Source: an optimization exercise on an open RTL-to-GDS flow (aim: a short achievable clock period and few clock cycles). Production flows keep margins and buffers that such runs may drop.
Function was checked by simulation only, so behaviour that the tests miss may differ from the original.
Some runs may be left out. An edit can pass the tests and still lose a function that they never use.

`flow/design.v`:
```
module VexRiscv (
  input               clk,
  input               reset,
  output              iBus_cmd_valid,
  input               iBus_cmd_ready,
  output     [31:0]   iBus_cmd_payload_pc,
  input               iBus_rsp_valid,
  input      [31:0]   iBus_rsp_payload_inst,
  output              dBus_cmd_valid,
  input               dBus_cmd_ready,
  output              dBus_cmd_payload_wr,
  output     [31:0]   dBus_cmd_payload_address,
  output     [31:0]   dBus_cmd_payload_data,
  output     [1:0]    dBus_cmd_payload_size,
  input               dBus_rsp_ready,
  input      [31:0]   dBus_rsp_data
);
  localparam BI = 5;               
  localparam NB = 1 << BI;
  localparam TW = 8;               
  localparam GW = 16;              
  localparam R_ADD  = 4'd0;
  localparam R_SLT  = 4'd1;
  localparam R_SLTU = 4'd2;
  localparam R_XOR  = 4'd3;
  localparam R_OR   = 4'd4;
  localparam R_AND  = 4'd5;
  localparam R_SLL  = 4'd6;
  localparam R_SRL  = 4'd7;
  localparam R_SRA  = 4'd8;
  localparam R_LINK = 4'd9;
  localparam R_CSR  = 4'd10;
  function [31:0] cexp;
    input [15:0] c;
    reg [4:0] rdp, rs2p;
    begin
      rdp  = {2'b01, c[4:2]};
      rs2p = {2'b01, c[9:7]};
      cexp = 32'h0;
      case ({c[15:13], c[1:0]})
        5'b000_00: cexp = {2'b0, c[10:7], c[12:11], c[5], c[6], 2'b00, 5'd2, 3'b000, rdp, 7'h13};            
        5'b010_00: cexp = {5'b0, c[5], c[12:10], c[6], 2'b00, rs2p, 3'b010, rdp, 7'h03};                     
        5'b110_00: cexp = {5'b0, c[5], c[12], rdp, rs2p, 3'b010, c[11:10], c[6], 2'b00, 7'h23};              
        5'b000_01: cexp = {{7{c[12]}}, c[6:2], c[11:7], 3'b000, c[11:7], 7'h13};                               
        5'b001_01: cexp = {c[12], c[8], c[10:9], c[6], c[7], c[2], c[11], c[5:3], {9{c[12]}}, 5'd1, 7'h6F};   
        5'b010_01: cexp = {{7{c[12]}}, c[6:2], 5'd0, 3'b000, c[11:7], 7'h13};                                  
        5'b011_01: begin
          if (c[11:7] == 5'd2)
            cexp = {{3{c[12]}}, c[4:3], c[5], c[2], c[6], 4'b0, 5'd2, 3'b000, 5'd2, 7'h13};                    
          else
            cexp = {{15{c[12]}}, c[6:2], c[11:7], 7'h37};                                                      
        end
        5'b100_01: begin
          case (c[11:10])
            2'b00: cexp = {7'b0000000, c[6:2], rs2p, 3'b101, rs2p, 7'h13};                                     
            2'b01: cexp = {7'b0100000, c[6:2], rs2p, 3'b101, rs2p, 7'h13};                                     
            2'b10: cexp = {{7{c[12]}}, c[6:2], rs2p, 3'b111, rs2p, 7'h13};                                     
            default: begin
              case (c[6:5])
                2'b00: cexp = {7'b0100000, rdp, rs2p, 3'b000, rs2p, 7'h33};                                    
                2'b01: cexp = {7'b0000000, rdp, rs2p, 3'b100, rs2p, 7'h33};                                    
                2'b10: cexp = {7'b0000000, rdp, rs2p, 3'b110, rs2p, 7'h33};                                    
                default: cexp = {7'b0000000, rdp, rs2p, 3'b111, rs2p, 7'h33};                                  
              endcase
            end
          endcase
        end
        5'b101_01: cexp = {c[12], c[8], c[10:9], c[6], c[7], c[2], c[11], c[5:3], {9{c[12]}}, 5'd0, 7'h6F};   
        5'b110_01: cexp = {{4{c[12]}}, c[6:5], c[2], 5'd0, rs2p, 3'b000, c[11:10], c[4:3], c[12], 7'h63};     
        5'b111_01: cexp = {{4{c[12]}}, c[6:5], c[2], 5'd0, rs2p, 3'b001, c[11:10], c[4:3], c[12], 7'h63};     
        5'b000_10: cexp = {7'b0000000, c[6:2], c[11:7], 3'b001, c[11:7], 7'h13};                               
        5'b010_10: cexp = {4'b0, c[3:2], c[12], c[6:4], 2'b00, 5'd2, 3'b010, c[11:7], 7'h03};                 
        5'b110_10: cexp = {4'b0, c[8:7], c[12], c[6:2], 5'd2, 3'b010, c[11:9], 2'b00, 7'h23};                 
        5'b100_10: begin
          if (c[12] == 1'b0) begin
            if (c[6:2] == 5'd0) cexp = {12'b0, c[11:7], 3'b000, 5'd0, 7'h67};                                  
            else                cexp = {7'b0, c[6:2], 5'd0, 3'b000, c[11:7], 7'h33};                           
          end else begin
            if (c[11:2] == 10'd0)    cexp = 32'h00100073;                                                      
            else if (c[6:2] == 5'd0) cexp = {12'b0, c[11:7], 3'b000, 5'd1, 7'h67};                             
            else                     cexp = {7'b0, c[6:2], c[11:7], 3'b000, c[11:7], 7'h33};                   
          end
        end
        default: cexp = 32'h00000013;
      endcase
    end
  endfunction
  wire        flush;               
  wire [31:1] rpc;                 
  wire        hold_w, hold_x, hold_m, hold_e;
  reg  [NB-1:0] btb_v;
  reg  [TW-1:0] btb_tag [0:NB-1];
  reg           btb_e   [0:NB-1];
  reg  [1:0]    btb_ctr [0:NB-1];
  reg  [GW:1]   btb_tgt [0:NB-1];
  wire          btb_we;
  wire [BI-1:0] btb_widx;
  wire          btb_wv;
  wire [TW-1:0] btb_wtag;
  wire          btb_we_e;
  wire [1:0]    btb_wctr;
  wire [31:1]   btb_wtgt;
  reg  [31:2] f_pc;
  reg         f_start;             
  reg         f_valid;
  reg  [4:0]  f_live;              
  reg  [4:0]  f_drop;              
  reg  [1:0]  mq_h, mq_t;
  reg         mq_start [0:3];
  reg         mq_hit   [0:3];
  reg         mq_e     [0:3];
  reg  [1:0]  mq_ctr   [0:3];
  reg  [31:1] mq_tgt   [0:3];
  localparam QN = 12;
  localparam QW = 60;
  reg  [QN*QW-1:0] qv;               
  reg  [3:0]       q_cnt;
  wire [BI-1:0] f_idx = f_pc[BI+1:2];
  reg           bu_we;
  reg  [BI-1:0] bu_idx;
  reg           bu_v;
  reg  [TW-1:0] bu_tag;
  reg           bu_e;
  reg  [1:0]    bu_ctr;
  reg  [GW:1]   bu_tgt;
  reg  f_nopred;
  wire f_hit  = btb_v[f_idx] && (btb_tag[f_idx] == f_pc[BI+1+TW:BI+2]) && !(!btb_e[f_idx] && f_start) && !f_nopred;
  wire f_take = f_hit && btb_ctr[f_idx][1];
  wire [31:1] f_tgt = {f_pc[31:GW+1], btb_tgt[f_idx]};
  wire f_acc   = f_valid && iBus_cmd_ready;
  wire r_stale = (f_drop != 5'd0);
  wire r_live  = iBus_rsp_valid && !r_stale;
  assign iBus_cmd_valid      = f_valid;
  reg  [31:2] o_pc;                
  assign iBus_cmd_payload_pc = {o_pc, 2'b00};
  wire        m_st  = mq_start[mq_h];
  wire        m_ht  = mq_hit[mq_h];
  wire        m_e   = mq_e[mq_h];
  wire [1:0]  m_ct  = mq_ctr[mq_h];
  wire [31:1] m_tg  = mq_tgt[mq_h];
  wire        m_end = (m_ht && m_ct[1]) ? m_e : 1'b1;
  wire        push  = r_live && !flush;
  wire [1:0]  npush = !r_live ? 2'd0 : ((m_st || !m_end) ? 2'd1 : 2'd2);    
  wire [15:0] p0_hw = m_st ? iBus_rsp_payload_inst[31:16] : iBus_rsp_payload_inst[15:0];
  wire        p0_bh = m_ht && (m_e == m_st);
  wire [15:0] p1_hw = iBus_rsp_payload_inst[31:16];
  wire        p1_bh = m_ht && m_e;
  wire [QW-1:0] pe0, pe1;
  wire [QW-1:0] qe0 = qv[0 +: QW];
  wire [QW-1:0] qe1 = qv[QW +: QW];
  wire [QW-1:0] h0 = qe0;
  wire [QW-1:0] h1 = qe1;
  wire [15:0] hw0 = h0[15:0];
  wire [15:0] hw1 = h1[15:0];
  wire        is16 = (hw0[1:0] != 2'b11);
  wire        i_avail = (q_cnt >= 4'd2) || ((q_cnt == 4'd1) && is16);
  wire        i_take;              
  wire [1:0]  npop = i_take ? (is16 ? 2'd1 : 2'd2) : 2'd0;
  wire [4:0] tot_next  = f_live + f_drop + {4'd0, f_acc} - {4'd0, iBus_rsp_valid};
  wire [4:0] live_next = flush ? 5'd0 : (f_live + {4'd0, f_acc} - {4'd0, r_live});
  wire [4:0] drop_next = flush ? tot_next : (f_drop - {4'd0, (iBus_rsp_valid && r_stale)});
  wire [3:0] qcnt_next = flush ? 4'd0 : (q_cnt + {2'd0, npush} - {2'd0, npop});
  wire [4:0] live_w    = f_live + {4'd0, f_valid};
  wire [6:0] room      = {3'd0, q_cnt} + {1'b0, live_w, 1'b0};
  wire       valid_next = (flush || ((room <= QN - 2) && (live_w < 5'd3))) && ((live_w + f_drop) < 5'd14);
  wire [31:0] p0_x = cexp(p0_hw);
  wire [31:0] p1_x = cexp(p1_hw);
  assign pe0 = {p0_x[24:20], p0_x[19:15], m_tg, m_ct, p0_bh, p0_hw};
  assign pe1 = {p1_x[24:20], p1_x[19:15], m_tg, m_ct, p1_bh, p1_hw};
  reg  [QN*QW-1:0] qv_n;
  integer qi, qb;
  reg [QW-1:0] c0, c1, c2;
  always @(*) begin
    for (qi = 0; qi < QN; qi = qi + 1) begin
      qb = q_cnt;
      c0 = (qi < qb) ? qv[qi*QW +: QW] : (qi == qb) ? pe0 : pe1;
      c1 = (qi < qb - 1) ? qv[((qi+1 < QN) ? qi+1 : qi)*QW +: QW] : (qi == qb - 1) ? pe0 : pe1;
      c2 = (qi < qb - 2) ? qv[((qi+2 < QN) ? qi+2 : qi)*QW +: QW] : (qi == qb - 2) ? pe0 : pe1;
      qv_n[qi*QW +: QW] = (npop == 2'd0) ? c0 : (npop == 2'd1) ? c1 : c2;
    end
  end
  wire [31:2] f_pc_n = flush ? rpc[31:2] : f_acc ? (f_take ? f_tgt[31:2] : (f_pc + 30'd1)) : f_pc;
  always @(posedge clk or posedge reset) begin
    if (reset) o_pc <= 30'd0;
    else if (flush || f_acc || !f_valid) o_pc <= f_pc_n;
  end
  always @(posedge clk or posedge reset) begin
    if (reset)      f_nopred <= 1'b1;
    else if (flush) f_nopred <= 1'b1;
    else if (f_acc) f_nopred <= 1'b0;
  end
  always @(posedge clk or posedge reset) begin
    if (reset) begin
      f_pc    <= 30'd0;
      f_start <= 1'b0;
      f_valid <= 1'b0;
      f_live  <= 5'd0;
      f_drop  <= 5'd0;
      mq_h    <= 2'd0;
      mq_t    <= 2'd0;
      q_cnt   <= 4'd0;
    end else begin
      f_valid <= valid_next;
      f_live  <= live_next;
      f_drop  <= drop_next;
      q_cnt   <= qcnt_next;
      if (flush) begin
        f_pc    <= f_pc_n;
        f_start <= rpc[1];
        mq_h    <= 2'd0;
        mq_t    <= 2'd0;
      end else begin
        if (f_acc) begin
          f_pc    <= f_pc_n;
          f_start <= f_take ? f_tgt[1] : 1'b0;
          mq_t    <= mq_t + 2'd1;
        end
        if (r_live) mq_h <= mq_h + 2'd1;
      end
    end
  end
  always @(posedge clk) begin
    if (f_acc) begin
      mq_start[mq_t] <= f_start;
      mq_hit[mq_t]   <= f_hit;
      mq_e[mq_t]     <= btb_e[f_idx];
      mq_ctr[mq_t]   <= btb_ctr[f_idx];
      mq_tgt[mq_t]   <= f_tgt;
    end
    qv <= qv_n;
  end
  reg  [31:1] i_pc;
  wire [31:0] ins = is16 ? cexp(hw0) : {hw1, hw0};
  wire        x_bh  = is16 ? h0[16]    : h1[16];
  wire [1:0]  x_bc  = is16 ? h0[18:17] : h1[18:17];
  wire [31:1] x_tgt = is16 ? h0[49:19] : h1[49:19];
  wire        x_pt  = x_bh && x_bc[1];
  wire        x_bad = !is16 && h0[16] && h0[18];
  wire [6:0] op  = ins[6:0];
  wire [4:0] rd  = ins[11:7];
  wire [2:0] f3  = ins[14:12];
  wire [4:0] rs1 = is16 ? h0[54:50] : {hw1[3:0], hw0[15]};
  wire [4:0] rs2 = is16 ? h0[59:55] : hw1[8:4];
  wire       f7b = ins[30];
  wire i_lui   = (op == 7'h37);
  wire i_auipc = (op == 7'h17);
  wire i_jal   = (op == 7'h6F);
  wire i_jalr  = (op == 7'h67);
  wire i_br    = (op == 7'h63);
  wire i_load  = (op == 7'h03);
  wire i_store = (op == 7'h23);
  wire i_opi   = (op == 7'h13);
  wire i_op    = (op == 7'h33);
  wire i_sys   = (op == 7'h73);
  wire i_csr   = i_sys && (f3 != 3'b000);
  wire i_ebrk  = i_sys && (f3 == 3'b000) && (ins[31:20] == 12'h001);
  wire i_mret  = i_sys && (f3 == 3'b000) && (ins[31:20] == 12'h302);
  wire [31:0] imm_i = {{20{ins[31]}}, ins[31:20]};
  wire [31:0] imm_s = {{20{ins[31]}}, ins[31:25], ins[11:7]};
  wire [31:0] imm_b = {{19{ins[31]}}, ins[31], ins[7], ins[30:25], ins[11:8], 1'b0};
  wire [31:0] imm_u = {ins[31:12], 12'b0};
  wire [31:0] imm_j = {{11{ins[31]}}, ins[31], ins[19:12], ins[20], ins[30:21], 1'b0};
  wire use1 = !(i_lui || i_auipc || i_jal || (i_csr && f3[2]));
  wire use2 = i_br || i_store || i_op;
  wire wr_rd = (i_lui || i_auipc || i_jal || i_jalr || i_load || i_opi || i_op || i_csr) && (rd != 5'd0) && !x_bad;
  wire [31:1] i_p1 = i_pc + 31'd1;
  wire [31:1] i_p2 = i_pc + 31'd2;
  wire [31:1] i_nseq = is16 ? i_p1 : i_p2;
  wire [31:1] i_end  = is16 ? i_pc : i_p1;       
  wire [31:0] i_boff = i_jal ? imm_j : imm_b;
  wire [31:1] i_poff0 = h0[49:19] - i_pc;
  wire [31:1] i_poff1 = h1[49:19] - i_pc;
  wire [31:1] i_poff = is16 ? i_poff0 : i_poff1;   
  wire [31:0] i_imm  = i_store ? imm_s : (i_lui || i_auipc) ? imm_u : imm_i;
  wire [1:0]  i_asel = i_auipc ? 2'd1 : i_lui ? 2'd2 : (i_csr && f3[2]) ? 2'd3 : 2'd0;
  reg [3:0] i_rsel;
  always @(*) begin
    i_rsel = R_ADD;
    if (i_op || i_opi) begin
      case (f3)
        3'b010: i_rsel = R_SLT;
        3'b011: i_rsel = R_SLTU;
        3'b100: i_rsel = R_XOR;
        3'b110: i_rsel = R_OR;
        3'b111: i_rsel = R_AND;
        3'b001: i_rsel = R_SLL;
        3'b101: i_rsel = f7b ? R_SRA : R_SRL;
        default: i_rsel = R_ADD;
      endcase
    end
    if (i_jal || i_jalr) i_rsel = R_LINK;
    if (i_csr) i_rsel = R_CSR;
  end
  wire [11:0] csra = ins[31:20];
  wire [7:0]  i_csel = {csra == 12'hC80, csra == 12'hC00, csra == 12'h343, csra == 12'h342,
                        csra == 12'h341, csra == 12'h344, csra == 12'h304, csra == 12'h300};
  reg         dd_valid, dd_we, dd_load, dd_store, dd_br, dd_jal, dd_jalr, dd_csr, dd_csrw, dd_ebrk, dd_mret, dd_bad;
  reg         dd_sub, dd_pt, dd_bh, dd_use1, dd_use2, dd_bimm;
  reg  [1:0]  dd_bc, dd_asel;
  reg  [3:0]  dd_rsel;
  reg  [4:0]  dd_rd, dd_rs1, dd_rs2;
  reg  [2:0]  dd_f3;
  reg  [31:0] dd_imm;
  reg  [31:1] dd_pc, dd_nseq, dd_boff, dd_poff, dd_ptgt;
  reg  [BI-1:0] dd_eidx;
  reg  [TW-1:0] dd_etag;
  reg         dd_ehw;
  reg  [7:0]  dd_csel;
  wire d_go_nf;                    
  wire dd_free = !dd_valid || d_go_nf;
  assign i_take = i_avail && dd_free;
  always @(posedge clk or posedge reset) begin
    if (reset) begin
      i_pc     <= 31'd0;
      dd_valid <= 1'b0;
    end else begin
      if (flush) i_pc <= rpc;
      else if (i_take) i_pc <= x_pt ? x_tgt : i_nseq;
      if (flush) dd_valid <= 1'b0;
      else if (dd_free) dd_valid <= i_avail;
    end
  end
  always @(posedge clk) begin
    if (dd_free) begin
      dd_we    <= wr_rd;
      dd_load  <= i_load && !x_bad;
      dd_store <= i_store && !x_bad;
      dd_br    <= i_br && !x_bad;
      dd_jal   <= i_jal && !x_bad;
      dd_jalr  <= i_jalr && !x_bad;
      dd_csr   <= i_csr && !x_bad;
      dd_csrw  <= (f3[1:0] == 2'b01) || (rs1 != 5'd0);
      dd_ebrk  <= i_ebrk && !x_bad;
      dd_mret  <= i_mret && !x_bad;
      dd_bad   <= x_bad;
      dd_sub   <= (i_op && f7b && (f3 == 3'b000)) || ((i_op || i_opi) && (f3[2:1] == 2'b01));
      dd_pt    <= x_pt;
      dd_bh    <= x_bh;
      dd_bc    <= x_bc;
      dd_use1  <= use1;
      dd_use2  <= use2;
      dd_bimm  <= !(i_op || i_br);
      dd_asel  <= i_asel;
      dd_rsel  <= i_rsel;
      dd_rd    <= rd;
      dd_rs1   <= rs1;
      dd_rs2   <= rs2;
      dd_f3    <= f3;
      dd_imm   <= i_imm;
      dd_pc    <= i_pc;
      dd_nseq  <= i_nseq;
      dd_boff  <= i_boff[31:1];
      dd_poff  <= i_poff;
      dd_ptgt  <= x_tgt;
      dd_eidx  <= i_end[BI+1:2];
      dd_etag  <= i_end[BI+1+TW:BI+2];
      dd_ehw   <= i_end[1];
      dd_csel  <= i_csel;
    end
  end
  reg  [31:0] rf [1:31];
  reg         e_valid, e_we, e_load, e_store, e_br, e_jal, e_jalr, e_csr, e_csrw, e_ebrk, e_mret, e_bad;
  reg         e_sub, e_pt, e_bh, e_mis_t, e_mis_s;
  reg  [31:0] e_ca, e_cb;          
  reg  [31:1] e_btgt, e_alt;
  reg  [1:0]  e_bc;
  reg  [3:0]  e_rsel;
  reg  [4:0]  e_rd;
  reg  [2:0]  e_f3;
  reg  [31:0] e_a, e_b, e_sd;
  reg  [31:1] e_pc, e_nseq, e_ptgt;
  reg  [BI-1:0] e_eidx;
  reg  [TW-1:0] e_etag;
  reg         e_ehw;
  reg  [7:0]  e_csel;
  reg         m_valid, m_we, m_load, m_sgn;
  reg  [1:0]  m_size;
  reg  [4:0]  m_rd;
  reg  [31:0] m_res;
  reg         x_valid, x_we, x_load, x_sgn;
  reg  [1:0]  x_size, x_alo;
  reg  [4:0]  x_rd;
  reg  [31:0] x_res;
  reg         w_valid, w_we, w_load, w_sgn;
  reg  [1:0]  w_size, w_alo;
  reg  [4:0]  w_rd;
  reg  [31:0] w_res;
  wire [31:0] e_res;
  reg  [31:0] rq_d [0:3];
  reg  [1:0]  rq_h, rq_t;
  reg  [2:0]  rq_n;
  wire [31:0] rq_top = rq_d[rq_h];
  wire [31:0] ld_sh = rq_top >> {w_alo, 3'b000};
  wire [31:0] ld_val = (w_size == 2'd0) ? {{24{w_sgn && ld_sh[7]}}, ld_sh[7:0]} :
                       (w_size == 2'd1) ? {{16{w_sgn && ld_sh[15]}}, ld_sh[15:0]} : rq_top;
  wire [31:0] w_val = w_load ? ld_val : w_res;
  reg [31:0] v1, v2;
  always @(*) begin
    if (dd_rs1 == 5'd0)                              v1 = 32'd0;
    else if (e_valid && e_we && (e_rd == dd_rs1))    v1 = e_res;
    else if (m_valid && m_we && (m_rd == dd_rs1))    v1 = m_res;
    else if (x_valid && x_we && (x_rd == dd_rs1))    v1 = x_res;
    else if (w_valid && w_we && (w_rd == dd_rs1))    v1 = w_val;
    else                                             v1 = rf[dd_rs1];
  end
  always @(*) begin
    if (dd_rs2 == 5'd0)                              v2 = 32'd0;
    else if (e_valid && e_we && (e_rd == dd_rs2))    v2 = e_res;
    else if (m_valid && m_we && (m_rd == dd_rs2))    v2 = m_res;
    else if (x_valid && x_we && (x_rd == dd_rs2))    v2 = x_res;
    else if (w_valid && w_we && (w_rd == dd_rs2))    v2 = w_val;
    else                                             v2 = rf[dd_rs2];
  end
  wire haz = (e_valid && e_load && (e_rd != 5'd0) && ((dd_use1 && e_rd == dd_rs1) || (dd_use2 && e_rd == dd_rs2))) ||
             (m_valid && m_load && (m_rd != 5'd0) && ((dd_use1 && m_rd == dd_rs1) || (dd_use2 && m_rd == dd_rs2))) ||
             (x_valid && x_load && (x_rd != 5'd0) && ((dd_use1 && x_rd == dd_rs1) || (dd_use2 && x_rd == dd_rs2)));
  assign d_go_nf = dd_valid && !haz && !hold_e;
  wire   d_go    = d_go_nf && !flush;
  wire [31:0] d_a = (dd_asel == 2'd1) ? {dd_pc, 1'b0} : (dd_asel == 2'd2) ? 32'd0 : (dd_asel == 2'd3) ? {27'd0, dd_rs1} : v1;
  wire [31:0] d_b = dd_bimm ? dd_imm : v2;
  wire        d_tgtok = (dd_poff == dd_boff);
  wire [31:1] d_btgt  = dd_pc + dd_boff;
  wire        d_mis_t = !(dd_pt && d_tgtok);
  wire        d_mis_s = (dd_jal && !(dd_pt && d_tgtok)) || (!(dd_br || dd_jal || dd_jalr) && dd_pt) ||
                        dd_ebrk || dd_mret || dd_bad;
  wire [31:1] d_alt   = dd_bad ? dd_pc : dd_ebrk ? 31'h10 : dd_jal ? d_btgt : dd_nseq;
  always @(posedge clk or posedge reset) begin
    if (reset) begin
      e_valid <= 1'b0;
    end else begin
      if (!hold_e) e_valid <= d_go;
    end
  end
  always @(posedge clk) begin
    if (!hold_e) begin
      e_we    <= dd_we;
      e_load  <= dd_load;
      e_store <= dd_store;
      e_br    <= dd_br;
      e_jal   <= dd_jal;
      e_jalr  <= dd_jalr;
      e_csr   <= dd_csr;
      e_csrw  <= dd_csrw;
      e_ebrk  <= dd_ebrk;
      e_mret  <= dd_mret;
      e_bad   <= dd_bad;
      e_sub   <= dd_sub;
      e_mis_t <= d_mis_t;
      e_mis_s <= d_mis_s;
      e_btgt  <= d_btgt;
      e_alt   <= d_alt;
      if (dd_br) begin
        e_ca  <= d_a;
        e_cb  <= d_b;
      end
      e_pt    <= dd_pt;
      e_bh    <= dd_bh;
      e_bc    <= dd_bc;
      e_rsel  <= dd_rsel;
      e_rd    <= dd_rd;
      e_f3    <= dd_f3;
      e_a     <= d_a;
      e_b     <= d_b;
      e_sd    <= v2;
      e_pc    <= dd_pc;
      e_nseq  <= dd_nseq;
      e_ptgt  <= dd_ptgt;
      e_eidx  <= dd_eidx;
      e_etag  <= dd_etag;
      e_ehw   <= dd_ehw;
      e_csel  <= dd_csel;
    end
  end
  reg         st_mie, st_mpie;
  reg  [1:0]  st_mpp;
  reg         ie_meie, ie_mtie, ie_msie;
  reg  [31:0] mepc, mtval;
  reg         mc_int;
  reg  [3:0]  mc_code;
  reg  [63:0] mcycle;
  wire [31:0] bx   = e_sub ? ~e_b : e_b;
  wire [32:0] sum33 = {1'b0, e_a} + {1'b0, bx} + {32'd0, e_sub};
  wire [31:0] sum  = sum33[31:0];
  wire        a_lt  = (e_a[31] ^ e_b[31]) ? e_a[31] : sum[31];
  wire        a_ltu = !sum33[32];
  wire        c_eq  = (e_ca == e_cb);
  wire        c_lt  = ($signed(e_ca) < $signed(e_cb));
  wire        c_ltu = (e_ca < e_cb);
  wire [31:0] sll  = e_a << e_b[4:0];
  wire [31:0] srl  = e_a >> e_b[4:0];
  wire [31:0] sra  = $signed(e_a) >>> e_b[4:0];
  wire [31:0] csr_r =
      ({32{e_csel[0]}} & {19'd0, st_mpp, 3'd0, st_mpie, 3'd0, st_mie, 3'd0}) |
      ({32{e_csel[1]}} & {20'd0, ie_meie, 3'd0, ie_mtie, 3'd0, ie_msie, 3'd0}) |
      ({32{e_csel[3]}} & mepc) |
      ({32{e_csel[4]}} & {mc_int, 27'd0, mc_code}) |
      ({32{e_csel[5]}} & mtval) |
      ({32{e_csel[6]}} & mcycle[31:0]) |
      ({32{e_csel[7]}} & mcycle[63:32]);
  wire [31:0] csr_w = (e_f3[1:0] == 2'b01) ? e_a : (e_f3[1:0] == 2'b10) ? (csr_r | e_a) : (csr_r & ~e_a);
  reg [31:0] res;
  always @(*) begin
    case (e_rsel)
      R_SLT:  res = {31'd0, a_lt};
      R_SLTU: res = {31'd0, a_ltu};
      R_XOR:  res = e_a ^ e_b;
      R_OR:   res = e_a | e_b;
      R_AND:  res = e_a & e_b;
      R_SLL:  res = sll;
      R_SRL:  res = srl;
      R_SRA:  res = sra;
      R_LINK: res = {e_nseq, 1'b0};
      R_CSR:  res = csr_r;
      default: res = sum;
    endcase
  end
  assign e_res = res;
  reg cond;
  always @(*) begin
    case (e_f3)
      3'b000: cond = c_eq;
      3'b001: cond = !c_eq;
      3'b100: cond = c_lt;
      3'b101: cond = !c_lt;
      3'b110: cond = c_ltu;
      default: cond = !c_ltu;
    endcase
  end
  wire [31:0] jr_p  = {e_ptgt, 1'b0};
  wire [31:0] jr_k  = e_a ^ e_b ^ jr_p;
  wire [31:0] jr_g  = (e_a & e_b) | ((e_a ^ e_b) & ~jr_p);
  wire [31:0] jr_c  = {jr_g[30:1], e_a[0] & e_b[0], 1'b0};
  wire jr_ok  = (jr_k[31:1] == jr_c[31:1]);
  wire is_cti = e_br || e_jal || e_jalr;
  wire mis = e_mis_s || (e_br && (cond ? e_mis_t : e_pt)) || (e_jalr && !(e_pt && jr_ok));
  wire e_fire = e_valid && !hold_e;
  assign flush = e_valid && mis;
  assign rpc = e_mret ? mepc[31:1] :
               e_jalr ? sum[31:1] :
               e_br ? (cond ? e_btgt : e_nseq) : e_alt;
  assign btb_we   = e_valid && ((e_br && (e_bh || cond)) || e_jal || e_jalr || (!is_cti && e_bh) || e_bad);
  assign btb_widx = e_bad ? e_pc[BI+1:2] : e_eidx;
  assign btb_wv   = is_cti;
  assign btb_wtag = e_etag;
  assign btb_we_e = e_ehw;
  assign btb_wctr = !e_br ? 2'b11 :
                    !e_bh ? 2'b10 :
                    cond ? ((e_bc == 2'b11) ? 2'b11 : e_bc + 2'd1) :
                           ((e_bc == 2'b00) ? 2'b00 : e_bc - 2'd1);
  assign btb_wtgt = e_jalr ? sum[31:1] : e_btgt;
  always @(posedge clk or posedge reset) begin
    if (reset) begin
      btb_v <= {NB{1'b0}};
      bu_we <= 1'b0;
    end else begin
      bu_we <= btb_we;
      if (bu_we) btb_v[bu_idx] <= bu_v;
    end
  end
  always @(posedge clk) begin
    bu_idx <= btb_widx;
    bu_v   <= btb_wv;
    bu_tag <= btb_wtag;
    bu_e   <= btb_we_e;
    bu_ctr <= btb_wctr;
    bu_tgt <= btb_wtgt[GW:1];
    if (bu_we) begin
      btb_tag[bu_idx] <= bu_tag;
      btb_e[bu_idx]   <= bu_e;
      btb_ctr[bu_idx] <= bu_ctr;
      btb_tgt[bu_idx] <= bu_tgt;
    end
  end
  always @(posedge clk or posedge reset) begin
    if (reset) begin
      st_mie  <= 1'b0;
      st_mpie <= 1'b0;
      st_mpp  <= 2'b11;
      ie_meie <= 1'b0;
      ie_mtie <= 1'b0;
      ie_msie <= 1'b0;
      mcycle  <= 64'd0;
    end else begin
      mcycle <= mcycle + 64'd1;
      if (e_fire) begin
        if (e_csr && e_csrw && e_csel[0]) begin
          st_mpp  <= csr_w[12:11];
          st_mpie <= csr_w[7];
          st_mie  <= csr_w[3];
        end
        if (e_csr && e_csrw && e_csel[1]) begin
          ie_meie <= csr_w[11];
          ie_mtie <= csr_w[7];
          ie_msie <= csr_w[3];
        end
        if (e_ebrk) begin
          st_mie  <= 1'b0;
          st_mpie <= st_mie;
          st_mpp  <= 2'b11;
        end
        if (e_mret) begin
          st_mpp  <= 2'b00;
          st_mie  <= st_mpie;
          st_mpie <= 1'b1;
        end
      end
    end
  end
  always @(posedge clk) begin
    if (e_fire) begin
      if (e_csr && e_csrw && e_csel[3]) mepc <= csr_w;
      if (e_ebrk) begin
        mepc    <= {e_pc, 1'b0};
        mc_int  <= 1'b0;
        mc_code <= 4'd3;
        mtval   <= 32'h00100073;
      end
    end
  end
  reg         c_v0, c_v1;
  reg         c0_wr, c1_wr;
  reg  [1:0]  c0_size, c1_size;
  reg  [31:0] c0_addr, c0_data, c1_addr, c1_data;
  assign dBus_cmd_valid           = c_v0;
  assign dBus_cmd_payload_wr      = c0_wr;
  assign dBus_cmd_payload_address = c0_addr;
  assign dBus_cmd_payload_data    = c0_data;
  assign dBus_cmd_payload_size    = c0_size;
  wire        e_mem   = e_load || e_store;
  wire        e_stall = e_valid && e_mem && c_v1;
  wire        w_stall = w_valid && w_load && (rq_n == 3'd0);
  assign hold_w = w_stall;
  assign hold_x = hold_w;
  assign hold_m = hold_x;
  assign hold_e = hold_m || e_stall;
  wire        c_pop  = c_v0 && dBus_cmd_ready;
  wire        c_push = e_valid && e_mem && !hold_e;
  wire [31:0] c_data = (e_f3[1:0] == 2'd0) ? {4{e_sd[7:0]}} : (e_f3[1:0] == 2'd1) ? {2{e_sd[15:0]}} : e_sd;
  wire        c0_new = c_push && (c_v1 ? 1'b0 : (!c_v0 || c_pop));
  wire        c0_sh  = c_pop && c_v1;
  wire        c1_new = c_push && !c0_new;
  wire rq_pop = w_valid && w_load && !w_stall;
  always @(posedge clk or posedge reset) begin
    if (reset) begin
      m_valid  <= 1'b0;
      c_v0     <= 1'b0;
      c_v1     <= 1'b0;
      x_valid  <= 1'b0;
      w_valid  <= 1'b0;
      rq_h     <= 2'd0;
      rq_t     <= 2'd0;
      rq_n     <= 3'd0;
    end else begin
      if (!hold_m) m_valid <= e_valid && !e_stall;
      c_v0 <= (c_v0 && !(c_pop && !c_v1)) || c_push;
      c_v1 <= (c_v1 && !c_pop) || (c_push && c_v0 && !c_pop);
      if (!hold_x) x_valid <= m_valid && !hold_m;
      if (!hold_w) w_valid <= x_valid;
      if (dBus_rsp_ready) rq_t <= rq_t + 2'd1;
      if (rq_pop) rq_h <= rq_h + 2'd1;
      rq_n <= rq_n + {2'd0, dBus_rsp_ready} - {2'd0, rq_pop};
    end
  end
  always @(posedge clk) begin
    if (c0_new) begin
      c0_wr   <= e_store;
      c0_size <= e_f3[1:0];
      c0_addr <= sum;
      c0_data <= c_data;
    end else if (c0_sh) begin
      c0_wr   <= c1_wr;
      c0_size <= c1_size;
      c0_addr <= c1_addr;
      c0_data <= c1_data;
    end
    if (c1_new) begin
      c1_wr   <= e_store;
      c1_size <= e_f3[1:0];
      c1_addr <= sum;
      c1_data <= c_data;
    end
    if (dBus_rsp_ready) rq_d[rq_t] <= dBus_rsp_data;
    if (!hold_m) begin
      m_we   <= e_we;
      m_load <= e_load;
      m_sgn  <= !e_f3[2];
      m_size <= e_f3[1:0];
      m_rd   <= e_rd;
      m_res  <= e_res;
    end
    if (!hold_x) begin
      x_we   <= m_we;
      x_load <= m_load;
      x_sgn  <= m_sgn;
      x_size <= m_size;
      x_alo  <= m_res[1:0];
      x_rd   <= m_rd;
      x_res  <= m_res;
    end
    if (!hold_w) begin
      w_we   <= x_we;
      w_load <= x_load;
      w_sgn  <= x_sgn;
      w_size <= x_size;
      w_alo  <= x_alo;
      w_rd   <= x_rd;
      w_res  <= x_res;
    end
    if (w_valid && w_we && !hold_w) rf[w_rd] <= w_val;
  end
endmodule
module vexriscv_core (
  input               clk,
  input               reset,
  output              iBus_cmd_valid,
  input               iBus_cmd_ready,
  output     [31:0]   iBus_cmd_payload_pc,
  input               iBus_rsp_valid,
  input      [31:0]   iBus_rsp_payload_inst,
  output              dBus_cmd_valid,
  input               dBus_cmd_ready,
  output              dBus_cmd_payload_wr,
  output     [31:0]   dBus_cmd_payload_address,
  output     [31:0]   dBus_cmd_payload_data,
  output     [1:0]    dBus_cmd_payload_size,
  input               dBus_rsp_ready,
  input      [31:0]   dBus_rsp_data
);
  VexRiscv cpu (
    .clk                           (clk),
    .reset                         (reset),
    .iBus_cmd_valid                (iBus_cmd_valid),
    .iBus_cmd_ready                (iBus_cmd_ready),
    .iBus_cmd_payload_pc           (iBus_cmd_payload_pc),
    .iBus_rsp_valid                (iBus_rsp_valid),
    .iBus_rsp_payload_inst         (iBus_rsp_payload_inst),
    .dBus_cmd_valid                (dBus_cmd_valid),
    .dBus_cmd_ready                (dBus_cmd_ready),
    .dBus_cmd_payload_wr           (dBus_cmd_payload_wr),
    .dBus_cmd_payload_address      (dBus_cmd_payload_address),
    .dBus_cmd_payload_data         (dBus_cmd_payload_data),
    .dBus_cmd_payload_size         (dBus_cmd_payload_size),
    .dBus_rsp_ready                (dBus_rsp_ready),
    .dBus_rsp_data                 (dBus_rsp_data)
  );
endmodule
```
`flow/flow/run.sh`:
```
#!/bin/bash
set -euo pipefail
bash standard.sh SETUP_SLACK_MARGIN=6.5 TNS_END_PERCENT=20 finish > standard_make.log 2>&1
```
`flow/standard.sh`:
```
#!/bin/bash
# synth_recipe.tcl (not shown) runs the flow's synth.tcl, then flattens the netlist and writes it again
# the make line also repeats each setting of config.mk as NAME=value (left out here)
make -C /OpenROAD-flow-scripts/flow DESIGN_CONFIG=/design/flow/config.mk WORK_HOME=/design/flow/orfs CLKGATE_MAP_FILE= SYNTH_SCRIPT=/design/flow/synth_recipe.tcl "${@:-finish}"
```
`flow/config.mk`:
```
export PLATFORM = sky130hd
export DESIGN_NAME = vexriscv_core
export DESIGN_NICKNAME = vexriscv_core
export VERILOG_FILES = /design/flow/design.v
export SDC_FILE = /design/flow/constraint.sdc
export NUM_CORES = 4
export LEC_CHECK = 0
export ABC_CLOCK_PERIOD_IN_PS = 4000
export CAP_MARGIN = 30
export CORE_MARGIN = 2
export CORE_UTILIZATION = 30
export PLACE_DENSITY = 0.5
export SLEW_MARGIN = 40
```
`flow/constraint.sdc`:
```
create_clock -name core_clock -period 10.0 [get_ports {clk}]
set_input_delay 2.0000 -clock core_clock [delete_from_list [all_inputs] [get_ports {clk}]]
set_output_delay 2.0000 -clock core_clock [all_outputs]
set_load 0.01 [all_outputs]
```
==> reports/results.ini, run 1 <==
[status]
status = timing/DRC/antenna clean

[finish]
area_growth_pct = 24.5
layout_commonest_cell = edfxtp_1
regArea_mm2 = 0.119
most-common-layout-cells = edfxtp_1, a21oi_1, nor2_1
multi_input_area_mm2 = 0.0880
num-fill-cells = 64876
fin_util_pct = 37.4
drive_above_1_share_pct = 26.1

[place]
dp_hpwl_um = 491000
gp_congestion = 0.928
placed_cell_area_mm2 = 0.219
io_buffers = 168

[timing]
fin_crit_ps = 4170
fin_skew_ps = 149
fin_tns_setup_ps = 0
final.period_utilization_pct = 41.7
worst_pin_slew_ps = 1010
whs_ps = 302
slew_violations = 0
finalHoldViolCount = 0
setup_viol = 0
fmax_mhz = 240
rsz0062_at_grt = true
slew_headroom_pct = 32.2

[worst_hold_path]
min_path_cells = 0
min-delay-start = cpu.dd_rd[4]
worstHoldPathType = reg2reg

[floorplanning]
start_util_pct = 30.1
die_h_um = 832
core.rowCount = 304
coreArea_mm2 = 0.684

[yosys]
synthFlopType = edfxtp_1
synth_xor_area_share_pct = 1.58
synthDistinctLibCells = 108
muxShareOfSynthArea_pct = 12.7
yosys_warnings = 1
synth_top_family_by_area = compound AO/OA/AOI/OAI gates
syn_area_per_cell_um2 = 12.3
async_flop_share_pct = 5.72
synth_fa_ha_area_share_pct = 1.93
synth_compound_area_share_pct = 14.6
synthCells = 16757
yosysTopAreaCell = edfxtp_1
ys_seq_elements = 4018
synth_edf_count = 3745
yosysSeqAreaShare_pct = 57.9
synth_common_cells = edfxtp_1, a21oi_1, nor2_1
synth.most_common_cell = edfxtp_1
yosys.area_share.simple_pct = 7.65
syn-cell-area_mm2 = 0.206
synthTopCellsByArea = edfxtp_1, mux4_2, a21oi_1, o21ai_0, nor2_1

[setup_path]
worst-path-max-fanout = 6
r2r_end = cpu.f_pc[27]
path_common_cell = buf_6
r2r_slack_ps = 5870
worstPathCellList = buf_8 > or4_4 > or4_4 > a21o_4 > buf_6 > buf_6 > buf_6 > o21ai_2 > a21oi_2 > nor2_1 > o21ai_2 > buf_6 > clkinvlp_4 > buf_12 > o221ai_2 > o211ai_1 > nand3_1
cp.depth = 17
r2r-start = cpu.f_pc[2]
cp_num_buf_inv = 7
crit_type = in2reg
crit_family = simple AND/OR/NAND/NOR gates
max_stage_delay_ps = 550
worstSetupEndpoint = cpu.qv[236]
critPathLaunch = iBus_rsp_payload_inst[6]
cp-start-kind = primary input
reg2regPathDepth = 17
worstPathArrival_ps = 4930
worst_ep_required_time_ps = 10760
crit_slowest_cell = or4_4

[cts]
postCtsSetupRepairBufs = 586
clk_path_buf_depth = 4
cts_buffers = 450
cts_hold_buf = 0
cts_sinks = 4018
clk_pin_slew_ps = 60
post_cts_resized = 1686
cts-root-buf = clkbuf_16
clk_latency_ps = 1130
htreeDepth = 5

[routing]
wl_met1_um = 349000
met2_length_um = 355000
drc = 0
wl_met3_um = 85600
route.antenna.remaining_nets = 0
drt-vias-per-instance = 5.82
drt_iter0_markers = 22030
highest_layer = met5

[grt]
grt_pass1_wl_um = 1140000
grt-ovfl-total = 0
first_global_vias = 144900
antenna_found_initial = 42

[flow_run]
max_cap_viol_count = 0

Testbench counts for the RTL of run 1, summed over its fixed seeds: cycles 146,027.
[run 1: registers in the layout, summed over array words and instances (netlist names), 64 cells and up, named ones only]
name,flops
cpu.rf,992
cpu.qv,720
cpu.btb_tgt,512
cpu.btb_tag,256
cpu.rq_d,128
cpu.mq_tgt,124
cpu.btb_ctr,64
cpu.mcycle,64
[run 1: routing by layer]
metal	vias up	global-route usage [%]
li1	66023	-
met5	-	0
met2	8970	33.4
met1	79961	32.9
met4	20	7.97
met3	1476	4.44
[run 1: worst reg2reg max path: stages (launching register included)]
cell and delay [ps]:
dfrtp_4 530, buf_16 160, buf_16 140, or3b_4 450, o22ai_4 260, o22ai_2 120, a221oi_4 530, xnor2_1 180
nand4_1 220, nor4b_4 330, buf_6 160, buf_12 110, buf_16 140, buf_8 120, buf_6 90, nor3_4 30
xor2_2 180, mux2_4 280
[run 1: layout make-up]
type | instances | share of cell area, %
Antenna cell | 23 | 0.0225
Clock buffer | 576 | 4.78
Clock inverter | 266 | 1.10
Inverter | 419 | 0.683
Multi-Input combinational cell | 10877 | 34.4
Sequential cell | 4018 | 46.6
Tap cell | 9027 | 4.41
Timing Repair Buffer | 1671 | 8.00
Timing Repair inverter | 4 | 0.0122
[run 1: kinds of logic (layout without fill, tap and decap cells)]
group	after synthesis	count (layout)
AOI/OAI and AO/OA	5008	5013
DFF	4018	4018
and+or+nand+nor	3725	3741
buffers and inverters	1886	2936
muxes	1457	1459
xor gates and xnor gates	369	369
adders and majority gates	293	293
other	1	25
[run 1: stage by stage]
step	setup slack (ps)	cells
6_report	5830	26881
3_3_place_gp	3390	24965
3_5_place_dp	3750	24995
4_1_cts	5900	26576
5_1_grt	5750	26869
2_1_floorplan	941	16758
[run 1: worst min path at each step]
stage,slack (ps),end
6_report,300,cpu.e_rd[4]
5_1_grt,280,cpu.e_rd[4]
4_1_cts,290,cpu.e_rd[4]
3_5_place_dp,330,cpu.bu_tag[6]
3_3_place_gp,320,cpu.bu_tag[6]
2_1_floorplan,320,cpu.bu_e
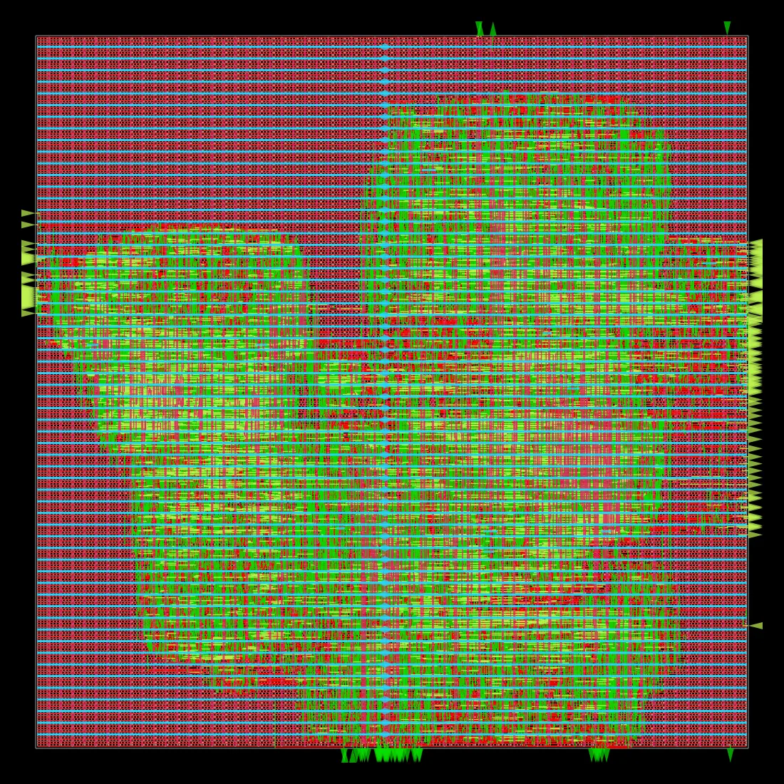
*Finished layout with every layer on, run 1*
Ports: 171
Die Area: 0.692 mm^2

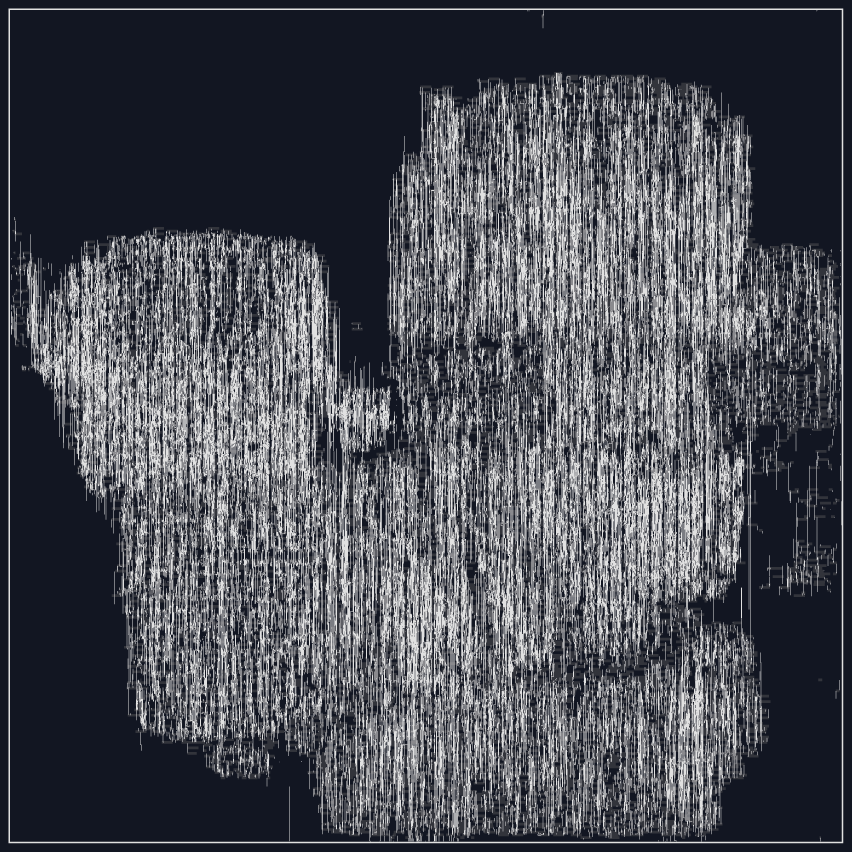
*Signal wires on met2, run 1*
(1 px per um) Cells faint in the background.
share of all routed wire	43%
main direction	vertical
longest straight run	239 um
nets with wire on the layer	14,247
wire length on this layer	355 mm
vias: 156,450
met2 Use GR: 33.4%
drt total wl: 825,000 um

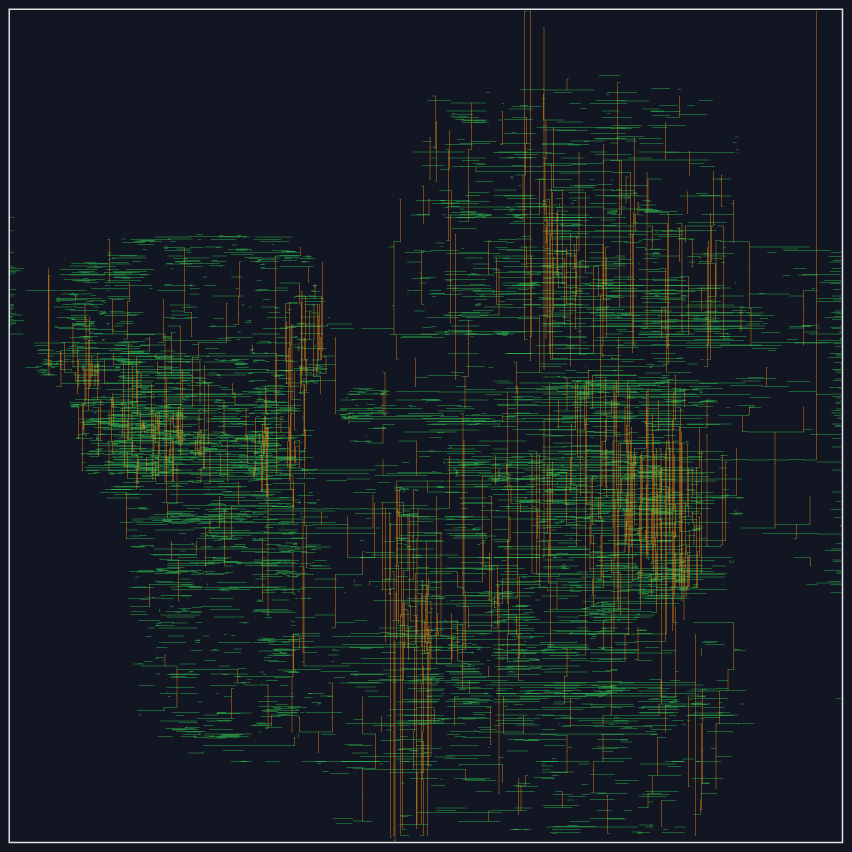
*Routed metal, one color a layer, run 1*
(1 px per um) Only two layers are drawn.
layer	color	wire length
metal 3	green	85.6 mm
metal 4	orange	35.1 mm
Wirelength per Cell: 30.7 um
gr usage total: 22.6%

### Sequential cells grouped by signal name, run 1

(1 px per um)
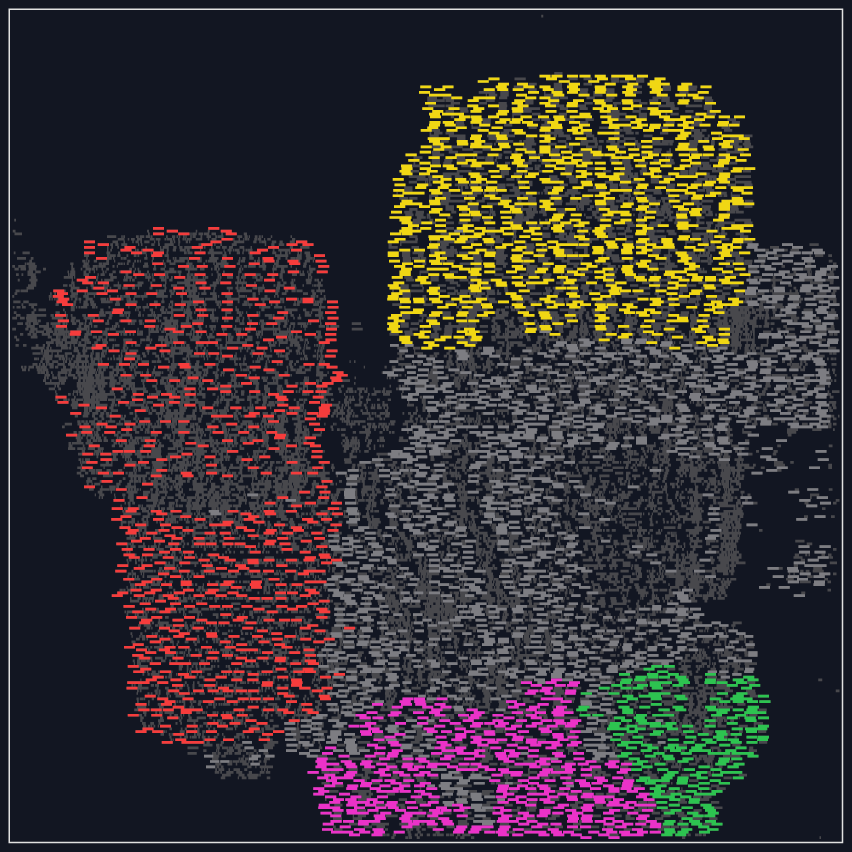

==> run 2, diff against run 1 <==
==> flow/flow/run.sh (replaced) <==
#!/bin/bash
set -euo pipefail
bash standard.sh SETUP_SLACK_MARGIN=6.5 TNS_END_PERCENT=20 \
  'BUFFER_PORTS_ARGS=-buffer_cell sky130_fd_sc_hd__buf_4' finish > standard_make.log 2>&1
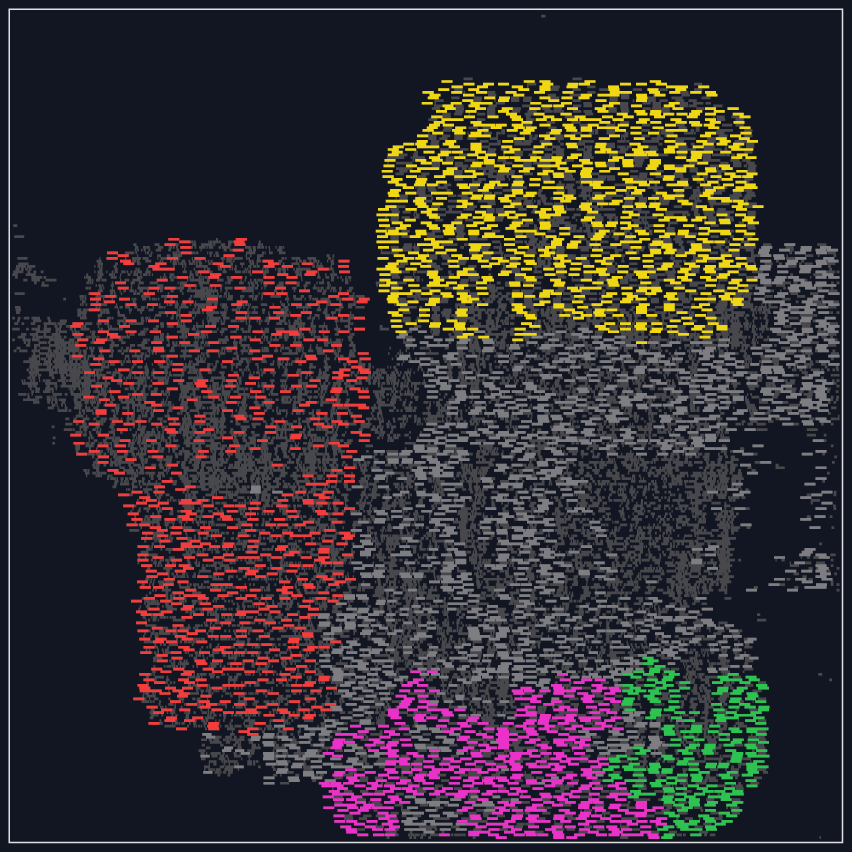
*Sequential cells grouped by signal name, run 2*
(1 px per um)
netlist name	color	sequential cells
cpu.qv	red	720
cpu.rf	yellow	992
cpu.btb_tgt	magenta	512
cpu.btb_tag	green	256
not colored	1,538
Seq/total area: 46.9%
final core occ: 37.2%
sequential cell area: 0.119 mm^2

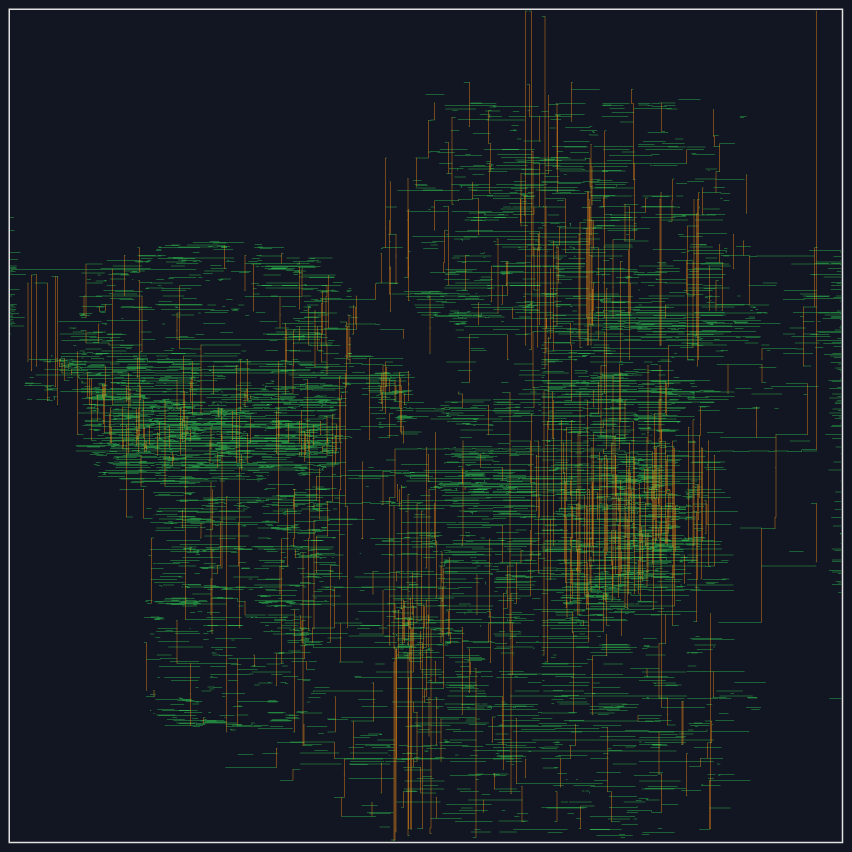
*Routed metal, one color a layer, run 2*
(1 px per um) Only two layers are drawn.
layer	color	wire length
metal 4	orange	35.4 mm
metal 3	green	86.1 mm
vias: 156,037
drt total wl: 824,000 um
Wirelength per Cell: 30.7 um

==> run 2 against run 1 <==
  * Still clean
  * Final cell count fell by 0.14%
  * Area after synthesis stayed put
  * Maximum frequency decreased by 0.77%
  * Non-clock buffer count is 29 lower
  * Die area stayed put
  * First-iteration DRC count fell by 0.61%
  * Utilization decreased by 0.22 points
  * Register-to-register slack lost 70 ps
  * Clock skew is 17 ps lower
  * Critical endpoint is now cpu.e_cb[24]
==> reports/results.ini, run 2 <==
[cts]
cts_buffers = 450  ; unchanged
clk_path_buf_depth = 4  ; unchanged
cts_sinks = 4018  ; unchanged
cts-root-buf = clkbuf_16
clk_pin_slew_ps = 60  ; about the same
cts_hold_buf = 0  ; unchanged
cts_tree = done
clk_latency_ps = 1130  ; about the same
htreeDepth = 5  ; unchanged

[setup_path]
reg2regPathDepth = 17  ; unchanged
r2r_slack_ps = 5800  ; -70 ps
r2r-start = cpu.e_sub
worstPathArrival_ps = 5010  ; +80 ps
cp-start-kind = register
worstSetupEndpoint = cpu.e_cb[24]
worst_ep_required_time_ps = 10800  ; +40 ps
cp-end-kind = register
critPathLaunch = cpu.e_sub
r2r_end = cpu.e_cb[24]
worst-path-max-fanout = 5  ; -1
crit_type = reg2reg

[routing]
drt_iter0_markers = 21896  ; -0.61%
drt_first_pass_iters = 9
drt-vias-per-instance = 5.81  ; -0.13%
route.antenna.remaining_nets = 0  ; unchanged
drc = 0  ; unchanged

[yosys]
ys_seq_elements = 4018  ; unchanged
synth_common_cells = edfxtp_1, a21oi_1, nor2_1
syn-cell-area_mm2 = 0.206  ; unchanged
synth.most_common_cell = edfxtp_1
syn_area_per_cell_um2 = 12.3  ; unchanged
async_flop_share_pct = 5.72  ; unchanged
synthCells = 16757  ; unchanged
synth_top_area_share_pct = 54.7
synthTopCellsByArea = edfxtp_1, mux4_2, a21oi_1, o21ai_0, nor2_1
yosys_warnings = 1  ; unchanged
synth_edf_count = 3745  ; unchanged
synthDistinctLibCells = 108  ; unchanged
yosysSeqAreaShare_pct = 57.9  ; unchanged
yosysTopAreaCell = edfxtp_1
synthFlopType = edfxtp_1

[grt]
grt_usage_pct = 22.1  ; -0.48 points
grt_max_degree = 120
antenna_found_initial = 38  ; -9.5%
grt-ovfl-total = 0  ; unchanged
first_global_vias = 142445  ; -1.7%
grt_pass1_wl_um = 1120000  ; -2.0%

[finish]
regMostFlops = cpu.rf
fin_nets = 17773
area_growth_pct = 23.7
drive_above_1_share_pct = 26.1  ; about the same
largest_register_ffs = 992  ; unchanged
most-common-layout-cells = edfxtp_1, a21oi_1, nor2_1
layout_commonest_cell = edfxtp_1
num-fill-cells = 65139  ; +0.41%
top_regs = cpu.rf x992, cpu.qv x720, cpu.btb_tgt x512

[timing]
slew_violations = 0  ; unchanged
fin_skew_ps = 132  ; -17.0 ps
slew_headroom_pct = 30.7  ; -1.5 points
worst_pin_slew_ps = 1040  ; +30.1 ps
setup_viol = 0  ; unchanged
fin_tns_setup_ps = 0  ; unchanged
fin_crit_ps = 4200  ; +32.6 ps
fmax_mhz = 238  ; -0.77%
finalHoldViolCount = 0  ; unchanged
final.period_utilization_pct = 42.0  ; +0.33 points
rsz0062_at_grt = true

[worst_hold_path]
min-delay-start = cpu.e_etag[2]
worst_hold_path.endpoint = cpu.bu_tag[2]
worstHoldPathType = reg2reg
min_path_cells = 0  ; unchanged

[floorplanning]
coreArea_mm2 = 0.684  ; unchanged
die-area_mm2 = 0.692  ; unchanged
start_util_pct = 30.1  ; unchanged
io_pins = 171  ; unchanged

[flow_run]
max_cap_viol_count = 0  ; unchanged

[status]
status = timing/DRC/antenna clean

[place]
io_buffers = 168  ; unchanged
gp_congestion = 0.945  ; +1.9%
dp_hpwl_um = 492000  ; +0.14%

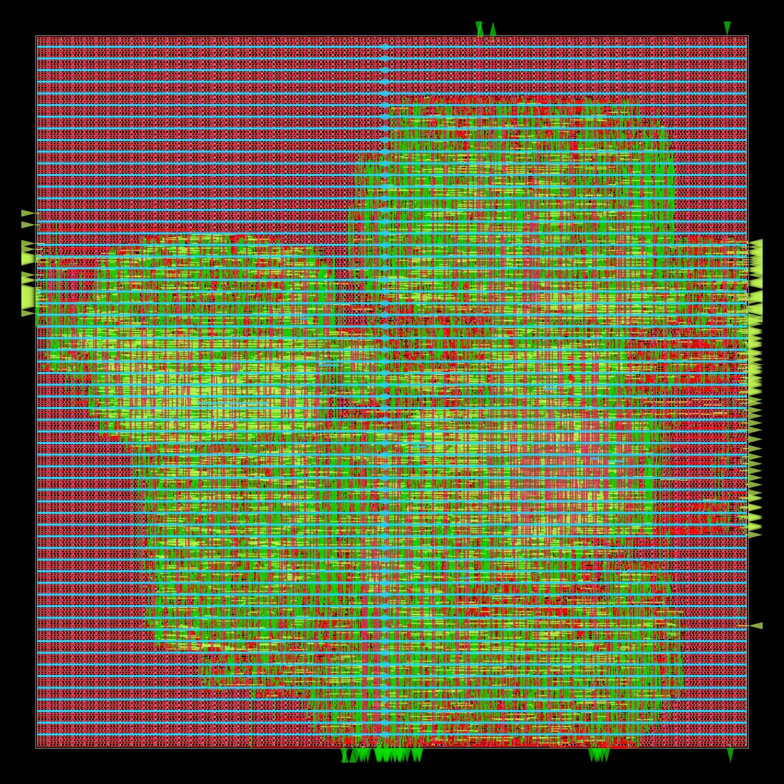
*Finished layout with every layer on, run 2*
post-route cell area: 0.254 mm^2
final std cells w/o fill: 26,844
Die Wd: 832 um
die span in y: 832 um
row count: 304

==> run 2: per-layer routing <==
layer	track usage, %	vias to the layer above	share of wire, %
li1	-	65917	-
met4	7.84	16	4.3
met5	0	-	0.021
met1	32.6	79620	42
met2	32.3	9058	43
met3	4.29	1426	10
==> run 2: critical path, cell delays in order (launching register included) <==
cell and delay (ps):
edfxtp_1 530, buf_6 190, buf_16 130, xor2_4 180, fa_2 380, a21o_1 190, a21oi_4 160, o211ai_1 100
buf_4 170, a21oi_4 210, a31oi_4 180, a21oi_4 300, buf_6 140, o21ai_4 90, xnor2_4 240, a32oi_4 340
nor2_4 80, o41ai_2 370
==> run 2: metrics by stage <==
step	hold WS, ps	instance area (um^2)	cells	worst slack, ps
2_1_floorplan	323	206000	16758	941
3_3_place_gp	327	218000	24960	3510
3_5_place_dp	329	219000	24998	3380
4_1_cts	325	244000	26319	5880
5_1_grt	324	254000	26834	5740
6_report	327	254000	26844	5800
==> run 2: cells by family (layout without fill, tap and decap cells) <==
group,count (synthesis),count (layout),synth area share [%]
adders and majority gates,293,293,1.93
muxes,1457,1458,12.7
DFF,4018,4018,57.9
other,1,15,0.00182
and+or+nand+nor,3725,3742,7.65
buffers and inverters,1886,2911,3.58
xor gates and xnor gates,369,369,1.58
AOI/OAI and AO/OA,5008,5011,14.6
==> run 2: what timing repair did <==
| item | in CTS | in global routing |
|---|---|---|
| endpoints found under the setup margin | 3136 | 2134 |
| cloned | 105 | 79 |
| pin swaps | 173 | 417 |
| gates resized for setup | 987 | 1214 |
| buffers inserted | 371 | 425 |
==> run 2: cell type report <==
type	instances	area [um^2]	area share, %
Timing Repair Buffer	1642	19700	7.76
Antenna cell	13	32.5	0.0128
Clock buffer	591	12200	4.78
Clock inverter	254	2510	0.987
Timing Repair inverter	5	43.8	0.0172
Multi-Input combinational cell	10875	87600	34.5
Tap cell	9027	11300	4.44
Inverter	419	1770	0.694
Sequential cell	4018	119000	46.9
### Signal wires on met2, run 2

(1 px per um) Cells faint in the background.
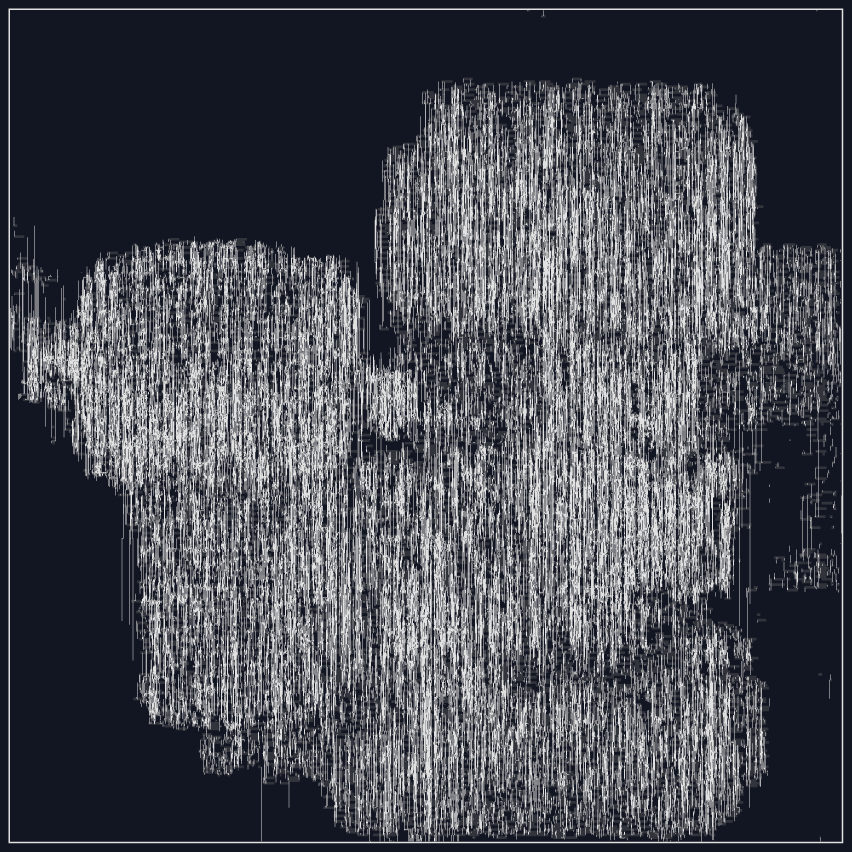

==> run 3, diff against run 2 <==
--- a/flow/config.mk
+++ b/flow/config.mk
@@ -8,6 +8,6 @@
 export ABC_CLOCK_PERIOD_IN_PS = 4000
 export CAP_MARGIN = 30
 export CORE_MARGIN = 2
-export CORE_UTILIZATION = 30
-export PLACE_DENSITY = 0.5
+export CORE_UTILIZATION = 40
+export PLACE_DENSITY = 0.6
 export SLEW_MARGIN = 40
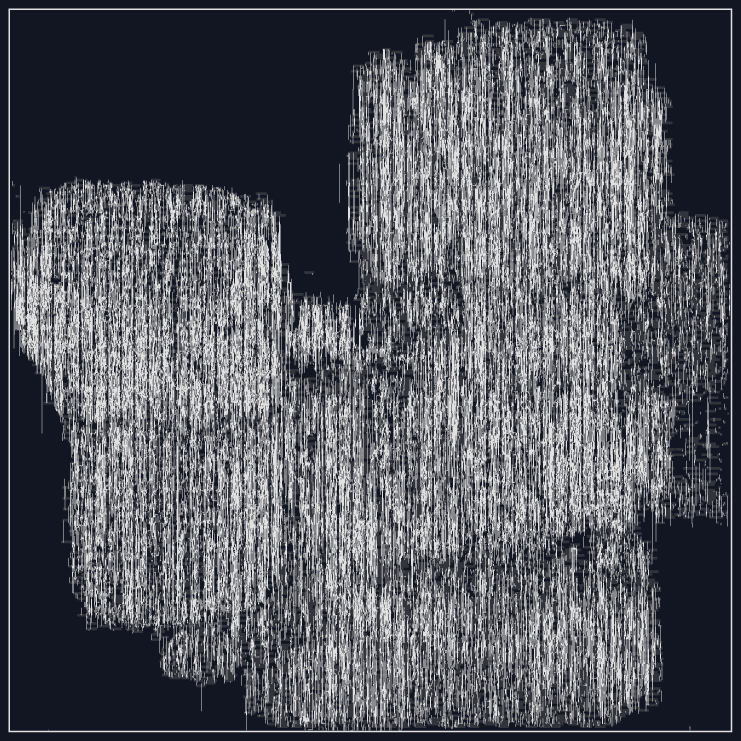
*Signal wires on met2, run 3*
(1 px per um) Cells faint in the background.
longest straight run	190 um
main direction	vertical
wire length on this layer	325 mm
share of all routed wire	43%
nets with wire on the layer	14,027
met2 Use GR: 39.2%
vias: 155,657
drt total wl: 765,000 um

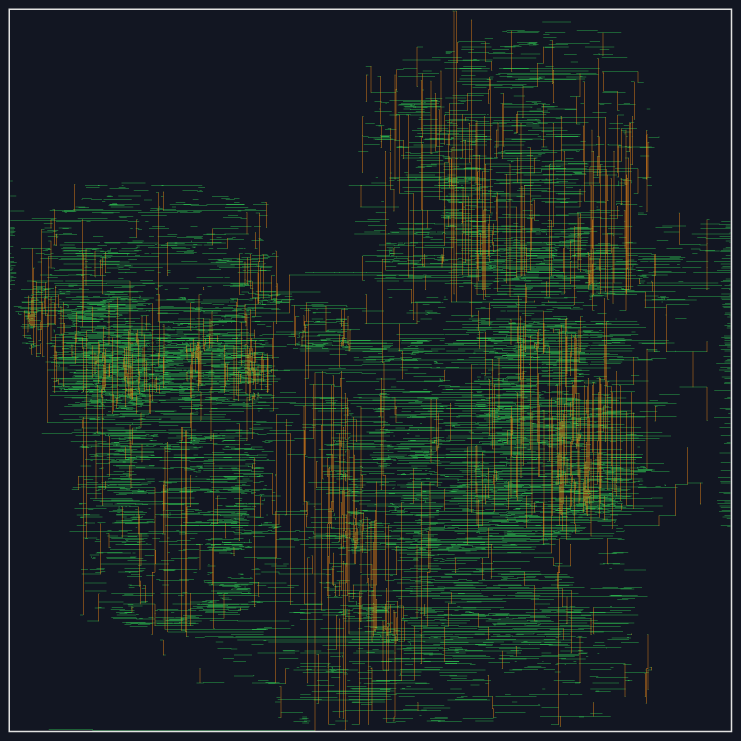
*Routed metal, one color a layer, run 3*
(1 px per um) Only two layers are drawn.
gr usage total: 26.9%
Wirelength per Cell: 31.4 um

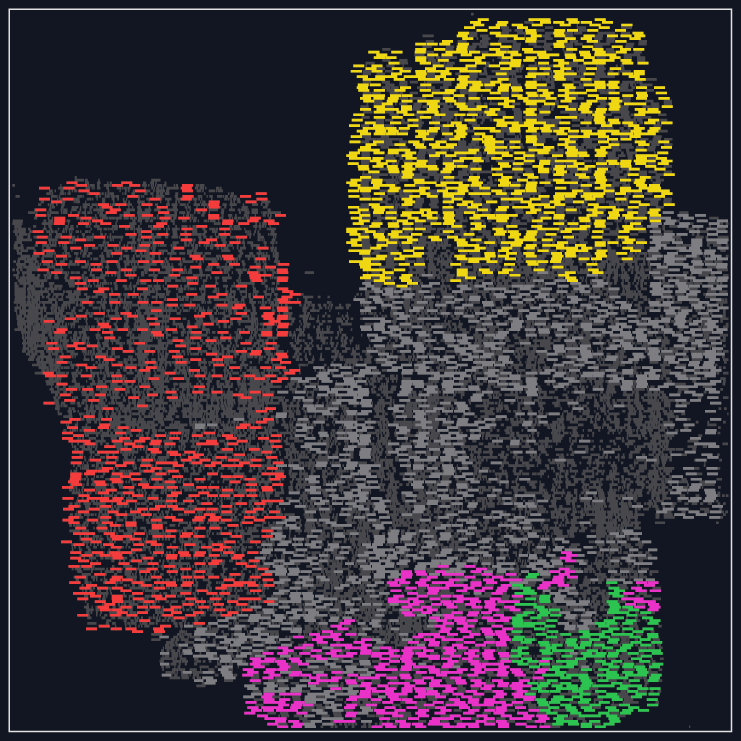
*Sequential cells grouped by signal name, run 3*
(1 px per um)
netlist name	color	sequential cells
cpu.qv	red	720
cpu.btb_tag	green	256
cpu.rf	yellow	992
cpu.btb_tgt	magenta	512
not colored	1,538
Seq/total area: 47.9%
final core occ: 48.5%
sequential cell area: 0.119 mm^2

==> run 3 against run 2 <==
  * Still clean on timing, DRC and antenna
  * Clock skew fell by 6.5 ps
  * Synthesized cell count unchanged
  * Flip-flop and latch count unchanged
  * Die area shrank 25%
  * Hold slack better by 50 ps
  * Register-to-register slack gained 30 ps
  * Maximum frequency down 1.8%
  * Critical path depth shrank 4
  * Final cell count decreased by 9.1%
  * Critical path type is now in2reg
  * Critical endpoint is now cpu.qv[531]
  * Largest cell class unchanged
==> reports/results.ini, run 3 <==
[status]
status = timing/DRC/antenna clean

[yosys]
synthFlopType = edfxtp_1
synthCells = 16757  ; unchanged
synthDistinctLibCells = 108  ; unchanged
synthTopCellsByArea = edfxtp_1, mux4_2, a21oi_1, o21ai_0, nor2_1
yosysTopAreaCell = edfxtp_1
yosysSeqAreaShare_pct = 57.9  ; unchanged
async_flop_share_pct = 5.72  ; unchanged
synth.most_common_cell = edfxtp_1
synth_edf_count = 3745  ; unchanged
syn-cell-area_mm2 = 0.206  ; unchanged
ys_seq_elements = 4018  ; unchanged
synth_common_cells = edfxtp_1, a21oi_1, nor2_1
synth_top_area_share_pct = 54.7  ; unchanged

[setup_path]
cp_num_buf_inv = 4  ; unchanged
worstPathCellList = buf_6 > or4_4 > or4_4 > a21o_4 > nor3b_4 > a211oi_2 > a21oi_2 > buf_4 > nor4_4 > buf_6 > buf_12 > a21oi_2 > or4_1
worstPathArrival_ps = 5040  ; +30 ps
cp-start-kind = primary input
crit_type = in2reg
worst_ep_required_time_ps = 10760  ; -40 ps
r2r_slack_ps = 5830  ; +30 ps
cp.depth = 13  ; -4
r2r_end = cpu.e_sd[30]
worst-path-max-fanout = 7  ; +2
crit_family = simple AND/OR/NAND/NOR gates

[floorplanning]
die_w_um = 721  ; -13%
io_pins = 171  ; unchanged
start_util_pct = 40.1  ; +10 points
die_h_um = 721  ; -13%
core.rowCount = 263  ; -13%

[grt]
grt-ovfl-total = 0  ; unchanged
first_global_vias = 139940  ; -1.8%
grt_pass1_wl_um = 1030000  ; -7.6%
antenna_found_initial = 26  ; -32%
grt_max_degree = 128  ; +6.7%

[timing]
whs_ps = 378  ; +50.4 ps
finalHoldViolCount = 0  ; unchanged
rsz0062_at_grt = true
setup_ws_ps = 5720  ; -77.1 ps
worst_pin_slew_ps = 1030  ; -9.52 ps
fin_crit_ps = 4280  ; +77.1 ps
final.period_utilization_pct = 42.8  ; +0.77 points
fmax_mhz = 234  ; -1.8%
fin_tns_setup_ps = 0  ; unchanged

[place]
io_buffers = 168  ; unchanged
pre_cts_ws_ps = 4320  ; +947 ps
gp_congestion = 0.974  ; +3.0%

[routing]
route.antenna.remaining_nets = 0  ; unchanged
drc = 0  ; unchanged
drt_iter0_markers = 24713  ; +13%

[worst_hold_path]
worstHoldPathType = reg2reg
min-delay-start = cpu.dd_csel[7]
worst_hold_path.endpoint = cpu.e_csel[7]

[cts]
clk_latency_ps = 1090  ; -40 ps
htreeDepth = 5  ; unchanged
cts_tree = done
cts-root-buf = clkbuf_16
cts_buffers = 427  ; -5.1%

[finish]
drive_above_1_share_pct = 25.3  ; -0.82 points
fin_nets = 17618  ; -0.87%
top_regs = cpu.rf x992, cpu.qv x720, cpu.btb_tgt x512
layout_commonest_cell = edfxtp_1
area_growth_pct = 20.9

## run 3: what timing repair did
item                                     CTS  global route
gates resized for setup                  554          1472
buffers inserted                         182           514
hold buffers                               0             0
cloned                                    60           105
pin swaps                                 69           473
endpoints found under the setup margin  2720          1818
## run 3: cell families after synthesis
family / count (synthesis) / share of synthesized area, %
compound gates: 5008 / 14.6
mux: 1457 / 12.7
other cells: 1 / 0.00182
fa+ha+maj: 293 / 1.93
buf+inv: 1886 / 3.58
simple gates: 3725 / 7.65
flops: 4018 / 57.9
xor+xnor: 369 / 1.58
## run 3: cell type report
class	count	area [um^2]
diodes	10	25.0
clock inverters	258	2660
repair buffers	1513	18000
fillers	43936	264000
repair inverters	7	50.0
flip-flops and latches	4018	119000
clock buffers	539	11300
multi-input cells	10870	87200
inverters	419	1750
well taps	6757	8450
## run 3: worst max path at each step
stage / start / endpoint / slack, ps
2_1_floorplan: cpu.rq_n[0] / cpu.e_ca[0] / 940
3_3_place_gp: cpu.q_cnt[2] / cpu.qv[57] / 3890
3_5_place_dp: cpu.q_cnt[2] / cpu.qv[384] / 4320
4_1_cts: cpu.e_sub / cpu.e_cb[30] / 5830
5_1_grt: iBus_rsp_payload_inst[2] / cpu.qv[531] / 5680
6_report: iBus_rsp_payload_inst[2] / cpu.qv[531] / 5720
## run 3: per-stage QoR
stage,cells,instance area (um^2)
after detailed placement,22717,216000
after global placement,22694,215000
after floorplan,16758,206000
after CTS,23756,235000
final,24391,249000
after global routing,24383,249000
## run 3: per-layer routing
| metal | GRT usage [%] | share of wire [%] |
|---|---|---|
| met4 | 9.72 | 4.8 |
| met2 | 39.2 | 42 |
| met5 | 0 | 0.0069 |
| met3 | 6.53 | 13 |
| met1 | 39.2 | 39 |

## separate check: timing with driven ports
In the flow no input, the clock included, has a driving cell. The finished layouts below were timed again as built, in two steps.
Step 1 (the two cells are an assumption about what drives the block):
set clk [get_ports {clk}]
set_driving_cell -lib_cell sky130_fd_sc_hd__clkbuf_16 $clk
set_driving_cell -lib_cell sky130_fd_sc_hd__buf_2 [delete_from_list [all_inputs] $clk]
Step 2 moves the port delays by t, midway between the first and last clock arrival at a register: inputs arrive t later, outputs are due t later. That takes back most of the time a late clock gives input paths.
Three values: ideal ports, drivers, drivers and shift; two values: the first two.
run | t, ns | setup slack, ns | cell pins on the clock port's net
run 1 | 1.205 | 5.830 / 5.783 / 4.734 | 1
run 2 | 1.206 | 5.797 / 5.797 / 4.772 | 1
run 3 | 1.159 | 5.720 / 5.811 / 4.651 | 1
After both steps setup and hold are still met in every run listed. For run 1, which loses most, drivers alone change the setup slack by -0.047 ns; drivers and shift together by -1.096 ns.
